From an optimization exercise on the open Yosys and OpenROAD flow, aimed at a short achievable clock period and few clock cycles; shortcuts taken in it are not production practice.
The RTL was checked by simulation tests, not by an equivalence proof against the original design.
The series may have gaps, and a smaller design here may also do less where the tests do not look.
No activity file was given, so power comes from the tool's default toggle rates.

<file path="flow/config.mk">
export PLATFORM = sky130hd
export DESIGN_NAME = CPU
export DESIGN_NICKNAME = CPU
export VERILOG_FILES = /design/flow/design.v
export SDC_FILE = /design/flow/constraint.sdc
export NUM_CORES = 4
export LEC_CHECK = 0
export CAP_MARGIN = 20
export CORE_MARGIN = 2
export CORE_UTILIZATION = 25
export SLEW_MARGIN = 20
</file>
<file path="flow/constraint.sdc">
create_clock -name core_clock -period 12.5 [get_ports {clk}]
set_input_delay 2.5000 -clock core_clock [delete_from_list [all_inputs] [get_ports {clk}]]
set_output_delay 2.5000 -clock core_clock [all_outputs]
set_load 0.01 [all_outputs]
</file>
<file path="flow/design.v">
`timescale 1ns / 1ps
module ALU(
    input signed [31:0] op1, op2,
    input [3:0] ALUOp,
    output reg [31:0] ALUResult,
    output reg zero
);
always @(*) begin
    case (ALUOp)
        0: ALUResult = op1 + op2;   
        1: ALUResult = op1 - op2;   
        2: ALUResult = op1 << op2[4:0];   
        3: ALUResult = op1 >> op2[4:0];   
        4: ALUResult = op1 >>> op2[4:0];   
        5: ALUResult = op1 ^ op2;   
        6: ALUResult = op1 | op2;   
        7: ALUResult = op1 & op2;   
        8: ALUResult = (op1 == op2) ? 1 : 0;   
        9: ALUResult = (op1 != op2) ? 1 : 0;   
        10: ALUResult = (op1 < op2) ? 1 : 0;   
        11: ALUResult = (op1 >= op2) ? 1 : 0;   
        12: ALUResult = ($unsigned(op1) < $unsigned(op2)) ? 1 : 0;   
        13: ALUResult = ($unsigned(op1) >= $unsigned(op2)) ? 1 : 0;   
        default: ALUResult = 0;
    endcase
    zero = (ALUResult) ? 0 : 1;
end
endmodule
module ALUControl(
    input [2:0] ALUSrc,
    input [31:0] rs1Data, rs2Data, imm32, pc,
    output reg [31:0] op1, op2
);
always @(*) begin
    case (ALUSrc)
        0: begin   
            op1 = rs1Data;
            op2 = rs2Data;
        end
        1 : begin   
            op1 = rs1Data;
            op2 = imm32;
        end
        2: begin   
            op1 = pc;
            op2 = 4;
        end
        3: begin   
            op1 = 0;
            op2 = imm32;
        end
        4: begin   
            op1 = pc;
            op2 = imm32;
        end
        5: begin   
            op1 = rs1Data;
            op2 = {27'b0, imm32[4:0]};
        end
        default: begin
            op1 = 0;
            op2 = 0;
        end
    endcase
end
endmodule
module Controller(
    input [31:0] inst, addr,
    output reg [3:0] ALUOp,
    output reg [2:0] ALUSrc,
    output reg Branch, MemRead, MemWrite, MemtoReg, RegWrite, ioRead, ioWrite, is_signed
);
parameter R = 7'b0110011, I = 7'b0010011, L = 7'b0000011, S = 7'b0100011, B = 7'b1100011;
parameter J = 7'b1101111, I_jalr = 7'b1100111, U_lui = 7'b0110111, U_auipc = 7'b0010111, I_sys = 7'b1110011;
always @(*) begin   
    case (inst[6:0])
        L, S, I_jalr, J, U_lui, U_auipc: ALUOp = 0;
        B: begin
            case (inst[14:12])
                0: ALUOp = 8;   
                1: ALUOp = 9;   
                4: ALUOp = 10;   
                5: ALUOp = 11;   
                6: ALUOp = 12;   
                7: ALUOp = 13;   
                default: ALUOp = 0;
            endcase
        end
        R, I: begin
            case (inst[14:12])
                0: begin
                    if (inst[6:0] == R && inst[31:25] == 7'h20) ALUOp = 1;   
                    else ALUOp = 0;   
                end
                1: ALUOp = 2;   
                2: ALUOp = 10;   
                3: ALUOp = 12;   
                4: ALUOp = 5;   
                5: begin
                    if (inst[31:25] == 7'h20) ALUOp = 4;   
                    else ALUOp = 3;   
                end
                6: ALUOp = 6;   
                7: ALUOp = 7;   
                default: ALUOp = 0;
            endcase
        end
        default: ALUOp = 0;
    endcase
end
always @(*) begin   
    case (inst[6:0])
        B, J, I_jalr: Branch = 1;
        default: Branch = 0;
    endcase
end
always @(*) begin   
    case (inst[6:0])
        I: begin
            if (inst[14:12] == 1 || inst[14:12] == 5) ALUSrc = 5;   
            else ALUSrc = 1;   
        end
        L, S: ALUSrc = 1;
        J, I_jalr: ALUSrc = 2;
        U_lui: ALUSrc = 3;
        U_auipc: ALUSrc = 4;
        default: ALUSrc = 0;
    endcase
end
always @(*) begin   
    case (inst[6:0])
        L: begin
            MemtoReg = 1;
            if (addr[31:16] == 16'hFFFF) begin
                MemRead = 0;
                ioRead = 1;
            end
            else begin
                MemRead = 1;
                ioRead = 0;
            end
            is_signed = inst[14:12] == 0 || inst[14:12] == 1;   
        end
        default: begin
            MemtoReg = 0;
            MemRead = 0;
            ioRead = 0;
            is_signed = 0;
        end
    endcase
end
always @(*) begin   
    case (inst[6:0])
        R, I, L, J, I_jalr, U_lui, U_auipc: begin
            RegWrite = 1;
            MemWrite = 0;
            ioWrite = 0;
        end
        S: begin
            RegWrite = 0;
            if (addr[31:16] == 16'hFFFF) begin
                MemWrite = 0;
                ioWrite = 1;
            end
            else begin
                MemWrite = 1;
                ioWrite = 0;
            end
        end
        default: begin
            RegWrite = 0;
            MemWrite = 0;
            ioWrite = 0;
        end
    endcase
end
endmodule
module Decoder(
    input clk,
    input rst,
    input regWrite,     
    input [31:0] inst,         
    input [31:0] writeData,    
    output wire [31:0] rs1Data,     
    output wire [31:0] rs2Data,     
    output [31:0] imm32        
);
parameter R = 7'b0110011, I = 7'b0010011, L = 7'b0000011, S = 7'b0100011, B = 7'b1100011;
parameter J = 7'b1101111, I_jalr = 7'b1100111, U_lui = 7'b0110111, U_auipc = 7'b0010111, I_sys = 7'b1110011;
reg [31:0] registers [0:31];   
wire rs1;
assign rs1 = registers[1];  
immGen ig(inst, imm32);
assign rs1Data = registers[inst[19:15]];   
assign rs2Data = registers[inst[24:20]];
integer i;
always @(posedge clk or negedge rst) begin
    if (!rst) begin
        for (i = 0; i < 32; i = i + 1) begin
            registers[i] <= 32'b0;   
        end
    end
    else if (regWrite && (inst[11:7] != 5'b0)) begin
        registers[inst[11:7]] <= writeData;
    end
end
endmodule
module immGen(
    input [31:0] inst,
    output reg [31:0] imm
);
parameter R = 7'b0110011, I = 7'b0010011, L = 7'b0000011, S = 7'b0100011, B = 7'b1100011;
parameter J = 7'b1101111, I_jalr = 7'b1100111, U_lui = 7'b0110111, U_auipc = 7'b0010111, I_sys = 7'b1110011;
always @(*) begin
    case (inst[6:0])
        R: imm = 32'b0;
        I, L, I_jalr, I_sys: imm = { {20{inst[31]}}, inst[31:20] };
        S: imm = { {20{inst[31]}}, inst[31:25], inst[11:7] };
        B: imm = { {20{inst[31]}}, inst[7], inst[30:25], inst[11:8], 1'b0 };
        J: imm = { {12{inst[31]}}, inst[19:12], inst[20], inst[30:21], 1'b0 };
        U_lui, U_auipc: imm = { inst[31:12], 12'b0 };
        default: imm = 32'b0;
    endcase
end
endmodule
module WriteMux(
    input MemtoReg,
    input [31:0] ALUResult,
    input [31:0] dout,
    output reg [31:0] writeData
    );
    always @(*) begin
        if (MemtoReg) begin
            writeData = dout;
        end else begin
            writeData = ALUResult;
        end
    end
endmodule
module IFetch(
    input clk, rst, branch, zero,
    input [31:0] rs1Data, 
    input[31:0] imm32,
    output [13:0] imem_addr,   
    input [31:0] imem_data,    
    output[31:0] inst,
    output reg [31:0] pc,
    output reg [31:0] pcOld
    );
    assign imem_addr = pc[15:2];
    assign inst = imem_data;
    always@ (posedge clk or negedge rst) begin
        if(!rst) begin 
            pcOld <= 32'b0;
            pc<= 32'b0;
        end
        else if(branch & ~zero) begin 
            pcOld <= pc;
            if (inst[6:0] != 7'b1100111) begin  
                pc<=pc+imm32;
            end else begin  
                pc<=rs1Data+imm32;
            end
        end
        else begin  
            pc<=pc+4;
            pcOld <= pc;
        end
    end
endmodule
module MemOrIO(
    input clk, rst,
    input MemRead,   
    input MemWrite,   
    input ioRead,   
    input ioWrite,   
    input is_signed,   
    input [31:0] addr_in,   
    input [7:0] switch_little,   
    input [7:0] switch_big,   
    input button0, button1, button2, button3,
    input [31:0] din,   
    output reg [31:0] dout,   
    output [13:0] dmem_addr,   
    output [31:0] dmem_wdata,   
    output dmem_we,   
    input [31:0] dmem_rdata,   
    output reg [7:0] led_big,   
    output reg [7:0] led_little,   
    output reg [31:0] seg   
);
wire [31:0] MemData;
assign dmem_addr = addr_in[13:0];
assign dmem_wdata = din;
assign dmem_we = MemWrite;
assign MemData = dmem_rdata;
reg [31:0] ioData;   
wire LEDCtrl, SwitchCtrl, ButtonCtrl, SegCtrl;
assign SwitchCtrl = (ioRead && (addr_in == 32'hFFFF0008 || addr_in == 32'hFFFF000C)) ? 1 : 0;
assign LEDCtrl = (ioWrite && (addr_in == 32'hFFFF0000 || addr_in == 32'hFFFF0004)) ? 1 : 0;
assign ButtonCtrl = (ioRead && (addr_in == 32'hFFFF0010 || addr_in == 32'hFFFF0014 || addr_in == 32'hFFFF0018 || addr_in == 32'hFFFF001C)) ? 1 : 0;
assign SegCtrl = (ioWrite && addr_in == 32'hFFFF0020) ? 1 : 0;
always @* begin
    if (MemRead || ioRead)
        dout = (MemRead) ? MemData : ioData;
    else
        dout = 32'h0;
end
always @(*) begin
    case (addr_in)
        32'hFFFF0008:   
            ioData = SwitchCtrl ? is_signed ? {{24{switch_big[7]}}, switch_big} : {24'h0, switch_big} : 32'h0;
        32'hFFFF000C:   
            ioData = SwitchCtrl ? is_signed ? {{24{switch_little[7]}}, switch_little} : {24'h0, switch_little} : 32'h0;
        32'hFFFF0010:   
            ioData = ButtonCtrl ? {31'h0, button0} : 32'h0;
        32'hFFFF0014:   
            ioData = ButtonCtrl ? {31'h0, button1} : 32'h0;
        32'hFFFF0018:   
            ioData = ButtonCtrl ? {31'h0, button2} : 32'h0;
        32'hFFFF001C:   
            ioData = ButtonCtrl ? {31'h0, button3} : 32'h0;
        default: ioData = 32'h0;
    endcase
end
always @(posedge clk or negedge rst) begin
    if (!rst) begin
        led_big <= 8'h0;
        led_little <= 8'h0;
        seg <= 32'h0;
    end
    else begin
        case (addr_in)
            32'hFFFF0000: begin   
                led_big <= LEDCtrl ? din[7:0] : led_big;
                led_little <= led_little;
                seg <= seg;
            end
            32'hFFFF0004: begin   
                led_big <= led_big;
                led_little <= LEDCtrl ? din[7:0] : led_little;
                seg <= seg;
            end
            32'hFFFF0020: begin   
                led_big <= led_big;
                led_little <= led_little;
                seg <= SegCtrl ? din : seg;
            end
            default: begin
                led_big <= led_big;
                led_little <= led_little;
                seg <= seg;
            end
        endcase
    end
end
endmodule
module CPU(
    input clk, rst,
    input [7:0] switch_little,   
    input [7:0] switch_big,   
    input button0, button1, button2, button3,   
    output [13:0] imem_addr,
    input  [31:0] imem_data,
    output [13:0] dmem_addr,
    output [31:0] dmem_wdata,
    output dmem_we,
    input  [31:0] dmem_rdata,
    output [7:0] led_big,   
    output [7:0] led_little,   
    output [31:0] seg   
);
wire [31:0] pc;  
wire [31:0] pcOld;  
wire [31:0] inst;  
wire branch;  
wire [3:0] ALUOp;  
wire [2:0] ALUSrc;  
wire MemRead;  
wire MemWrite;  
wire MemtoReg;  
wire RegWrite;  
wire ioRead;   
wire ioWrite;   
wire is_signed;   
wire [31:0] rs1Data; 
wire [31:0] rs2Data;  
wire [31:0] imm32;  
wire [31:0] op1, op2;  
wire [31:0] ALUResult;  
wire zero;  
wire [31:0] dout;  
wire [31:0] writeData;  
IFetch ife(.clk(clk), .rst(rst), .branch(branch), .zero(zero), .imm32(imm32), .imem_addr(imem_addr), .imem_data(imem_data), .inst(inst), .pc(pc),.pcOld(pcOld),.rs1Data(rs1Data)); 
Controller ctrl(.inst(inst), .addr(ALUResult), .ALUOp(ALUOp), .ALUSrc(ALUSrc), .Branch(branch), .MemRead(MemRead), .MemWrite(MemWrite), .MemtoReg(MemtoReg), .RegWrite(RegWrite), .ioRead(ioRead), .ioWrite(ioWrite), .is_signed(is_signed));
Decoder dc (.clk(clk), .rst(rst), .regWrite(RegWrite), .inst(inst), .writeData(writeData), .imm32(imm32), .rs1Data(rs1Data), .rs2Data(rs2Data)); 
ALUControl ac(.ALUSrc(ALUSrc), .rs1Data(rs1Data), .rs2Data(rs2Data), .imm32(imm32), .pc(pc), .op1(op1), .op2(op2));
ALU alu(.op1(op1), .op2(op2), .ALUOp(ALUOp), .ALUResult(ALUResult), .zero(zero));
MemOrIO m(.clk(clk), .rst(rst), .MemRead(MemRead), .MemWrite(MemWrite), .ioRead(ioRead), .ioWrite(ioWrite), .is_signed(is_signed), .addr_in(ALUResult), .din(rs2Data), .dout(dout), .dmem_addr(dmem_addr), .dmem_wdata(dmem_wdata), .dmem_we(dmem_we), .dmem_rdata(dmem_rdata), .led_big(led_big), .led_little(led_little), .seg(seg), .switch_little(switch_little), .switch_big(switch_big), .button0(button0), .button1(button1), .button2(button2), .button3(button3));
WriteMux wc(.MemtoReg(MemtoReg), .ALUResult(ALUResult), .dout(dout), .writeData(writeData));
endmodule
</file>
<file path="flow/run.sh">
#!/bin/bash
# synth_recipe.tcl (not shown) runs the flow's synth.tcl, then flattens the netlist and writes it again
# the make line also repeats each setting of config.mk as NAME=value (left out here)
make -C /OpenROAD-flow-scripts/flow DESIGN_CONFIG=/design/flow/config.mk WORK_HOME=/design/flow/orfs CLKGATE_MAP_FILE= SYNTH_SCRIPT=/design/flow/synth_recipe.tcl finish
</file>
### Layout detail, run 1

Bar = 5 um. Region (255, 255) to (275, 275) um. Cells in grey, sequential cells in the stronger grey; small squares are vias.
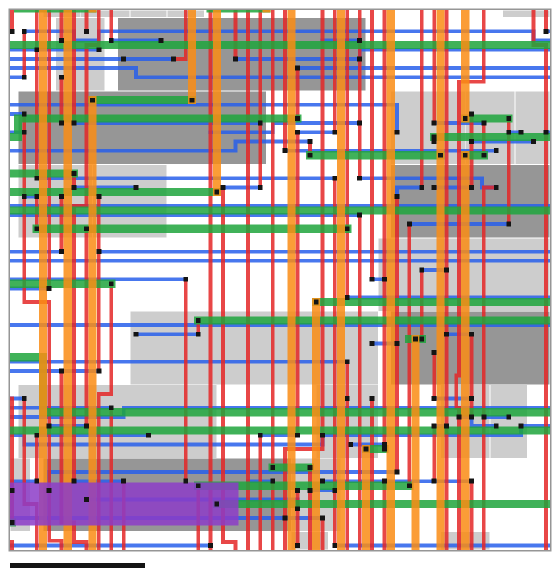
Key: orange = met4; green = met3; blue = met1; red = met2; purple = met5
Most frequent: dfrtp_1 (5), a21oi_1 (3), buf_4 (3). Sequential cells in the window: 5. 18 logic cells have their middle in the window. Netlist names of flops here include dc.registers (5).

### M1 wires, run 1

Supply wires on this layer in grey. Cells faint in the background.
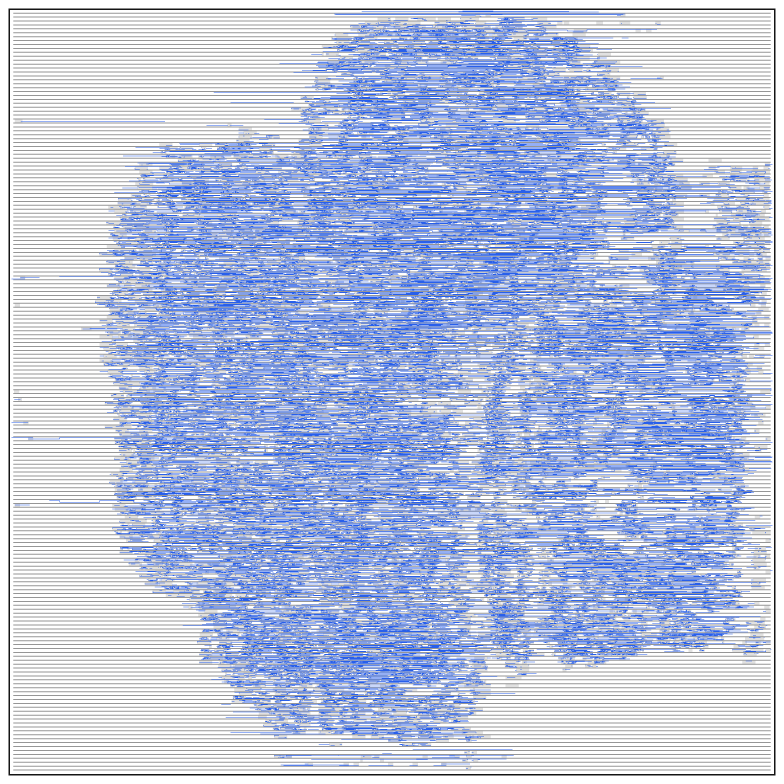
The longest straight run is 202 um. The layer holds 37% of the routed length. The layer carries 184 mm of wire.
total routed wirelength: 503 mm
number of vias after detailed routing: 82300
GR Util met1: 0.420

==> flow_summary_export.csv, run 1 <==
group,metric,value,unit
worst_setup_path,timing.critical_path.slowest_cell_delay,720,ps
yosys,register_bit_count_reported_by_yosys,1104,
cts,cts_made_buffers,135,
timing,totalNegativeSetupSlack,0,ps
cells_and_area,area_growth,30.3,%
yosys,compound_gate_portion_of_the_synthesized_area,0.279,
power_and_ir_drop,peakVddDrop,0.000147,V
yosys,synth_simple_gate_area_frac,0.193,
power_and_ir_drop,power.density_cell_area,126,nW/um^2
flow_run,maxCapViolations,0,
routing,initialDrtViolationCount,14400,
worst_setup_path,crit_top_cell,"buf_4",
yosys,synth.avg_cell_area,8.50,sq um
yosys,dominantRegCellSynth,"dfrtp_1",
worst_setup_path,worstSetupStartpointType,"primary input",
worst_setup_path,critical_path_cell_count,29,
yosys,syn_inst,8129,
worst_setup_path,cpMaxStageDelayCell,"a2111oi_0",
placed_design,hpwlAfterDp,364,mm
yosys,post-synth-top-area-fraction,0.400,
worst_setup_path,worst_ep_required_time,10000,ps
worst_setup_path,cp_top_delay_family,"compound AO/OA/AOI/OAI gates",
run_status,outcome,"finished clean",
cts,clk_path_buf_depth,3,
yosys,synth_sequential_area_ratio,0.400,
cells_and_area,fillCellCount,28700,
timing,maxClockFrequency,81.2,MHz
yosys,synth_area,69100,sq um
placed_design,place.gp.congestion,1.08,
yosys,synthXorXnorAreaFrac,0.0105,
grt,grt.overflow.total,0,
yosys,ys_types,100,
routing,drt-vias-per-instance,6.44,
placed_design,pre_cts_slack,-755,ps
yosys,ys_warn_count,9,
routing,drt_pass1_iterations,14,
grt,grt_start_max_net_pins,162,
cts,worstSkewPairLatency,890,ps
timing,slew_viol_final,0,
timing,timing.clock.skew,59.5,ps
cts,cts_root_buf,"clkbuf_16",
grt,antenna_found_initial,65,
routing,routedWlPerCell,39.4,um
power_and_ir_drop,power_leakage,40.3,nW
cts,tritoncts,"built",
yosys,synth_top_cells_by_area,"dfrtp_1 (40%), a22oi_1 (9.0%), nor2_1 (5.3%), a21oi_1 (4.1%), and3_1 (3.5%)",
power_and_ir_drop,post-layout-total-power,11.4,mW
yosys,netlist.top_cell.by_area,"dfrtp_1",
timing,timing_hold_violations_final,0,
floorplan,die-area,281000,sq um
grt,wire_length_of_the_first_global_routing_pass,668,mm
yosys,post_synth_edffs,0,
routing,ant_nets,0,
yosys,postSynth.asyncResetShare,1.00,
cts,postCtsHoldBufs,0,
min_path,timing.hold.worst.class,"reg -> reg",
yosys,synth_mux_area_frac,0.0399,
timing,timing.slew.headroom,0.122,
cells_and_area,final_layout_size_suffix_gt1_frac,0.207,
timing,finalCriticalPeriod,12310,ps
min_path,worst_hold_path.num_cells,0,
grt,global_route.usage.total,0.345,
yosys,largest_family_of_logic_cells_by_synthesized_area,"compound AO/OA/AOI/OAI gates",
cts,h-tree-depth,4,
floorplan,core_area,276000,sq um
yosys,synth_fa_ha_area_frac,0.0242,
floorplan,die_height,530,um
floorplan,core.rowCount,193,
floorplan,effective_utilization_at_floorplan,0.251,
cells_and_area,finish.net_count,9122,
cts,clkTransAtPathRegs,50,ps
timing,finalSetupViolations,0,
timing,post-route-period-util,0.985,
timing,timing.final.ws_setup,189,ps
worst_setup_path,critPathKind,"in -> out",
grt,number_of_global_route_vias_before_repair,75600,
placed_design,input_output_buffers,194,
floorplan,boundaryPins,195,
routing,post-route-drc-count,0,
timing,worstMarginPinSlew,1310,ps
floorplan,die_x,530,um
worst_setup_path,end_kind,"output pin",
cts,clock_sinks,1104,
timing,rsz_0062_raised_after_global_routing,"no",
worst_setup_path,number_of_buffers_and_inverters_on_the_critical_path,8,
worst_setup_path,worst_r2r_path_depth,34,
worst_setup_path,crit_path_max_fanout,24,
worst_setup_path,crit_arrival,9810,ps
Testbench counts for the RTL of run 1, summed over its fixed seeds: cycles 32,817.
### Register map, names as in the netlist, run 1

Bar = 200 um. Other sequential cells in the stronger grey, the rest of the logic in the fainter grey.
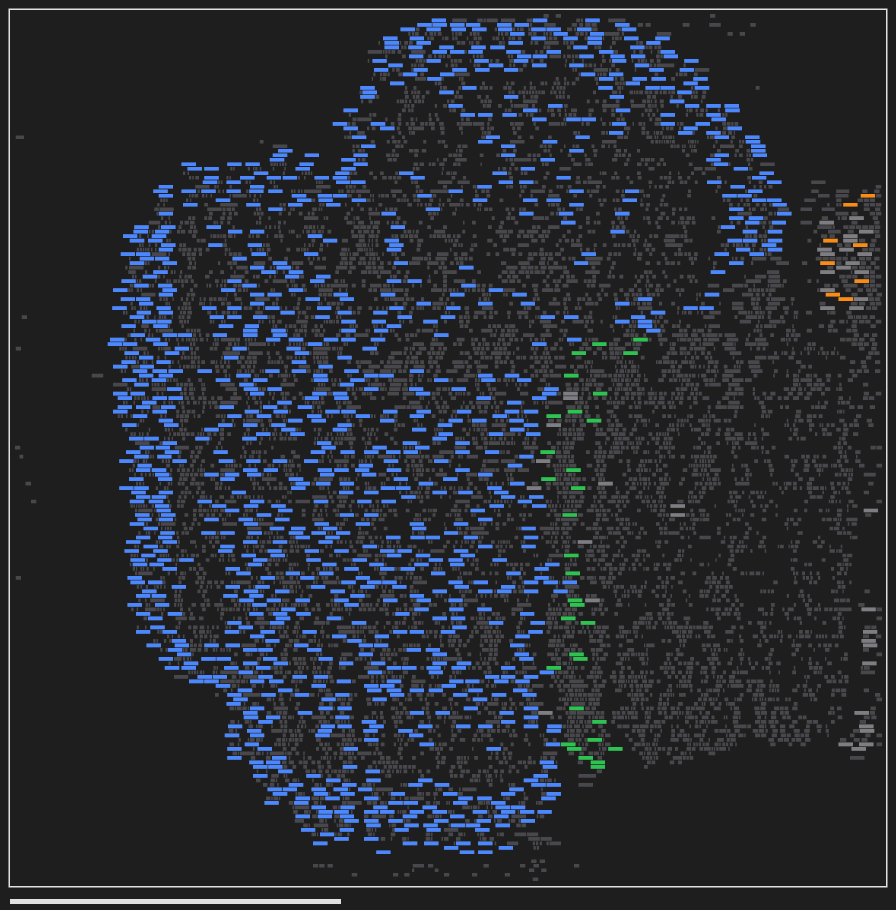
Key: orange = m.led_little [sequential cells 8, where north-east]; blue = dc.registers [sequential cells 1024]; green = ife.pc [sequential cells 32]
Another 40 sequential cells are not coloured.
sequential share of cell area: 0.307
combined flip-flop and latch cell area: 27600 sq um
utilization after layout: 0.327
power attributed to sequential cells: 4.12 mW

run 1: cell usage after synthesis, drive strengths merged (34+ instances only):
cell type and count:
buf 224, nor2 980, and3 388, a21oi 568
a41oi 191, clkbuf 587, xnor2 42, a2111oi 110
o21ai 510, nand3 272, a31oi 106, a22o 61
nand2 614, dfrtp 1104, nor3 105, nand4 117
a22oi 834, xor2 41, mux2 89, o22ai 37
nand2b 34, nor4 67, ha 129, a221oi 66
mux2i 169, and2 37, inv 101, nor2b 38
a211oi 45, a21o 41
run 1: flip-flops by register name, summed over array words and instances, names as in the netlist:
signal,count
m.led_big,8
m.led_little,8
m.seg,32
ife.pc,32
dc.registers,1024
run 1: worst paths after layout:
kind,start,endpoint,slack [ps]
max,imem_data[16],dmem_we,190
min,dc.registers[0][1],dc.registers[0][1],400
max reg2reg,dc.registers[6][1],dc.registers[28][18],3710
min reg2reg,dc.registers[0][1],dc.registers[0][1],400
max in group asynchronous,rst,dc.registers[6][11],8390
min in group asynchronous,rst,dc.registers[11][14],1670
run 1: layer usage:
metal / global-route usage / part of all wire / vias up
met3: 0.135 / 0.14 / 2164
met4: 0.271 / 0.098 / 40
li1: - / - / 32200
met2: 0.482 / 0.40 / 7498
met5: 0 / 0.00053 / -
met1: 0.420 / 0.37 / 40400
run 1: placed cells by master, fill, tap and decap left out, drive strengths merged, types with 41 or more instances in the layout:
| cell type | netlist | layout |
|---|---|---|
| buf | 224 | 1264 |
| dfrtp | 1104 | 1104 |
| nor2 | 980 | 980 |
| a22oi | 834 | 834 |
| nand2 | 614 | 614 |
| a21oi | 568 | 568 |
| o21ai | 510 | 510 |
| and3 | 388 | 388 |
| nand3 | 272 | 272 |
| a41oi | 191 | 191 |
| clkdlybuf4s50 | 0 | 183 |
| clkbuf | 587 | 176 |
| mux2i | 169 | 169 |
| ha | 129 | 129 |
| nand4 | 117 | 117 |
| a2111oi | 110 | 110 |
| inv | 101 | 107 |
| a31oi | 106 | 106 |
| nor3 | 105 | 105 |
| mux2 | 89 | 89 |
| nor4 | 67 | 67 |
| a221oi | 66 | 66 |
| a22o | 61 | 61 |
| diode | 0 | 57 |
| clkinv | 2 | 45 |
| a211oi | 45 | 45 |
| xnor2 | 42 | 42 |
| xor2 | 41 | 41 |
| a21o | 41 | 41 |
run 1: layout make-up:
type	instances	area, sq um	share of cell area
well taps	3705	4640	0.0515
diodes	57	143	0.00158
clock buffers	176	3750	0.0417
flip-flops and latches	1104	27600	0.307
clock inverters	69	1040	0.0116
repair buffers	1449	13300	0.148
inverters	103	388	0.00431
multi-input cells	6111	39200	0.435
run 1: report_power, final:
part	internal, mW	leakage [nW]	switching (mW)	total [mW]
sequential	3.81	15.1	0.311	4.12
clock	2.44	2.33	1.87	4.31
combinational	1.07	22.8	1.87	2.94
total	7.31	40.3	4.05	11.4
run 1: per-stage QoR:
step / util / hold slack (ps) / cell area [sq um] / std cells
2_1_floorplan: - / 437 / 69100 / 8129
3_3_place_gp: 0.307 / 382 / 84600 / 12500
3_5_place_dp: 0.307 / 388 / 84600 / 12500
4_1_cts: 0.325 / 399 / 89600 / 12700
5_1_grt: 0.326 / 415 / 90000 / 12700
6_report: 0.327 / 396 / 90100 / 12800
run 1: kinds of logic after synthesis:
kind of cell / Yosys count
AO/OA/AOI/OAI: 2831
AND/OR/NAND/NOR: 2804
flip-flops: 1104
buffers and inverters: 914
multiplexers: 261
adder cells (fa/ha/maj): 132
XOR/XNOR: 83
run 1: what timing repair did:
action / in CTS / in global routing
buffers inserted: 13 / 6
pin swaps: 3 / 12
setup endpoints to repair: 2 / 2
gates cloned: 0 / 0
resized for setup: 30 / 63
--- run 2 (changed files replaced; the others as in run 1) ---
removed: flow/run.sh
==> flow/design.v <==
module CPU(
    input clk, rst,
    input [7:0] switch_little,
    input [7:0] switch_big,
    input button0, button1, button2, button3,
    output [13:0] imem_addr,
    input  [31:0] imem_data,
    output [13:0] dmem_addr,
    output [31:0] dmem_wdata,
    output dmem_we,
    input  [31:0] dmem_rdata,
    output reg [7:0] led_big,
    output reg [7:0] led_little,
    output reg [31:0] seg
);
localparam OP_R = 7'b0110011, OP_I = 7'b0010011, OP_L = 7'b0000011, OP_S = 7'b0100011, OP_B = 7'b1100011;
localparam OP_JAL = 7'b1101111, OP_JALR = 7'b1100111, OP_LUI = 7'b0110111, OP_AUIPC = 7'b0010111;
reg [31:0] pc_f;
reg [15:2] ia_q;            
reg        valid_x;
reg [31:0] pc_x;
reg [31:0] ir_x;
reg        pred_x;          
reg [31:0] ptgt_x;
reg [31:0] pchk_x;          
reg        pjr_x;           
reg [31:0] opa_x, opb_x;    
reg [31:0] imm_x;           
reg        am_x, awl_x, awr_x, ar_x;
reg        bm_x, bwl_x, bwr_x, br_x, bi_x;    
reg        sm_x, swl_x, swr_x, sr_x;          
reg        wen_x;           
reg        isld_x, isst_x, isbr_x, isjal_x, isjalr_x;
reg        isr_x, isi_x, isfix_x, iscti_x;
reg        sub_x;
reg [4:0]  rd_x_q;
reg [2:0]  f3_x;
reg        wen_m;
reg [4:0]  rd_m;
reg        load_m;
reg        st_io_m;
reg        ld_io_m;
reg        ld_sext_m;
reg [31:0] res_m;
reg [13:0] daddr_m;      
reg [31:0] wdata_m;
reg        we_m;
reg        wen_w;
reg [4:0]  rd_w;
reg        ldmem_w;
reg [31:0] res_w;
reg [31:0] rdata_w;
reg [31:0] rf [1:31];
localparam BI = 4;
localparam BN = 1 << BI;
reg             btb_v   [0:BN-1];
reg [15:BI+2]   btb_tag [0:BN-1];
reg [15:0]      btb_tgt [0:BN-1];
reg [31:0]      btb_chk [0:BN-1];
reg             btb_jr  [0:BN-1];
reg             upd;
reg             upd_set;
reg [BI+1:2]    upd_idx;
reg [15:BI+2]   upd_tag;
reg [31:0]      upd_tgt;
reg [31:0]      upd_chk;
reg             upd_jr;
assign imem_addr  = ia_q;
assign dmem_addr  = daddr_m;
assign dmem_wdata = wdata_m;
assign dmem_we    = we_m;
wire [31:0] wb_w = ldmem_w ? rdata_w : res_w;
wire ldmem_m = load_m & ~ld_io_m;    
wire [31:0] ir = imem_data;
wire [6:0] opc = ir[6:0];
wire [4:0] rs1 = ir[19:15];
wire [4:0] rs2 = ir[24:20];
wire [4:0] rd  = ir[11:7];
wire f_r     = opc == OP_R;
wire f_i     = opc == OP_I;
wire f_ld    = opc == OP_L;
wire f_st    = opc == OP_S;
wire f_br    = opc == OP_B;
wire f_jal   = opc == OP_JAL;
wire f_jalr  = opc == OP_JALR;
wire f_lui   = opc == OP_LUI;
wire f_auipc = opc == OP_AUIPC;
wire [32*32-1:0] rf_flat;
genvar q;
generate
    for (q = 0; q < 32; q = q + 1) begin : rfl
        if (q == 0) begin : z
            assign rf_flat[31:0] = 32'd0;
        end else begin : r
            assign rf_flat[q*32 +: 32] = rf[q];
        end
    end
endgenerate
wire [31:0] rv1, rv2;
rfread rp1 (.regs(rf_flat), .rs(rs1), .byp(wen_w & (rd_w == rs1)), .bval(wb_w), .v(rv1));
rfread rp2 (.regs(rf_flat), .rs(rs2), .byp(wen_w & (rd_w == rs2)), .bval(wb_w), .v(rv2));
wire m1 = wen_x & (rd_x_q == rs1);
wire w1 = wen_m & (rd_m == rs1) & ~m1;
wire m2 = wen_x & (rd_x_q == rs2);
wire w2 = wen_m & (rd_m == rs2) & ~m2;
wire f_imm2 = ~(f_r | f_br);
wire stall_f;
wire [BI+1:2] idx_f = pc_f[BI+1:2];
wire hit_f = btb_v[idx_f] & (btb_tag[idx_f] == pc_f[15:BI+2]) &
             (pc_f[31:16] == 16'd0) & (pc_f[1:0] == 2'd0);
wire [31:0] btgt_f = {16'd0, btb_tgt[idx_f]};
wire [31:0] a  = ({32{am_x}} & res_m) | ({32{awl_x}} & rdata_w) | ({32{awr_x}} & res_w) | ({32{ar_x}} & opa_x);
wire [31:0] op2 = ({32{bm_x}} & res_m) | ({32{bwl_x}} & rdata_w) | ({32{bwr_x}} & res_w) | ({32{br_x}} & opb_x) | ({32{bi_x}} & imm_x);
wire [31:0] sd  = ({32{sm_x}} & res_m) | ({32{swl_x}} & rdata_w) | ({32{swr_x}} & res_w) | ({32{sr_x}} & opb_x);
wire [31:0] sum  = a + (sub_x ? ~op2 : op2) + {31'd0, sub_x};
wire        eq   = a == op2;
wire        ltu  = a < op2;
wire        lt   = (a[31] ^ op2[31]) ? a[31] : ltu;
wire [4:0]  sh   = op2[4:0];
wire [31:0] shl  = a << sh;
wire [63:0] shx  = {{32{ir_x[30] & a[31]}}, a} >> sh;
wire [31:0] shr  = shx[31:0];
reg [31:0] alu;
always @(*) begin
    case (f3_x)
        3'd0: alu = sum;
        3'd1: alu = shl;
        3'd2: alu = {31'd0, lt};
        3'd3: alu = {31'd0, ltu};
        3'd4: alu = a ^ op2;
        3'd5: alu = shr;
        3'd6: alu = a | op2;
        default: alu = a & op2;
    endcase
end
wire [31:0] immu_x = {ir_x[31:12], 12'b0};
wire [31:0] immb_x = {{20{ir_x[31]}}, ir_x[7], ir_x[30:25], ir_x[11:8], 1'b0};
wire [31:0] immj_x = {{12{ir_x[31]}}, ir_x[19:12], ir_x[20], ir_x[30:21], 1'b0};
wire [31:0] pc4_x  = pc_x + 32'd4;
wire [31:0] fix_x  = (ir_x[6:0] == OP_LUI) ? immu_x : (ir_x[6:0] == OP_AUIPC) ? pc_x + immu_x : pc4_x;
wire [31:0] tgt_x  = pc_x + (isjal_x ? immj_x : immb_x);
wire [31:0] res_x = isfix_x ? fix_x : (isr_x | isi_x) ? alu : sum;
reg cond;
always @(*) begin
    case (f3_x)
        3'd0: cond = eq;
        3'd1: cond = ~eq;
        3'd4: cond = lt;
        3'd5: cond = ~lt;
        3'd6: cond = ltu;
        3'd7: cond = ~ltu;
        default: cond = 1'b0;    
    endcase
end
wire tgt_ok = pred_x & ~pjr_x & (pchk_x == (isjal_x ? immj_x : immb_x));    
wire jr_ok  = pred_x & pjr_x & (a == pchk_x);                              
wire taken  = isjal_x | isjalr_x | (isbr_x & cond);
wire        rd_t  = isjalr_x ? ~jr_ok : ~tgt_ok;                  
wire [31:0] jsum  = a + imm_x;      
wire [31:0] np_t  = isjalr_x ? jsum : tgt_x;
wire        rd_n  = pred_x;                                      
wire        redir_x = valid_x & (taken ? rd_t : rd_n);
wire [31:0] pc_next;
wire [15:2] ia_next;
nextpc npc (.rs1(rs1), .rs2(rs2), .isld_x(isld_x), .wen_x(wen_x), .rd_x(rd_x_q),
            .hit_f(hit_f), .btgt_f(btgt_f), .pc_f(pc_f),
            .valid_x(valid_x), .taken(taken), .rd_t(rd_t), .np_t(np_t), .rd_n(rd_n), .pc4_x(pc4_x),
            .ia_q(ia_q), .stall_f(stall_f), .pc_next(pc_next), .ia_next(ia_next));
wire [16:0] lo_sum = {1'b0, a[15:0]} + {1'b0, op2[15:0]};
wire [31:16] io_need = ~(a[31:16] ^ op2[31:16]);
wire io_addr = (io_need[16] == lo_sum[16]) &
               (io_need[31:17] == (a[30:16] & op2[30:16]));
wire go_f = ~redir_x & ~stall_f;
always @(posedge clk or negedge rst) begin
    if (!rst) begin
        pc_f <= 32'd0;
        ia_q <= 14'd0;
        valid_x <= 1'b0;
        wen_x <= 1'b0;
        isld_x <= 1'b0;
        isst_x <= 1'b0;
        isbr_x <= 1'b0;
        isjal_x <= 1'b0;
        isjalr_x <= 1'b0;
    end else begin
        pc_f     <= pc_next;
        ia_q     <= ia_next;
        valid_x  <= go_f;
        wen_x    <= go_f & (f_r | f_i | f_ld | f_jal | f_jalr | f_lui | f_auipc) & (rd != 5'd0);
        isld_x   <= go_f & f_ld;
        isst_x   <= go_f & f_st;
        isbr_x   <= go_f & f_br;
        isjal_x  <= go_f & f_jal;
        isjalr_x <= go_f & f_jalr;
    end
end
always @(posedge clk) begin
    pc_x <= pc_f;
    ir_x <= ir;
    pred_x <= hit_f;
    ptgt_x <= btgt_f;
    pchk_x <= btb_chk[idx_f];
    pjr_x <= btb_jr[idx_f];
    opa_x <= rv1;
    opb_x <= rv2;
    imm_x <= f_st ? {{20{ir[31]}}, ir[31:25], ir[11:7]} : {{20{ir[31]}}, ir[31:20]};
    am_x  <= m1;
    awl_x <= w1 & ldmem_m;
    awr_x <= w1 & ~ldmem_m;
    ar_x  <= ~m1 & ~w1;
    bm_x  <= m2 & ~f_imm2;
    bwl_x <= w2 & ldmem_m & ~f_imm2;
    bwr_x <= w2 & ~ldmem_m & ~f_imm2;
    br_x  <= ~m2 & ~w2 & ~f_imm2;
    bi_x  <= f_imm2;
    sm_x  <= m2;
    swl_x <= w2 & ldmem_m;
    swr_x <= w2 & ~ldmem_m;
    sr_x  <= ~m2 & ~w2;
    rd_x_q <= rd;
    f3_x <= ir[14:12];
    isr_x <= f_r;
    isi_x <= f_i;
    isfix_x <= f_lui | f_auipc | f_jal | f_jalr;
    iscti_x <= f_br | f_jal | f_jalr;
    sub_x <= f_r & ir[30] & (ir[14:12] == 3'd0);
end
always @(posedge clk or negedge rst) begin
    if (!rst) begin
        wen_m <= 1'b0;
        load_m <= 1'b0;
        st_io_m <= 1'b0;
        ld_io_m <= 1'b0;
        we_m <= 1'b0;
    end else begin
        wen_m   <= wen_x;
        load_m  <= isld_x;
        st_io_m <= isst_x & io_addr;
        ld_io_m <= isld_x & io_addr;
        we_m    <= isst_x & ~io_addr;
    end
end
always @(posedge clk) begin
    rd_m <= rd_x_q;
    ld_sext_m <= (f3_x == 3'd0) | (f3_x == 3'd1);
    res_m <= res_x;
    daddr_m <= sum[13:0];
    wdata_m <= sd;
end
wire upd_ok = upd_set & (upd_tgt[31:16] == 16'd0) & (upd_tgt[1:0] == 2'd0);
integer j;
always @(posedge clk or negedge rst) begin
    if (!rst) begin
        upd <= 1'b0;
        for (j = 0; j < BN; j = j + 1) btb_v[j] <= 1'b0;
    end else begin
        upd <= valid_x & (iscti_x | pred_x);
        if (upd) btb_v[upd_idx] <= upd_ok;
    end
end
always @(posedge clk) begin
    upd_set <= taken & (pc_x[31:16] == 16'd0) & (pc_x[1:0] == 2'd0);    
    upd_jr <= isjalr_x;
    upd_idx <= pc_x[BI+1:2];
    upd_tag <= pc_x[15:BI+2];
    upd_tgt <= isjalr_x ? sum : tgt_x;
    upd_chk <= isjalr_x ? a : isjal_x ? immj_x : immb_x;
    if (upd & upd_ok) begin
        btb_tag[upd_idx] <= upd_tag;
        btb_tgt[upd_idx] <= upd_tgt[15:0];
        btb_chk[upd_idx] <= upd_chk;
        btb_jr[upd_idx] <= upd_jr;
    end
end
reg [31:0] io_rd;
always @(*) begin
    case (res_m[15:0])
        16'h0008: io_rd = ld_sext_m ? {{24{switch_big[7]}}, switch_big} : {24'd0, switch_big};
        16'h000C: io_rd = ld_sext_m ? {{24{switch_little[7]}}, switch_little} : {24'd0, switch_little};
        16'h0010: io_rd = {31'd0, button0};
        16'h0014: io_rd = {31'd0, button1};
        16'h0018: io_rd = {31'd0, button2};
        16'h001C: io_rd = {31'd0, button3};
        default:  io_rd = 32'd0;
    endcase
end
always @(posedge clk or negedge rst) begin
    if (!rst) begin
        led_big <= 8'h0;
        led_little <= 8'h0;
        seg <= 32'h0;
        wen_w <= 1'b0;
    end else begin
        if (st_io_m && res_m[15:0] == 16'h0000) led_big <= wdata_m[7:0];
        if (st_io_m && res_m[15:0] == 16'h0004) led_little <= wdata_m[7:0];
        if (st_io_m && res_m[15:0] == 16'h0020) seg <= wdata_m;
        wen_w <= wen_m;
    end
end
always @(posedge clk) begin
    rd_w <= rd_m;
    ldmem_w <= ldmem_m;
    res_w <= ld_io_m ? io_rd : res_m;
    rdata_w <= dmem_rdata;
end
integer i;
always @(posedge clk or negedge rst) begin
    if (!rst) begin
        for (i = 1; i < 32; i = i + 1) rf[i] <= 32'd0;
    end else if (wen_w) begin
        rf[rd_w] <= wb_w;
    end
end
endmodule
module rfread(
    input  [32*32-1:0] regs,
    input  [4:0]       rs,
    input              byp,
    input  [31:0]      bval,
    output [31:0]      v
);
wire [31:0] sel = 32'd1 << rs;
reg [31:0] r;
integer k;
always @(*) begin
    r = 32'd0;
    for (k = 0; k < 32; k = k + 1) r = r | ({32{sel[k]}} & regs[k*32 +: 32]);
end
assign v = byp ? bval : r;
endmodule
module nextpc(
    input  [4:0]  rs1, rs2,
    input         isld_x, wen_x,
    input  [4:0]  rd_x,
    input         hit_f,
    input  [31:0] btgt_f, pc_f,
    input         valid_x, taken, rd_t, rd_n,
    input  [31:0] np_t, pc4_x,
    input  [15:2] ia_q,
    output        stall_f,
    output [31:0] pc_next,
    output [15:2] ia_next
);
assign stall_f = isld_x & wen_x & ((rd_x == rs1) | (rd_x == rs2));
wire [31:0] pc_seq = stall_f ? pc_f : hit_f ? btgt_f : pc_f + 32'd4;
assign pc_next = ~valid_x ? pc_seq :
                 taken ? (rd_t ? np_t : pc_seq) :
                         (rd_n ? pc4_x : pc_seq);
wire [31:0] pc4_f = pc_f + 32'd4;
wire [15:2] ia_seq = stall_f ? ia_q : hit_f ? btgt_f[15:2] : pc4_f[15:2];
assign ia_next = ~valid_x ? ia_seq :
                 taken ? (rd_t ? np_t[15:2] : ia_seq) :
                         (rd_n ? pc4_x[15:2] : ia_seq);
endmodule
==> flow/flow/run.sh <==
#!/bin/bash
# Own layout flow: the standard synthesis and layout, with timing repair
# asked to leave MARGIN ns of setup slack at the design's clock period (the
# SDC itself is the design's, unchanged), and all the machine's CPUs for the
# layout tools. Each step logs to its own file.
set -euo pipefail
MARGIN=$(cat flow/margin.txt)
CORES=$(nproc)
bash standard.sh synth > synth.log 2>&1
bash standard.sh SETUP_SLACK_MARGIN=$MARGIN NUM_CORES=$CORES finish > layout.log 2>&1
==> flow/flow/margin.txt <==
9.0
==> flow/standard.sh <==
#!/bin/bash
# synth_recipe.tcl (not shown) runs the flow's synth.tcl, then flattens the netlist and writes it again
# the make line also repeats each setting of config.mk as NAME=value (left out here)
make -C /OpenROAD-flow-scripts/flow DESIGN_CONFIG=/design/flow/config.mk WORK_HOME=/design/flow/orfs CLKGATE_MAP_FILE= SYNTH_SCRIPT=/design/flow/synth_recipe.tcl "${@:-finish}"
==> flow/config.mk <==
export PLATFORM = sky130hd
export DESIGN_NAME = CPU
export DESIGN_NICKNAME = CPU
export VERILOG_FILES = /design/flow/design.v
export SDC_FILE = /design/flow/constraint.sdc
export NUM_CORES = 4
export LEC_CHECK = 0
export ABC_CLOCK_PERIOD_IN_PS = 3000
export CAP_MARGIN = 20
export CELL_PAD_IN_SITES_DETAIL_PLACEMENT = 1
export CELL_PAD_IN_SITES_GLOBAL_PLACEMENT = 1
export CORE_MARGIN = 2
export CORE_UTILIZATION = 30
export PLACE_DENSITY = 0.45
export SLEW_MARGIN = 20
export SYNTH_HIERARCHICAL = 1
### Track usage over the die, run 2

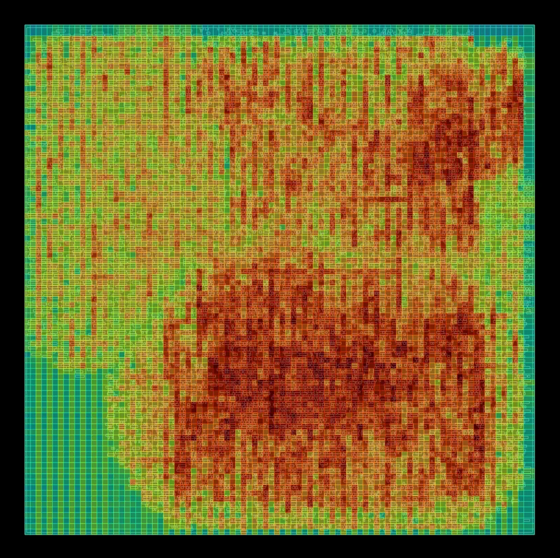
global routing usage summed across all routing layers: 0.357
GR Util met1: 0.497
utilization after layout: 0.405

==> run 2 against run 1 <==
- synthesized cell count is 32% higher
- routed wire length is 47% higher
- area after synthesis is 72% higher
- highest routed layer unchanged
- critical endpoint is now res_m[30]
==> flow_summary_export.csv, run 2 <==
group,metric,value,unit
worst_setup_path,worstSetupStartpointType,"flip-flop",
timing,finalSetupViolations,0,
routing,post-route-drc-count,0,
floorplan,core.rowCount,231,
yosys,post_synth_edffs,944,
cts,postCtsHoldBufs,0,
timing,slew_viol_final,0,
worst_setup_path,critPathKind,"reg -> reg",
placed_design,place.gp.congestion,0.969,
yosys,postSynth.asyncResetShare,0.450,
worst_setup_path,crit_path_max_fanout,16,
cts,tritoncts,"built",
worst_setup_path,crit_chain,"bufbuf_16 -> a22oi_1 -> nand3_1 -> xor2_1 -> ha_1 -> a21oi_1 -> o21bai_1 -> a211o_1 -> a21oi_2 -> and3_1 -> o21ai_4 -> a41oi_2 -> o21ai_2 -> xnor2_2 -> o211ai_1",
timing,timing_hold_violations_final,0,
cells_and_area,reg_top3,"rf (992), btb_chk (512), btb_tgt (256)",
timing,post-route-period-util,0.372,
cts,cts_made_buffers,305,
routing,drt-vias-per-instance,6.18,
power_and_ir_drop,power_leakage,62.7,nW
routing,drt_pass1_iterations,8,
floorplan,die_height,634,um
yosys,synth.avg_cell_area,11.1,sq um
yosys,synth_area,119000,sq um
routing,routedWlPerCell,42.6,um
cts,cts_root_buf,"clkbuf_16",
worst_setup_path,timing.critical_path.slowest_cell_delay,650,ps
cells_and_area,largest_register_ffs,992,
worst_setup_path,cpMaxStageDelayCell,"o211ai_1",
power_and_ir_drop,peakVddDrop,0.000124,V
grt,grt_start_max_net_pins,135,
cells_and_area,finish.net_count,12100,
cells_and_area,area_growth,34.3,%
cts,worstSkewPairLatency,980,ps
grt,number_of_global_route_vias_before_repair,105000,
power_and_ir_drop,power.density_cell_area,169,nW/um^2
yosys,synth_top_cells_by_area,"edfxtp_1 (24%), dfrtp_1 (23%), dfxtp_1 (7.0%), mux4_2 (5.8%), a22oi_1 (5.1%)",
worst_setup_path,number_of_buffers_and_inverters_on_the_critical_path,1,
flow_run,maxCapViolations,0,
floorplan,core_area,396000,sq um
yosys,post-synth-top-area-fraction,0.238,
yosys,ys_types,119,
power_and_ir_drop,post-layout-total-power,27.1,mW
cts,clock_sinks,2479,
yosys,synth.most_common_cell,"dfrtp_1",
timing,timing.clock.skew,93.4,ps
placed_design,input_output_buffers,194,
floorplan,effective_utilization_at_floorplan,0.301,
floorplan,boundaryPins,195,
worst_setup_path,worst_ep_required_time,13250,ps
timing,timing.slew.headroom,0.176,
run_status,outcome,"finished clean",
yosys,synth.top_cells.by_count,"dfrtp_1 (1116), nor2_1 (973), a21oi_1 (950)",
cts,h-tree-depth,5,
cts,clk_path_buf_depth,4,
timing,totalNegativeSetupSlack,0,ps
cts,clkTransAtPathRegs,60,ps
worst_setup_path,end_kind,"flip-flop",
cells_and_area,final_layout_size_suffix_gt1_frac,0.297,
routing,ant_nets,0,
cells_and_area,mostFrequentLayoutCells,"dfrtp_1 (1106), edfxtp_1 (944), a21oi_1 (879)",
grt,wire_length_of_the_first_global_routing_pass,975,mm
grt,grt.overflow.total,0,
cells_and_area,mostFrequentLayoutCell,"dfrtp_1",
yosys,synth_sequential_area_ratio,0.542,
yosys,syn_inst,10700,
timing,worstMarginPinSlew,1240,ps
worst_setup_path,crit_arrival,5400,ps
yosys,ys_warn_count,10,
timing,finalCriticalPeriod,4650,ps
timing,maxClockFrequency,215,MHz
timing,rsz_0062_raised_after_global_routing,"yes",
routing,initialDrtViolationCount,14300,
min_path,timing.hold.worst.class,"reg -> reg",
cells_and_area,register_with_the_most_flip_flops,"rf",
floorplan,die-area,403000,sq um
yosys,netlist.top_cell.by_area,"edfxtp_1",
placed_design,hpwlAfterDp,458,mm
yosys,dominantRegCellSynth,"dfrtp_1",
floorplan,die_x,634,um
worst_setup_path,cp_top_delay_family,"compound AO/OA/AOI/OAI gates",
grt,antenna_found_initial,91,
yosys,register_bit_count_reported_by_yosys,2479,
Testbench counts for the RTL of run 2, summed over its fixed seeds: cycles 36,721.
### M1 wires, run 2

Supply wires on this layer in grey. Cells faint in the background.
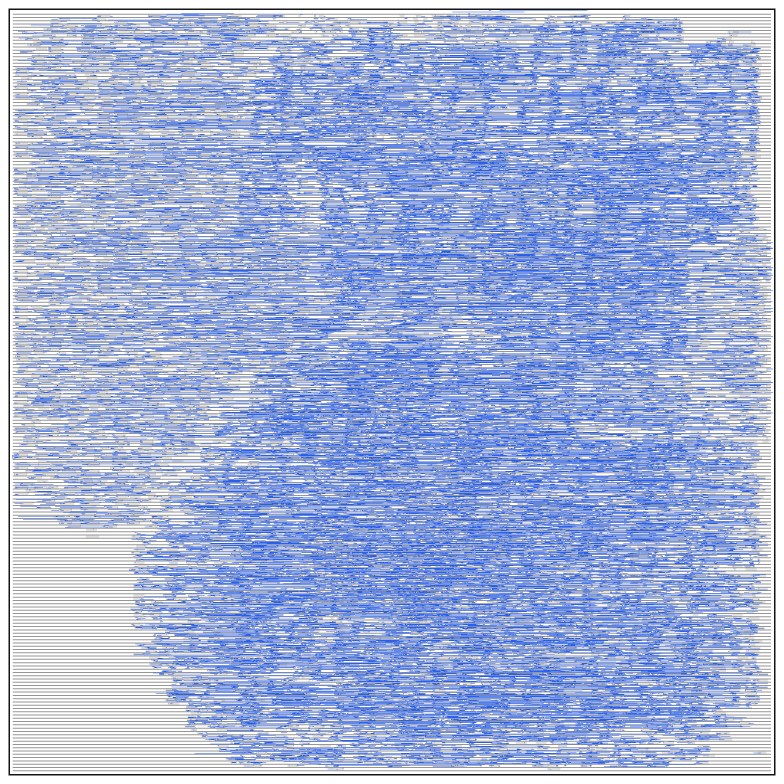
The wires run mostly horizontal. The layer holds 43% of the routed length. The layer carries 316 mm of wire.
total routed wirelength: 740 mm
number of vias after detailed routing: 107000

-- run 2: changes by cell type after synthesis, sizes merged, moves of 126 or more --
cell,before,now
edfxtp,0,944
dfxtp,0,419
a21oi,568,951
and3,388,34
nand2,614,928
mux4,3,307
a41oi,191,9
o21ai,510,636
-- run 2: repair_timing --
action | in CTS | in global routing
pin swaps | 422 | 315
gates resized for setup | 2111 | 416
setup endpoints to repair | 1716 | 940
setup buffers | 694 | 187
cloned | 77 | 8
-- run 2: metrics by stage --
| stage | util | cell area, sq um | std cells | hold slack (ps) | worst slack [ps] |
|---|---|---|---|---|---|
| final | 0.405 | 160000 | 17400 | 396 | 7850 |
| after global routing | 0.405 | 160000 | 17300 | 405 | 7820 |
| after CTS | 0.395 | 156000 | 17100 | 402 | 8010 |
| after detailed placement | 0.327 | 130000 | 15800 | 387 | 5900 |
| after global placement | 0.327 | 129000 | 15800 | 381 | 5910 |
| after floorplan | - | 122000 | 10800 | 359 | 8300 |
-- run 2: worst paths after layout --
check	start	to	slack [ps]	cells after the start
hold reg to reg	rd_m[3]	rd_w[3]	400	0
min in group asynchronous	rst	rf[19][31]	1510	1
setup / recovery	bwl_x	res_m[30]	7850	15
setup reg to reg	bwl_x	res_m[30]	7850	15
hold / removal	rd_m[3]	rd_w[3]	400	0
max in group asynchronous	rst	rf[4][23]	9230	3
-- run 2: cell type report --
type	count	area [sq um]
multi-input combinational	7331	58500
inverter	195	856
clock buffer	427	8670
fill	41500	235000
clock inverter	134	1870
tap	5242	6560
antenna	38	95.1
timing repair buffer	1511	18800
sequential	2479	64800
-- run 2: logic make-up after synthesis --
logic type | Yosys count | share of synthesized area
fa+ha+maj | 213 | 0.0226
buf+inv | 1021 | 0.0360
flops | 2479 | 0.542
compound gates | 3329 | 0.183
simple gates | 2731 | 0.103
xor+xnor | 284 | 0.0209
other cells | 1 | 0.0000314
mux | 689 | 0.0916
-- run 2: where the power goes --
part	switching [mW]	internal [mW]	leakage [nW]	total (mW)
combinational	4.26	2.77	30.4	7.04
clock	3.91	5.61	5.13	9.52
sequential	1.31	9.23	27.2	10.5
-- run 2: modules after synthesis (local to each module, per instance) --
| module | cell area (sq um) | flops+latches | times used | cells |
|---|---|---|---|---|
| CPU | 102000 | 2479 | 1 | 8244 |
| nextpc | 2660 | 0 | 1 | 411 |
| rfread | 7160 | 0 | 2 | 1046 |
-- run 2: metal layers --
layer / GRT usage / vias to the layer above / routed length [um]
met5: 0 / - / 249
li1: - / 42700 / -
met4: 0.197 / 38 / 49500
met3: 0.0871 / 1818 / 72800
met1: 0.497 / 56300 / 316000
met2: 0.505 / 6314 / 301000
-- run 2: worst reg2reg max path: cells and delay by family, from the launching register on --
family / cells / cell delay [ps]
simple gates: 2 / 550
flops: 1 / 380
buf+inv: 1 / 320
compound gates: 9 / 2340
xor+xnor: 2 / 410
fa+ha+maj: 1 / 460
--- run 3 (diff from run 2) ---
==> flow/flow/run.sh (replaced) <==
#!/bin/bash
# Own layout flow: the standard synthesis and layout, with timing repair
# asked to leave MARGIN ns of setup slack at the design's clock period (the
# SDC itself is the design's, unchanged). Each step logs to its own file.
set -euo pipefail
MARGIN=$(cat flow/margin.txt)
bash standard.sh synth > synth.log 2>&1
bash standard.sh SETUP_SLACK_MARGIN=$MARGIN NUM_CORES=4 finish > layout.log 2>&1
--- a/flow/config.mk
+++ b/flow/config.mk
@@ -11,6 +11,5 @@
 export CELL_PAD_IN_SITES_GLOBAL_PLACEMENT = 1
 export CORE_MARGIN = 2
 export CORE_UTILIZATION = 30
-export PLACE_DENSITY = 0.45
 export SLEW_MARGIN = 20
 export SYNTH_HIERARCHICAL = 1
### Layout detail, run 3

Bar = 5 um. Region (307, 307) to (327, 327) um. Cells in grey, sequential cells in the stronger grey; small squares are vias.
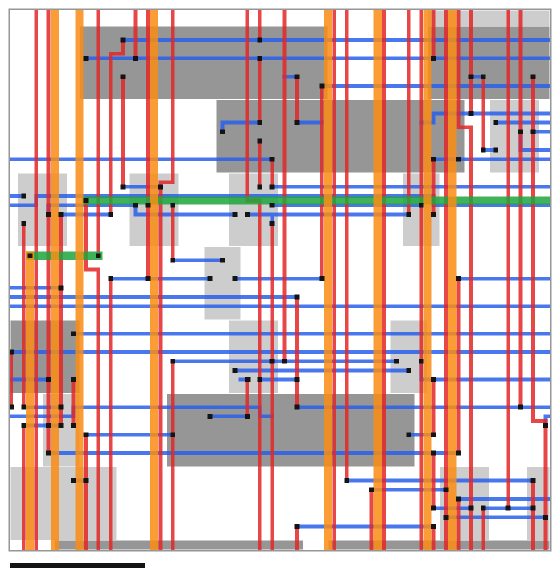
Key: orange = met4; red = met2; green = met3; blue = met1
14 logic cells have their middle in the window. Netlist names of flops here include rf (3). Sequential cells in the window: 3. Most frequent: a21oi_1 (4), nor2_1 (3), dfrtp_1 (3).

==> run 3 against run 2 <==
- the layout now fails its checks (max-capacitance violations, max-slew violations)
- hold slack better by 2.0 ps
- die area stayed put
- routed wire length is 0.43% lower
- non-clock buffer count is 16 lower
- core utilization is 0.48 points lower
- first-iteration DRC count is 15% higher
- flip-flop and latch count stayed put
- clock skew is 29 ps higher
- worst setup slack worse by 150 ps
- sequential share of layout area is 0.50 points higher
- via count is 4.1% higher
- largest cell class unchanged
==> flow_summary_export.csv, run 3 <==
group,metric,value,unit
run_status,outcome,"finished with violations",
run_status,check-failures,"max-capacitance violations, max-slew violations",
yosys,synth.most_common_cell,"dfrtp_1",
routing,ant_nets,0,
cts,tritoncts,"built",
cts,cts_root_buf,"clkbuf_16",
floorplan,core_area,396000,sq um
yosys,netlist.top_cell.by_area,"edfxtp_1",
floorplan,die_x,634,um
cells_and_area,final_layout_size_suffix_gt1_frac,0.290,
worst_setup_path,worst_ep_required_time,13410,ps
cts,cts_made_buffers,285,
timing,worstMarginPinSlew,1710,ps
power_and_ir_drop,power_leakage,62.1,nW
cells_and_area,mostFrequentLayoutCells,"dfrtp_1 (1098), edfxtp_1 (944), nor2_1 (882)",
floorplan,boundaryPins,195,
timing,timing.final.ws_setup,7710,ps
cells_and_area,register_with_the_most_flip_flops,"rf",
routing,initialDrtViolationCount,16400,
yosys,ys_types,119,
cells_and_area,multiInputGateArea,57900,sq um
placed_design,place.detailed.instances,15800,
timing,timing.clock.skew,122,ps
timing,slew_viol_final,11,
placed_design,pre_cts_slack,5860,ps
placed_design,place.gp.congestion,1.02,
floorplan,effective_utilization_at_floorplan,0.301,
power_and_ir_drop,peakVddDrop,0.000138,V
grt,grt.overflow.total,0,
floorplan,die-area,403000,sq um
min_path,worst_hold_path.num_cells,0,
cells_and_area,finish.net_count,12100,
timing,totalNegativeSetupSlack,0,ps
cells_and_area,seqCellArea,64900,sq um
routing,drt-vias-per-instance,6.43,
worst_setup_path,crit_path_max_fanout,6,
timing,timing_hold_violations_final,0,
yosys,synth.avg_cell_area,11.1,sq um
cts,clock_sinks,2479,
worst_setup_path,worst_r2r_path_depth,15,
min_path,timing.hold.worst.class,"reg -> reg",
yosys,synth_top_cells_by_area,"edfxtp_1 (24%), dfrtp_1 (23%), dfxtp_1 (7.0%), mux4_2 (5.8%), a22oi_1 (5.1%)",
worst_setup_path,cpMaxStageDelayCell,"dfxtp_1",
routing,drt_pass1_iterations,9,
floorplan,core.rowCount,231,
worst_setup_path,end_kind,"flip-flop",
routing,post-route-drc-count,0,
floorplan,die_height,634,um
cells_and_area,final_cell_count_without_fillers,17300,
timing,finalSetupViolations,0,
yosys,post-synth-top-area-fraction,0.238,
yosys,register_bit_count_reported_by_yosys,2479,
routing,postRouteWirelength,737,mm
grt,grt_start_max_net_pins,156,
power_and_ir_drop,power.density_cell_area,165,nW/um^2
cells_and_area,mostFrequentLayoutCell,"dfrtp_1",
worst_setup_path,critPathKind,"reg -> reg",
placed_design,hpwlAfterDp,438,mm
flow_run,maxCapViolations,1,
cells_and_area,area_growth,32.8,%
timing,rsz_0062_raised_after_global_routing,"yes",
cts,clkTransAtPathRegs,60,ps
timing,post-route-period-util,0.383,
grt,antenna_found_initial,103,
cts,h-tree-depth,5,
yosys,synth_area,119000,sq um
worst_setup_path,crit_chain,"a22oi_1 -> nand3_4 -> ha_4 -> nor4_4 -> nand4_1 -> nor3_2 -> xnor2_1 -> nand3_1 -> o211ai_1 -> or2_4 -> mux2i_4 -> o21ai_4 -> or4_1 -> o221a_2 -> o21ai_1",
timing,timing.slew.headroom,-0.140,
cts,worstSkewPairLatency,1070,ps
grt,number_of_global_route_vias_before_repair,108000,
cells_and_area,largest_register_ffs,992,
worst_setup_path,timing.critical_path.slowest_cell_delay,1070,ps
worst_setup_path,worstSetupStartpointType,"flip-flop",
cts,clk_path_buf_depth,4,
yosys,syn_inst,10700,
### Track usage over the die, run 3

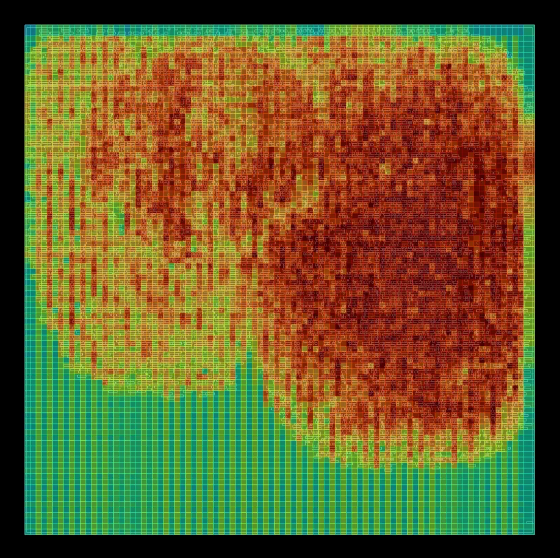
utilization after layout: 0.400
global routing usage summed across all routing layers: 0.356
wire length per cell after detailed routing: 42.5 um
met2 Usage GRT: 0.504

-- run 3: cell count changes in the layout (fill, tap and decap cells not counted), moves of 14 or more --
cell,change
nand3_1,-19
a22oi_2,-41
bufinv_16,-16
a22oi_1,+41
buf_12,-33
diode_2,+39
buf_4,-29
mux2i_1,+15
nand2_2,+16
clkbuf_16,-15
nand3_4,+14
buf_6,+46
nand2_1,-14
-- run 3: metal layers --
| layer | vias to the layer above | share of wire | GRT usage |
|---|---|---|---|
| met5 | - | 0.0018 | 0.0110 |
| met2 | 8665 | 0.41 | 0.504 |
| met3 | 3328 | 0.12 | 0.157 |
| li1 | 42600 | - | - |
| met4 | 52 | 0.10 | 0.283 |
| met1 | 56900 | 0.36 | 0.416 |
-- run 3: Yosys stat by module (local to each module, per instance) --
module	flops+latches	cell area [sq um]	cells inside	times used
nextpc	0	2660	411	1
CPU	2479	102000	8244	1
rfread	0	7160	1046	2
-- run 3: power breakdown --
group          internal, mW  switching [mW]  total (mW)  leakage, nW
Combinational          2.75            4.05        6.80         30.2
Clock                  4.97            3.75        8.72         4.64
Sequential             9.23            1.31        10.5         27.2
Total                  17.0            9.10        26.1         62.1
-- run 3: per-stage QoR --
step	hold WS, ps	area [sq um]	power [mW]
after floorplan	359	122000	13.4
after CTS	390	154000	25.6
after global placement	389	129000	16.1
final	398	158000	26.1
after global routing	388	158000	26.7
after detailed placement	390	129000	16.1
-- run 3: final timing paths --
| path | startpoint | endpoint | slack [ps] |
|---|---|---|---|
| max reg2reg | opb_x[29] | pc_f[17] | 7710 |
| min reg2reg | rd_m[3] | rd_w[3] | 400 |
| max | opb_x[29] | pc_f[17] | 7710 |
| min | rd_m[3] | rd_w[3] | 400 |
| min in group asynchronous | rst | rf[5][31] | 1420 |
| max in group asynchronous | rst | pc_f[3] | 9070 |
-- run 3: repair_timing --
action / in CTS / in global routing
pin swaps: 410 / 292
setup buffers: 660 / 193
resized for setup: 2030 / 474
setup endpoints to repair: 1615 / 720
hold buffers: 0 / 0
cloned: 77 / 14
endpoints found under the hold margin: 0 / 0
-- run 3: kinds of logic after synthesis --
logic type               synth area share
AO/OA/AOI/OAI                       0.183
AND/OR/NAND/NOR                     0.103
flip-flops                          0.542
buffers and inverters              0.0360
multiplexers                       0.0916
XOR/XNOR                           0.0209
adder cells (fa/ha/maj)            0.0226
other                           0.0000314
-- run 3: layout make-up --
type                       instances  share of cell area
multi-input combinational       7335               0.366
sequential                      2479               0.410
timing repair buffer            1495               0.117
clock inverter                   117             0.00811
antenna                           77             0.00122
inverter                         195             0.00529
tap                             5242              0.0414
clock buffer                     406              0.0515
-- run 3: critical path: cells and delay by family, from the launching register on --
family	cells	cell delay [ps]
xor+xnor	1	140
simple gates	7	1900
fa+ha+maj	1	270
flops	1	1070
mux	1	340
compound gates	5	870
--- run 4 (diff from run 3) ---
--- a/flow/design.v
+++ b/flow/design.v
@@ -106,8 +106,7 @@
 wire f_imm2 = ~(f_r | f_br);
 wire stall_f;
 wire [BI+1:2] idx_f = pc_f[BI+1:2];
-wire hit_f = btb_v[idx_f] & (btb_tag[idx_f] == pc_f[15:BI+2]) &
-             (pc_f[31:16] == 16'd0) & (pc_f[1:0] == 2'd0);
+wire hit_f = 1'b0;    
 wire [31:0] btgt_f = {16'd0, btb_tgt[idx_f]};
 wire [31:0] a  = ({32{am_x}} & res_m) | ({32{awl_x}} & rdata_w) | ({32{awr_x}} & res_w) | ({32{ar_x}} & opa_x);
 wire [31:0] op2 = ({32{bm_x}} & res_m) | ({32{bwl_x}} & rdata_w) | ({32{bwr_x}} & res_w) | ({32{br_x}} & opb_x) | ({32{bi_x}} & imm_x);
--- a/flow/flow/run.sh
+++ b/flow/flow/run.sh
@@ -5,4 +5,4 @@
 set -euo pipefail
 MARGIN=$(cat flow/margin.txt)
 bash standard.sh synth > synth.log 2>&1
-bash standard.sh SETUP_SLACK_MARGIN=$MARGIN NUM_CORES=4 finish > layout.log 2>&1
+bash standard.sh SETUP_SLACK_MARGIN=$MARGIN NUM_CORES=3 finish > layout.log 2>&1
--- a/flow/config.mk
+++ b/flow/config.mk
@@ -11,5 +11,6 @@
 export CELL_PAD_IN_SITES_GLOBAL_PLACEMENT = 1
 export CORE_MARGIN = 2
 export CORE_UTILIZATION = 30
+export PLACE_DENSITY = 0.45
 export SLEW_MARGIN = 20
 export SYNTH_HIERARCHICAL = 1
### Track usage over the die, run 4

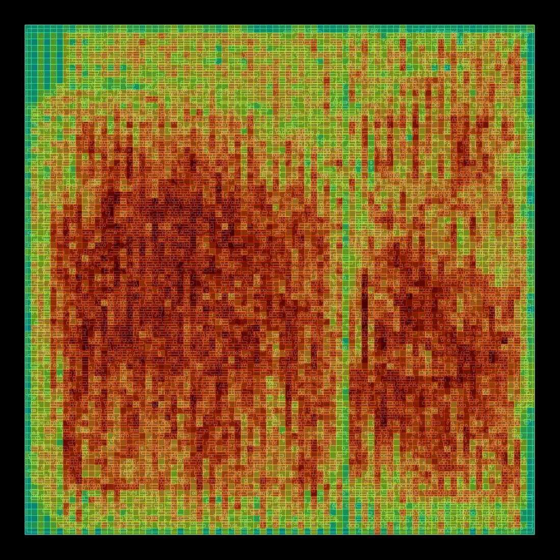
global routing usage summed across all routing layers: 0.407
GR Util met1: 0.505
Most Used Layer, Global Route: met2

==> run 4 against run 3 <==
- fails the layout checks on max-slew violations
- clock-buffer cell count is 100 lower
- via count decreased by 17%
- sequential share of layout area decreased by 7.2 points
- hold slack got worse by 41 ps
- sequential power is 33% lower
- power fell by 29%
- register-to-register slack improved by 230 ps
- non-clock buffer count down 37
- final cell count is 15% lower
- combinational power shrank 29%
- die area shrank 24%
- largest power group unchanged
==> flow_summary_export.csv, run 4 <==
group,metric,value,unit
flow_run,maxCapViolations,0,
grt,grt_start_max_net_pins,151,
worst_setup_path,crit_arrival,5380,ps
grt,wire_length_of_the_first_global_routing_pass,848,mm
min_path,holdCritStartpoint,"pc_f[1]",
power_and_ir_drop,part_of_the_power_in_the_clock_network,0.361,
worst_setup_path,r2r_setup_slack,7930,ps
cts,clkTransAtPathRegs,60,ps
run_status,check-failures,"max-slew violations",
cts,worstSkewPairLatency,960,ps
yosys,synth_area,90500,sq um
yosys,netlist.top_cell.by_area,"dfrtp_1",
yosys,synth_mux_area_frac,0.0705,
grt,antenna_found_initial,68,
power_and_ir_drop,power.switching,6.67,mW
yosys,compound_gate_portion_of_the_synthesized_area,0.235,
timing,finalSetupViolations,0,
floorplan,boundaryPins,195,
timing,finalCriticalPeriod,4570,ps
placed_design,hpwlAfterDp,400,mm
worst_setup_path,crit_path_max_fanout,7,
power_and_ir_drop,power.sequential.fraction,0.378,
timing,worstMarginPinSlew,3220,ps
yosys,syn_inst,9535,
power_and_ir_drop,power.density_cell_area,149,nW/um^2
cts,tritoncts,"built",
timing,timing.slew.headroom,-1.15,
routing,routedWlPerCell,43.9,um
cells_and_area,reg_top3,"rf (992), btb_tgt (256)",
floorplan,die_height,553,um
cells_and_area,register_with_the_most_flip_flops,"rf",
yosys,postSynth.asyncResetShare,0.648,
yosys,synth_top_cells_by_area,"dfrtp_1 (30%), edfxtp_1 (8.5%), dfxtp_1 (7.6%), a22oi_1 (7.1%), a21oi_1 (4.7%)",
grt,number_of_global_route_vias_before_repair,90600,
worst_setup_path,critPathKind,"reg -> reg",
yosys,synth.avg_cell_area,9.49,sq um
cells_and_area,final_layout_size_suffix_gt1_frac,0.287,
yosys,synth_simple_gate_area_frac,0.134,
worst_setup_path,worst_r2r_startpoint,"awr_x",
cells_and_area,area_growth,38.2,%
cells_and_area,finish.net_count,10800,
timing,rsz_0062_raised_after_global_routing,"yes",
cells_and_area,mostFrequentLayoutCell,"dfrtp_1",
cells_and_area,fillCellCount,32400,
worst_setup_path,worst_ep_required_time,13310,ps
routing,drt-vias-per-instance,6.30,
power_and_ir_drop,peakVddDrop,0.000112,V
routing,drt_pass1_iterations,6,
cts,cts_made_buffers,211,
timing,timing.clock.skew,116,ps
yosys,ys_types,111,
timing,timing_hold_violations_final,0,
yosys,synth_fa_ha_area_frac,0.0298,
timing,post-route-period-util,0.365,
cts,clock_sinks,1698,
min_path,timing.hold.worst.class,"reg -> reg",
power_and_ir_drop,power_leakage,52.0,nW
yosys,register_bit_count_reported_by_yosys,1698,
power_and_ir_drop,netSwitchingFraction,0.359,
worst_setup_path,rr_endpoint,"pc_f[16]",
yosys,synth.most_common_cell,"dfrtp_1",
cells_and_area,seqCellArea,42200,sq um
routing,initialDrtViolationCount,11700,
worst_setup_path,end_kind,"flip-flop",
placed_design,input_output_buffers,194,
placed_design,place.gp.congestion,0.976,
routing,post-route-drc-count,0,
min_path,worstHoldEndpoint,"pc_x[1]",
cts,clk_path_buf_depth,4,
cts,h-tree-depth,4,
worst_setup_path,worstSetupStartpointType,"flip-flop",
cells_and_area,mostFrequentLayoutCells,"dfrtp_1 (1096), nand2_1 (920), nor2_1 (801)",
routing,postRouteWirelength,646,mm
placed_design,pre_cts_slack,6100,ps
yosys,dominantRegCellSynth,"dfrtp_1",
worst_setup_path,startpoint,"awr_x",
yosys,synth.top_cells.by_count,"dfrtp_1 (1100), nand2_1 (977), nor2_1 (883)",
floorplan,core.rowCount,201,
yosys,largest_family_of_logic_cells_by_synthesized_area,"compound AO/OA/AOI/OAI gates",
timing,totalNegativeSetupSlack,0,ps
timing,maxClockFrequency,219,MHz
yosys,post-synth-top-area-fraction,0.304,
power_and_ir_drop,internal_power,11.9,mW
yosys,synth_sequential_area_ratio,0.465,
cells_and_area,largest_register_ffs,992,
min_path,worst_hold_path.num_cells,0,
floorplan,core_area,300000,sq um
cells_and_area,multiInputGateArea,51700,sq um
yosys,ys_warn_count,10,
yosys,post_synth_edffs,256,
routing,vias,92800,
timing,timing.final.ws_setup,7930,ps
cts,cts_root_buf,"clkbuf_16",
floorplan,die_x,553,um
power_and_ir_drop,comb_power_share,0.261,
floorplan,die-area,306000,sq um
routing,ant_nets,0,
timing,slew_viol_final,28,
cts,postCtsHoldBufs,0,
worst_setup_path,worst_r2r_path_depth,22,
yosys,synthXorXnorAreaFrac,0.0208,
floorplan,effective_utilization_at_floorplan,0.302,
grt,grt.overflow.total,0,
run_status,outcome,"finished with violations",
Testbench counts for the RTL of run 4, summed over its fixed seeds: cycles 38,777.
### Metal layers overlaid, run 4

Bar = 200 um. Two of the layers only.
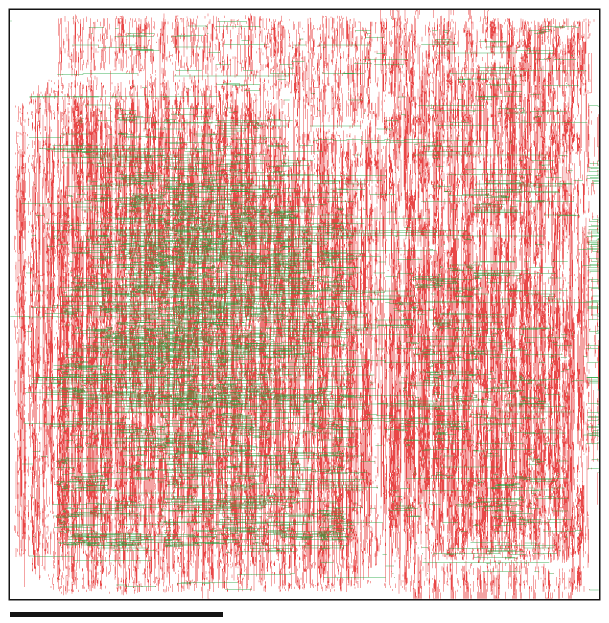
Key: red = met2 [wire length 276 mm]; green = met3 [wire length 58.8 mm]

-- run 4: changes by cell type after synthesis, sizes merged, moves of 30 or more --
cell / previous run / this run
edfxtp: 944 / 256
mux4: 307 / 89
a21oi: 951 / 854
nor2: 997 / 907
dfxtp: 419 / 342
nand2: 928 / 980
a22oi: 817 / 861
mux2i: 240 / 280
xor2: 145 / 109
xnor2: 139 / 106
o21ai: 636 / 668
buf: 271 / 240
clkbuf: 554 / 524
-- run 4: layer usage --
| metal | GRT usage | vias up | routed length (um) |
|---|---|---|---|
| met5 | 0 | - | 336 |
| li1 | - | 37400 | - |
| met2 | 0.610 | 5464 | 276000 |
| met1 | 0.505 | 48000 | 253000 |
| met3 | 0.107 | 1904 | 58800 |
| met4 | 0.297 | 46 | 58300 |
-- run 4: how the worst max path moves through the flow --
stage          slack [ps]   endpoint  cells past startpoint
3_3_place_gp         6060  opb_x[29]                     13
5_1_grt              7860   pc_f[17]                     20
2_1_floorplan        8330   pc_f[17]                     20
6_report             7930   pc_f[16]                     22
4_1_cts              8010   pc_f[18]                     17
3_5_place_dp         6100  opb_x[29]                     13
-- run 4: area by class of cell --
cell class | count | share of cell area
multi-input combinational | 6969 | 0.413
sequential | 1698 | 0.337
timing repair buffer | 1458 | 0.143
clock buffer | 306 | 0.0495
tap | 3958 | 0.0396
clock inverter | 87 | 0.00988
inverter | 198 | 0.00669
antenna | 39 | 0.000780
timing repair inverter | 3 | 0.000330
-- run 4: Yosys stat by module (local to each module, per instance) --
| module | cells | times used | cell area [sq um] |
|---|---|---|---|
| CPU | 7032 | 1 | 73600 |
| nextpc | 411 | 1 | 2660 |
| rfread | 1046 | 2 | 7160 |
-- run 4: timing repair --
item,CTS,global route
pin swaps,462,331
buffers inserted,684,165
setup endpoints to repair,962,829
resized for setup,1936,367
cloned,74,9
-- run 4: metrics by stage --
stage          total power, mW  area, sq um  cells   util  hold WS, ps
2_1_floorplan             8.80        93100   9626      -          342
3_3_place_gp              11.0        99000  13300  0.330          358
3_5_place_dp              11.0        99100  13400  0.330          358
4_1_cts                   18.3       122000  14500  0.405          372
5_1_grt                   19.1       125000  14700  0.417          394
6_report                  18.6       125000  14700  0.417          357
-- run 4: logic make-up (layout without fill, tap and decap cells) --
group                    after synthesis  after routing
XOR/XNOR                             215            215
AO/OA/AOI/OAI                       3249           3249
multiplexers                         509            509
flip-flops                          1698           1698
adder cells (fa/ha/maj)              213            213
buffers and inverters                963           2052
other                                  2            132
AND/OR/NAND/NOR                     2686           2690
-- run 4: power groups by stage --
stage | Clock (mW) | Sequential (mW) | Combinational (mW)
2_1_floorplan | 0 | 6.65 | 2.15
3_3_place_gp | 0 | 7.05 | 3.90
3_5_place_dp | 0 | 7.08 | 3.93
4_1_cts | 6.79 | 6.99 | 4.56
5_1_grt | 6.98 | 7.08 | 5.02
6_report | 6.70 | 7.03 | 4.85
-- run 4: critical path, stage by stage, from the launching register on --
cell	delay, ps
dfxtp_4	400
buf_12	170
buf_4	140
a22oi_2	180
nand2_1	120
buf_12	140
ha_4	250
nor4_4	380
nand3_4	150
nor4_4	330
xnor2_1	100
o21a_1	240
nor4_4	260
buf_4	230
nor2_4	40
and2_4	240
mux2i_4	230
o21ai_4	80
buf_4	140
buf_12	120
buf_4	120
o41a_1	290
o21ai_1	80
--- run 5 (diff from run 4) ---
--- a/flow/design.v
+++ b/flow/design.v
@@ -33,6 +33,7 @@
 reg        isld_x, isst_x, isbr_x, isjal_x, isjalr_x;
 reg        isr_x, isi_x, isfix_x, iscti_x;
 reg        sub_x;
+reg        rs_sum, rs_shl, rs_shr, rs_xor, rs_or, rs_and, rs_slt, rs_sltu, rs_fix;
 reg [4:0]  rd_x_q;
 reg [2:0]  f3_x;
 reg        wen_m;
@@ -106,39 +107,38 @@
 wire f_imm2 = ~(f_r | f_br);
 wire stall_f;
 wire [BI+1:2] idx_f = pc_f[BI+1:2];
-wire hit_f = 1'b0;    
+wire hit_f = btb_v[idx_f] & (btb_tag[idx_f] == pc_f[15:BI+2]) &
+             (pc_f[31:16] == 16'd0) & (pc_f[1:0] == 2'd0);
 wire [31:0] btgt_f = {16'd0, btb_tgt[idx_f]};
 wire [31:0] a  = ({32{am_x}} & res_m) | ({32{awl_x}} & rdata_w) | ({32{awr_x}} & res_w) | ({32{ar_x}} & opa_x);
 wire [31:0] op2 = ({32{bm_x}} & res_m) | ({32{bwl_x}} & rdata_w) | ({32{bwr_x}} & res_w) | ({32{br_x}} & opb_x) | ({32{bi_x}} & imm_x);
 wire [31:0] sd  = ({32{sm_x}} & res_m) | ({32{swl_x}} & rdata_w) | ({32{swr_x}} & res_w) | ({32{sr_x}} & opb_x);
-wire [31:0] sum  = a + (sub_x ? ~op2 : op2) + {31'd0, sub_x};
-wire        eq   = a == op2;
-wire        ltu  = a < op2;
-wire        lt   = (a[31] ^ op2[31]) ? a[31] : ltu;
+wire [31:0] sum, jsum;
+wire eq, lt, ltu, jeq;
+xadd xa (.am(am_x), .awl(awl_x), .awr(awr_x), .ar(ar_x),
+         .bm(bm_x), .bwl(bwl_x), .bwr(bwr_x), .br(br_x), .bi(bi_x),
+         .res_m(res_m), .rdata_w(rdata_w), .res_w(res_w), .ra(opa_x), .rb(opb_x), .imm(imm_x),
+         .sub(sub_x), .sum(sum));
+xcmp xc (.am(am_x), .awl(awl_x), .awr(awr_x), .ar(ar_x),
+         .bm(bm_x), .bwl(bwl_x), .bwr(bwr_x), .br(br_x), .bi(bi_x),
+         .res_m(res_m), .rdata_w(rdata_w), .res_w(res_w), .ra(opa_x), .rb(opb_x), .imm(imm_x),
+         .eq(eq), .lt(lt), .ltu(ltu));
+xjmp xj (.am(am_x), .awl(awl_x), .awr(awr_x), .ar(ar_x),
+         .res_m(res_m), .rdata_w(rdata_w), .res_w(res_w), .ra(opa_x), .imm(imm_x), .chk(pchk_x),
+         .jsum(jsum), .jeq(jeq));
 wire [4:0]  sh   = op2[4:0];
 wire [31:0] shl  = a << sh;
 wire [63:0] shx  = {{32{ir_x[30] & a[31]}}, a} >> sh;
 wire [31:0] shr  = shx[31:0];
-reg [31:0] alu;
-always @(*) begin
-    case (f3_x)
-        3'd0: alu = sum;
-        3'd1: alu = shl;
-        3'd2: alu = {31'd0, lt};
-        3'd3: alu = {31'd0, ltu};
-        3'd4: alu = a ^ op2;
-        3'd5: alu = shr;
-        3'd6: alu = a | op2;
-        default: alu = a & op2;
-    endcase
-end
 wire [31:0] immu_x = {ir_x[31:12], 12'b0};
 wire [31:0] immb_x = {{20{ir_x[31]}}, ir_x[7], ir_x[30:25], ir_x[11:8], 1'b0};
 wire [31:0] immj_x = {{12{ir_x[31]}}, ir_x[19:12], ir_x[20], ir_x[30:21], 1'b0};
 wire [31:0] pc4_x  = pc_x + 32'd4;
 wire [31:0] fix_x  = (ir_x[6:0] == OP_LUI) ? immu_x : (ir_x[6:0] == OP_AUIPC) ? pc_x + immu_x : pc4_x;
 wire [31:0] tgt_x  = pc_x + (isjal_x ? immj_x : immb_x);
-wire [31:0] res_x = isfix_x ? fix_x : (isr_x | isi_x) ? alu : sum;
+wire [31:0] res_x = ({32{rs_sum}} & sum) | ({32{rs_shl}} & shl) | ({32{rs_shr}} & shr) |
+                    ({32{rs_xor}} & (a ^ op2)) | ({32{rs_or}} & (a | op2)) | ({32{rs_and}} & (a & op2)) |
+                    {31'd0, (rs_slt & lt) | (rs_sltu & ltu)} | ({32{rs_fix}} & fix_x);
 reg cond;
 always @(*) begin
     case (f3_x)
@@ -152,10 +152,9 @@
     endcase
 end
 wire tgt_ok = pred_x & ~pjr_x & (pchk_x == (isjal_x ? immj_x : immb_x));    
-wire jr_ok  = pred_x & pjr_x & (a == pchk_x);                              
+wire jr_ok  = pred_x & pjr_x & jeq;                                       
 wire taken  = isjal_x | isjalr_x | (isbr_x & cond);
 wire        rd_t  = isjalr_x ? ~jr_ok : ~tgt_ok;                  
-wire [31:0] jsum  = a + imm_x;      
 wire [31:0] np_t  = isjalr_x ? jsum : tgt_x;
 wire        rd_n  = pred_x;                                      
 wire        redir_x = valid_x & (taken ? rd_t : rd_n);
@@ -223,6 +222,15 @@
     isfix_x <= f_lui | f_auipc | f_jal | f_jalr;
     iscti_x <= f_br | f_jal | f_jalr;
     sub_x <= f_r & ir[30] & (ir[14:12] == 3'd0);
+    rs_fix  <= f_lui | f_auipc | f_jal | f_jalr;
+    rs_sum  <= ~(f_lui | f_auipc | f_jal | f_jalr) & (~(f_r | f_i) | (ir[14:12] == 3'd0));
+    rs_shl  <= (f_r | f_i) & (ir[14:12] == 3'd1);
+    rs_slt  <= (f_r | f_i) & (ir[14:12] == 3'd2);
+    rs_sltu <= (f_r | f_i) & (ir[14:12] == 3'd3);
+    rs_xor  <= (f_r | f_i) & (ir[14:12] == 3'd4);
+    rs_shr  <= (f_r | f_i) & (ir[14:12] == 3'd5);
+    rs_or   <= (f_r | f_i) & (ir[14:12] == 3'd6);
+    rs_and  <= (f_r | f_i) & (ir[14:12] == 3'd7);
 end
 always @(posedge clk or negedge rst) begin
     if (!rst) begin
@@ -351,3 +359,46 @@
                  taken ? (rd_t ? np_t[15:2] : ia_seq) :
                          (rd_n ? pc4_x[15:2] : ia_seq);
 endmodule
+module opsel(
+    input m, wl, wr, r,
+    input [31:0] res_m, rdata_w, res_w, rv,
+    output [31:0] v
+);
+assign v = ({32{m}} & res_m) | ({32{wl}} & rdata_w) | ({32{wr}} & res_w) | ({32{r}} & rv);
+endmodule
+module xadd(
+    input am, awl, awr, ar, bm, bwl, bwr, br, bi,
+    input [31:0] res_m, rdata_w, res_w, ra, rb, imm,
+    input sub,
+    output [31:0] sum
+);
+wire [31:0] a, b0;
+opsel sa (.m(am), .wl(awl), .wr(awr), .r(ar), .res_m(res_m), .rdata_w(rdata_w), .res_w(res_w), .rv(ra), .v(a));
+opsel sb (.m(bm), .wl(bwl), .wr(bwr), .r(br), .res_m(res_m), .rdata_w(rdata_w), .res_w(res_w), .rv(rb), .v(b0));
+wire [31:0] b = b0 | ({32{bi}} & imm);
+assign sum = a + (sub ? ~b : b) + {31'd0, sub};
+endmodule
+module xcmp(
+    input am, awl, awr, ar, bm, bwl, bwr, br, bi,
+    input [31:0] res_m, rdata_w, res_w, ra, rb, imm,
+    output eq, lt, ltu
+);
+wire [31:0] a, b0;
+opsel sa (.m(am), .wl(awl), .wr(awr), .r(ar), .res_m(res_m), .rdata_w(rdata_w), .res_w(res_w), .rv(ra), .v(a));
+opsel sb (.m(bm), .wl(bwl), .wr(bwr), .r(br), .res_m(res_m), .rdata_w(rdata_w), .res_w(res_w), .rv(rb), .v(b0));
+wire [31:0] b = b0 | ({32{bi}} & imm);
+assign eq  = a == b;
+assign ltu = a < b;
+assign lt  = (a[31] ^ b[31]) ? a[31] : ltu;
+endmodule
+module xjmp(
+    input am, awl, awr, ar,
+    input [31:0] res_m, rdata_w, res_w, ra, imm, chk,
+    output [31:0] jsum,
+    output jeq
+);
+wire [31:0] a;
+opsel sa (.m(am), .wl(awl), .wr(awr), .r(ar), .res_m(res_m), .rdata_w(rdata_w), .res_w(res_w), .rv(ra), .v(a));
+assign jsum = a + imm;
+assign jeq = a == chk;
+endmodule
--- a/flow/flow/run.sh
+++ b/flow/flow/run.sh
@@ -5,4 +5,4 @@
 set -euo pipefail
 MARGIN=$(cat flow/margin.txt)
 bash standard.sh synth > synth.log 2>&1
-bash standard.sh SETUP_SLACK_MARGIN=$MARGIN NUM_CORES=3 finish > layout.log 2>&1
+bash standard.sh SETUP_SLACK_MARGIN=$MARGIN NUM_CORES=4 finish > layout.log 2>&1
### M1 wires, run 5

Supply wires on this layer in grey. Cells faint in the background.
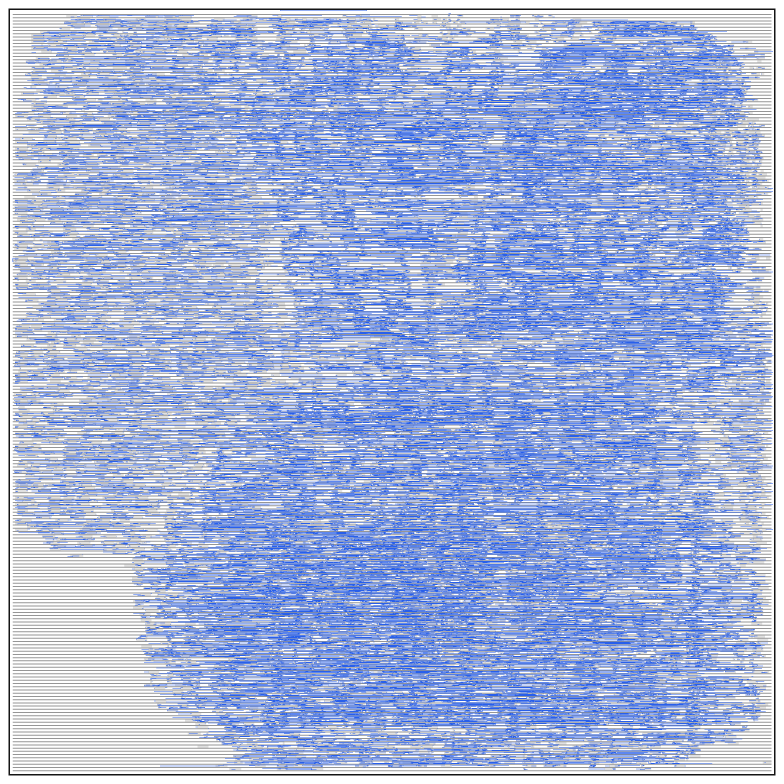
The longest straight run is 269 um. The layer holds 42% of the routed length. The wires run mostly horizontal. 11950 nets have wire on it.

==> run 5 against run 4 <==
- largest power group unchanged
- final cell count grew 22%
- combinational power increased by 44%
- cell area is 28% higher
- maximum frequency is 7.4% lower
- synthesized cell count is 19% higher
- largest cell class is now registers
- now clean on timing, DRC and antenna
==> flow_summary_export.csv, run 5 <==
group,metric,value,unit
run_status,outcome,"finished clean",
grt,grt_start_max_net_pins,149,
yosys,synth_simple_gate_area_frac,0.113,
worst_setup_path,cpMaxStageDelayCell,"dfxtp_4",
cells_and_area,mostFrequentLayoutCells,"nand2_1 (1195), dfrtp_1 (1102), a22oi_1 (1031)",
routing,routedWlPerCell,41.9,um
timing,hold-worst-slack,415,ps
worst_setup_path,crit_chain,"buf_12 -> buf_16 -> buf_4 -> a22oi_2 -> nand2_1 -> a21oi_2 -> ha_1 -> a21oi_1 -> o21ai_1 -> a211oi_1 -> o2111ai_1 -> o32ai_4 -> mux2i_1 -> xnor2_1 -> a22o_1 -> a211o_4 -> buf_4 -> nand2b_4 -> buf_12 -> buf_4 -> o22ai_2 -> and2_1 -> a21oi_1",
placed_design,input_output_buffers,194,
timing,timing.slew.headroom,0.0945,
routing,drt-vias-per-instance,6.21,
cts,cts_root_buf,"clkbuf_16",
timing,totalNegativeSetupSlack,0,ps
cells_and_area,area_growth,31.2,%
routing,route.layer.met1.wl,317,mm
yosys,register_bit_count_reported_by_yosys,2485,
worst_setup_path,timing.critical_path.slowest_cell_delay,410,ps
routing,ant_nets,0,
yosys,ys_types,128,
yosys,post-synth-top-area-fraction,0.231,
cells_and_area,register_with_the_most_flip_flops,"rf",
cells_and_area,mostFrequentLayoutCell,"nand2_1",
routing,drt_pass1_iterations,9,
grt,antenna_found_initial,98,
routing,post-route-drc-count,0,
cts,postCtsHoldBufs,0,
placed_design,hpwlAfterDp,464,mm
floorplan,die-area,413000,sq um
yosys,synthXorXnorAreaFrac,0.0200,
cts,tritoncts,"built",
placed_design,place.gp.congestion,0.949,
grt,global_route.usage.total,0.354,
worst_setup_path,critPathKind,"reg -> reg",
yosys,synth.avg_cell_area,10.8,sq um
power_and_ir_drop,peakVddDrop,0.000149,V
timing,timing_hold_violations_final,0,
yosys,synth_area,122000,sq um
cts,clk_path_buf_depth,4,
cells_and_area,reg_top3,"rf (992), btb_chk (512), btb_tgt (256)",
timing,slew_viol_final,0,
floorplan,effective_utilization_at_floorplan,0.301,
floorplan,core_area,406000,sq um
power_and_ir_drop,power.density_cell_area,167,nW/um^2
cts,worstSkewPairLatency,970,ps
routing,initialDrtViolationCount,14600,
routing,postRouteWirelength,754,mm
worst_setup_path,crit_path_max_fanout,8,
grt,grt.overflow.total,0,
timing,timing.final.ws_setup,7570,ps
floorplan,die_x,643,um
worst_setup_path,crit_arrival,5750,ps
timing,maxClockFrequency,203,MHz
yosys,synth_top_cells_by_area,"edfxtp_1 (23%), dfrtp_1 (23%), a22oi_1 (7.6%), dfxtp_1 (6.9%), mux4_2 (5.6%)",
worst_setup_path,r2r_setup_slack,7570,ps
worst_setup_path,crit_top_cell,"buf_4",
yosys,compound_gate_portion_of_the_synthesized_area,0.192,
yosys,dominantRegCellSynth,"dfrtp_1",
cts,clkTransAtPathRegs,60,ps
placed_design,pre_cts_slack,6050,ps
yosys,synth.most_common_cell,"nand2_1",
yosys,netlist.top_cell.by_area,"edfxtp_1",
floorplan,boundaryPins,195,
timing,post-route-period-util,0.395,
min_path,timing.hold.worst.class,"reg -> reg",
yosys,synth_mux_area_frac,0.0869,
routing,route.met2.wl,312,mm
routing,topRoutingLayerUsed,"met5",
yosys,synth_fa_ha_area_frac,0.0223,
yosys,synth_sequential_area_ratio,0.529,
timing,timing.clock.skew,89.2,ps
Testbench counts for the RTL of run 5, summed over its fixed seeds: cycles 36,721.
### Layout detail, run 5

Bar = 5 um. Region (311, 311) to (331, 331) um. Cells in grey, sequential cells in the stronger grey; small squares are vias.
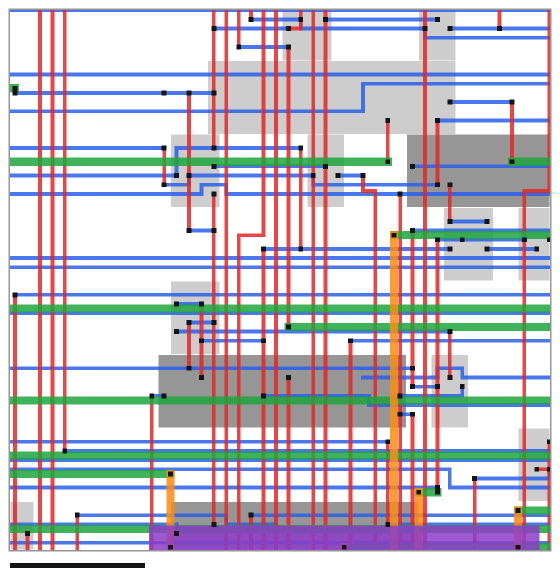
Key: red = met2; green = met3; purple = met5; orange = met4; blue = met1
Netlist names of flops here include rf (3). 13 logic cells have their middle in the window. Most frequent: nand2_1 (4), o21ai_0 (3), dfrtp_1 (3). Sequential cells in the window: 3.

[run 5: changes by cell type after synthesis, moves of 38 or more]
| cell | previous run | this run |
|---|---|---|
| edfxtp_1 | 256 | 944 |
| o21ai_1 | 13 | 65 |
| mux4_2 | 89 | 305 |
| nand4_1 | 137 | 224 |
| mux2_1 | 0 | 38 |
| dfxtp_1 | 342 | 425 |
| mux2_2 | 140 | 88 |
| clkbuf_1 | 522 | 565 |
| nand2_1 | 977 | 1277 |
| nor2_1 | 883 | 837 |
| a22oi_1 | 860 | 1247 |
| a22o_1 | 119 | 74 |
| buf_2 | 148 | 215 |
| mux2i_1 | 280 | 231 |
[run 5: path summary, 6_finish.rpt]
kind                              start          to  cells past startpoint
max in group asynchronous           rst  rf[31][29]                      3
worst max register to register     br_x     pc_f[2]                     23
worst max-delay path               br_x     pc_f[2]                     23
worst min register to register  rd_m[4]     rd_w[4]                      0
min in group asynchronous           rst  rf[20][10]                      1
worst min-delay path            rd_m[4]     rd_w[4]                      0
[run 5: worst register-to-register path, cell delays in order, from the launching register on]
cell and delay, ps:
dfxtp_4 410, buf_12 180, buf_16 150, buf_4 140, a22oi_2 130, nand2_1 80
a21oi_2 120, ha_1 270, a21oi_1 150, o21ai_1 100, a211oi_1 300, o2111ai_1 240
o32ai_4 360, mux2i_1 160, xnor2_1 160, a22o_1 290, a211o_4 410, buf_4 180
nand2b_4 180, buf_12 170, buf_4 140, o22ai_2 260, and2_1 220, a21oi_1 60
[run 5: power breakdown]
| group | internal [mW] | switching, mW |
|---|---|---|
| combinational | 2.67 | 4.33 |
| sequential | 9.25 | 1.26 |
| clock | 5.57 | 3.80 |
| total | 17.5 | 9.39 |
[run 5: routing by layer]
| layer | vias to the layer above | track usage |
|---|---|---|
| met5 | - | 0 |
| met4 | 42 | 0.179 |
| met3 | 1789 | 0.107 |
| met2 | 6406 | 0.508 |
| met1 | 58700 | 0.481 |
| li1 | 44800 | - |
[run 5: metrics by stage]
stage	utilization	instance area, sq um	std cells
floorplan	-	125000	11400
detailed placement	0.326	133000	16500
global placement	0.326	132000	16500
global route	0.395	161000	17900
CTS	0.388	158000	17800
finish	0.395	161000	18000
[run 5: cells by family after synthesis]
logic type	Yosys count
compound gates	3565
xor+xnor	280
fa+ha+maj	216
buf+inv	1059
flops	2485
mux	665
other cells	1
simple gates	3042
[run 5: layout make-up]
class / count / area [sq um]
fillers: 43300 / 246000
clock inverters: 110 / 1430
inverters: 193 / 786
clock buffers: 446 / 8910
multi-input cells: 7858 / 59900
repair inverters: 1 / 16.3
repair buffers: 1410 / 17600
diodes: 52 / 130
flip-flops and latches: 2485 / 65000
well taps: 5428 / 6790
[run 5: what timing repair did]
action                                  in CTS  in global routing
resized for setup                         1866                314
gates cloned                                80                  9
endpoints found under the setup margin    1846               1108
endpoints found under the hold margin        0                  0
pin swaps                                  427                289
buffers inserted                           691                106
[run 5: modules after synthesis (local to each module, per instance), excerpt]
module	copies in the design	cells
rfread	2	996
nextpc	1	412
xadd	1	305
xjmp	1	286
xcmp	1	124
opsel	5	108

-- re-timing with driven ports --
The flow's constraints put no driver on any port. The routed layouts listed below were extracted and timed again, unchanged, in two steps. Step 1 assumes that a clkbuf_16 drives the clock port and a buf_2 every other input. Step 2 moves the port delays by t, midway between the first and last clock arrival at a register: inputs arrive t later, outputs are due t later. That takes back most of the time a late clock gives input paths. Slacks: ideal / step 1 / step 2; pairs: ideal / step 1.
run	t (ns)	setup WS [ns]	hold WS [ns]	worst register clock-pin slew, ns
run 1	0.952	0.189 / 0.096 / 0.096	0.396 / 0.396 / 0.396	0.07 / 0.07
run 2	1.055	7.852 / 7.852 / 7.177	0.396 / 0.396 / 0.396	0.08 / 0.08
run 3	1.126	7.707 / 7.707 / 7.040	0.398 / 0.398 / 0.398	0.07 / 0.07
run 4	1.011	7.932 / 7.932 / 7.283	0.357 / 0.357 / 0.357	0.07 / 0.07
run 5	1.030	7.565 / 7.565 / 7.366	0.415 / 0.415 / 0.415	0.07 / 0.07
The setup slack of run 2, which loses most, moves by 0.000 ns with the drivers and by -0.675 ns with both steps.
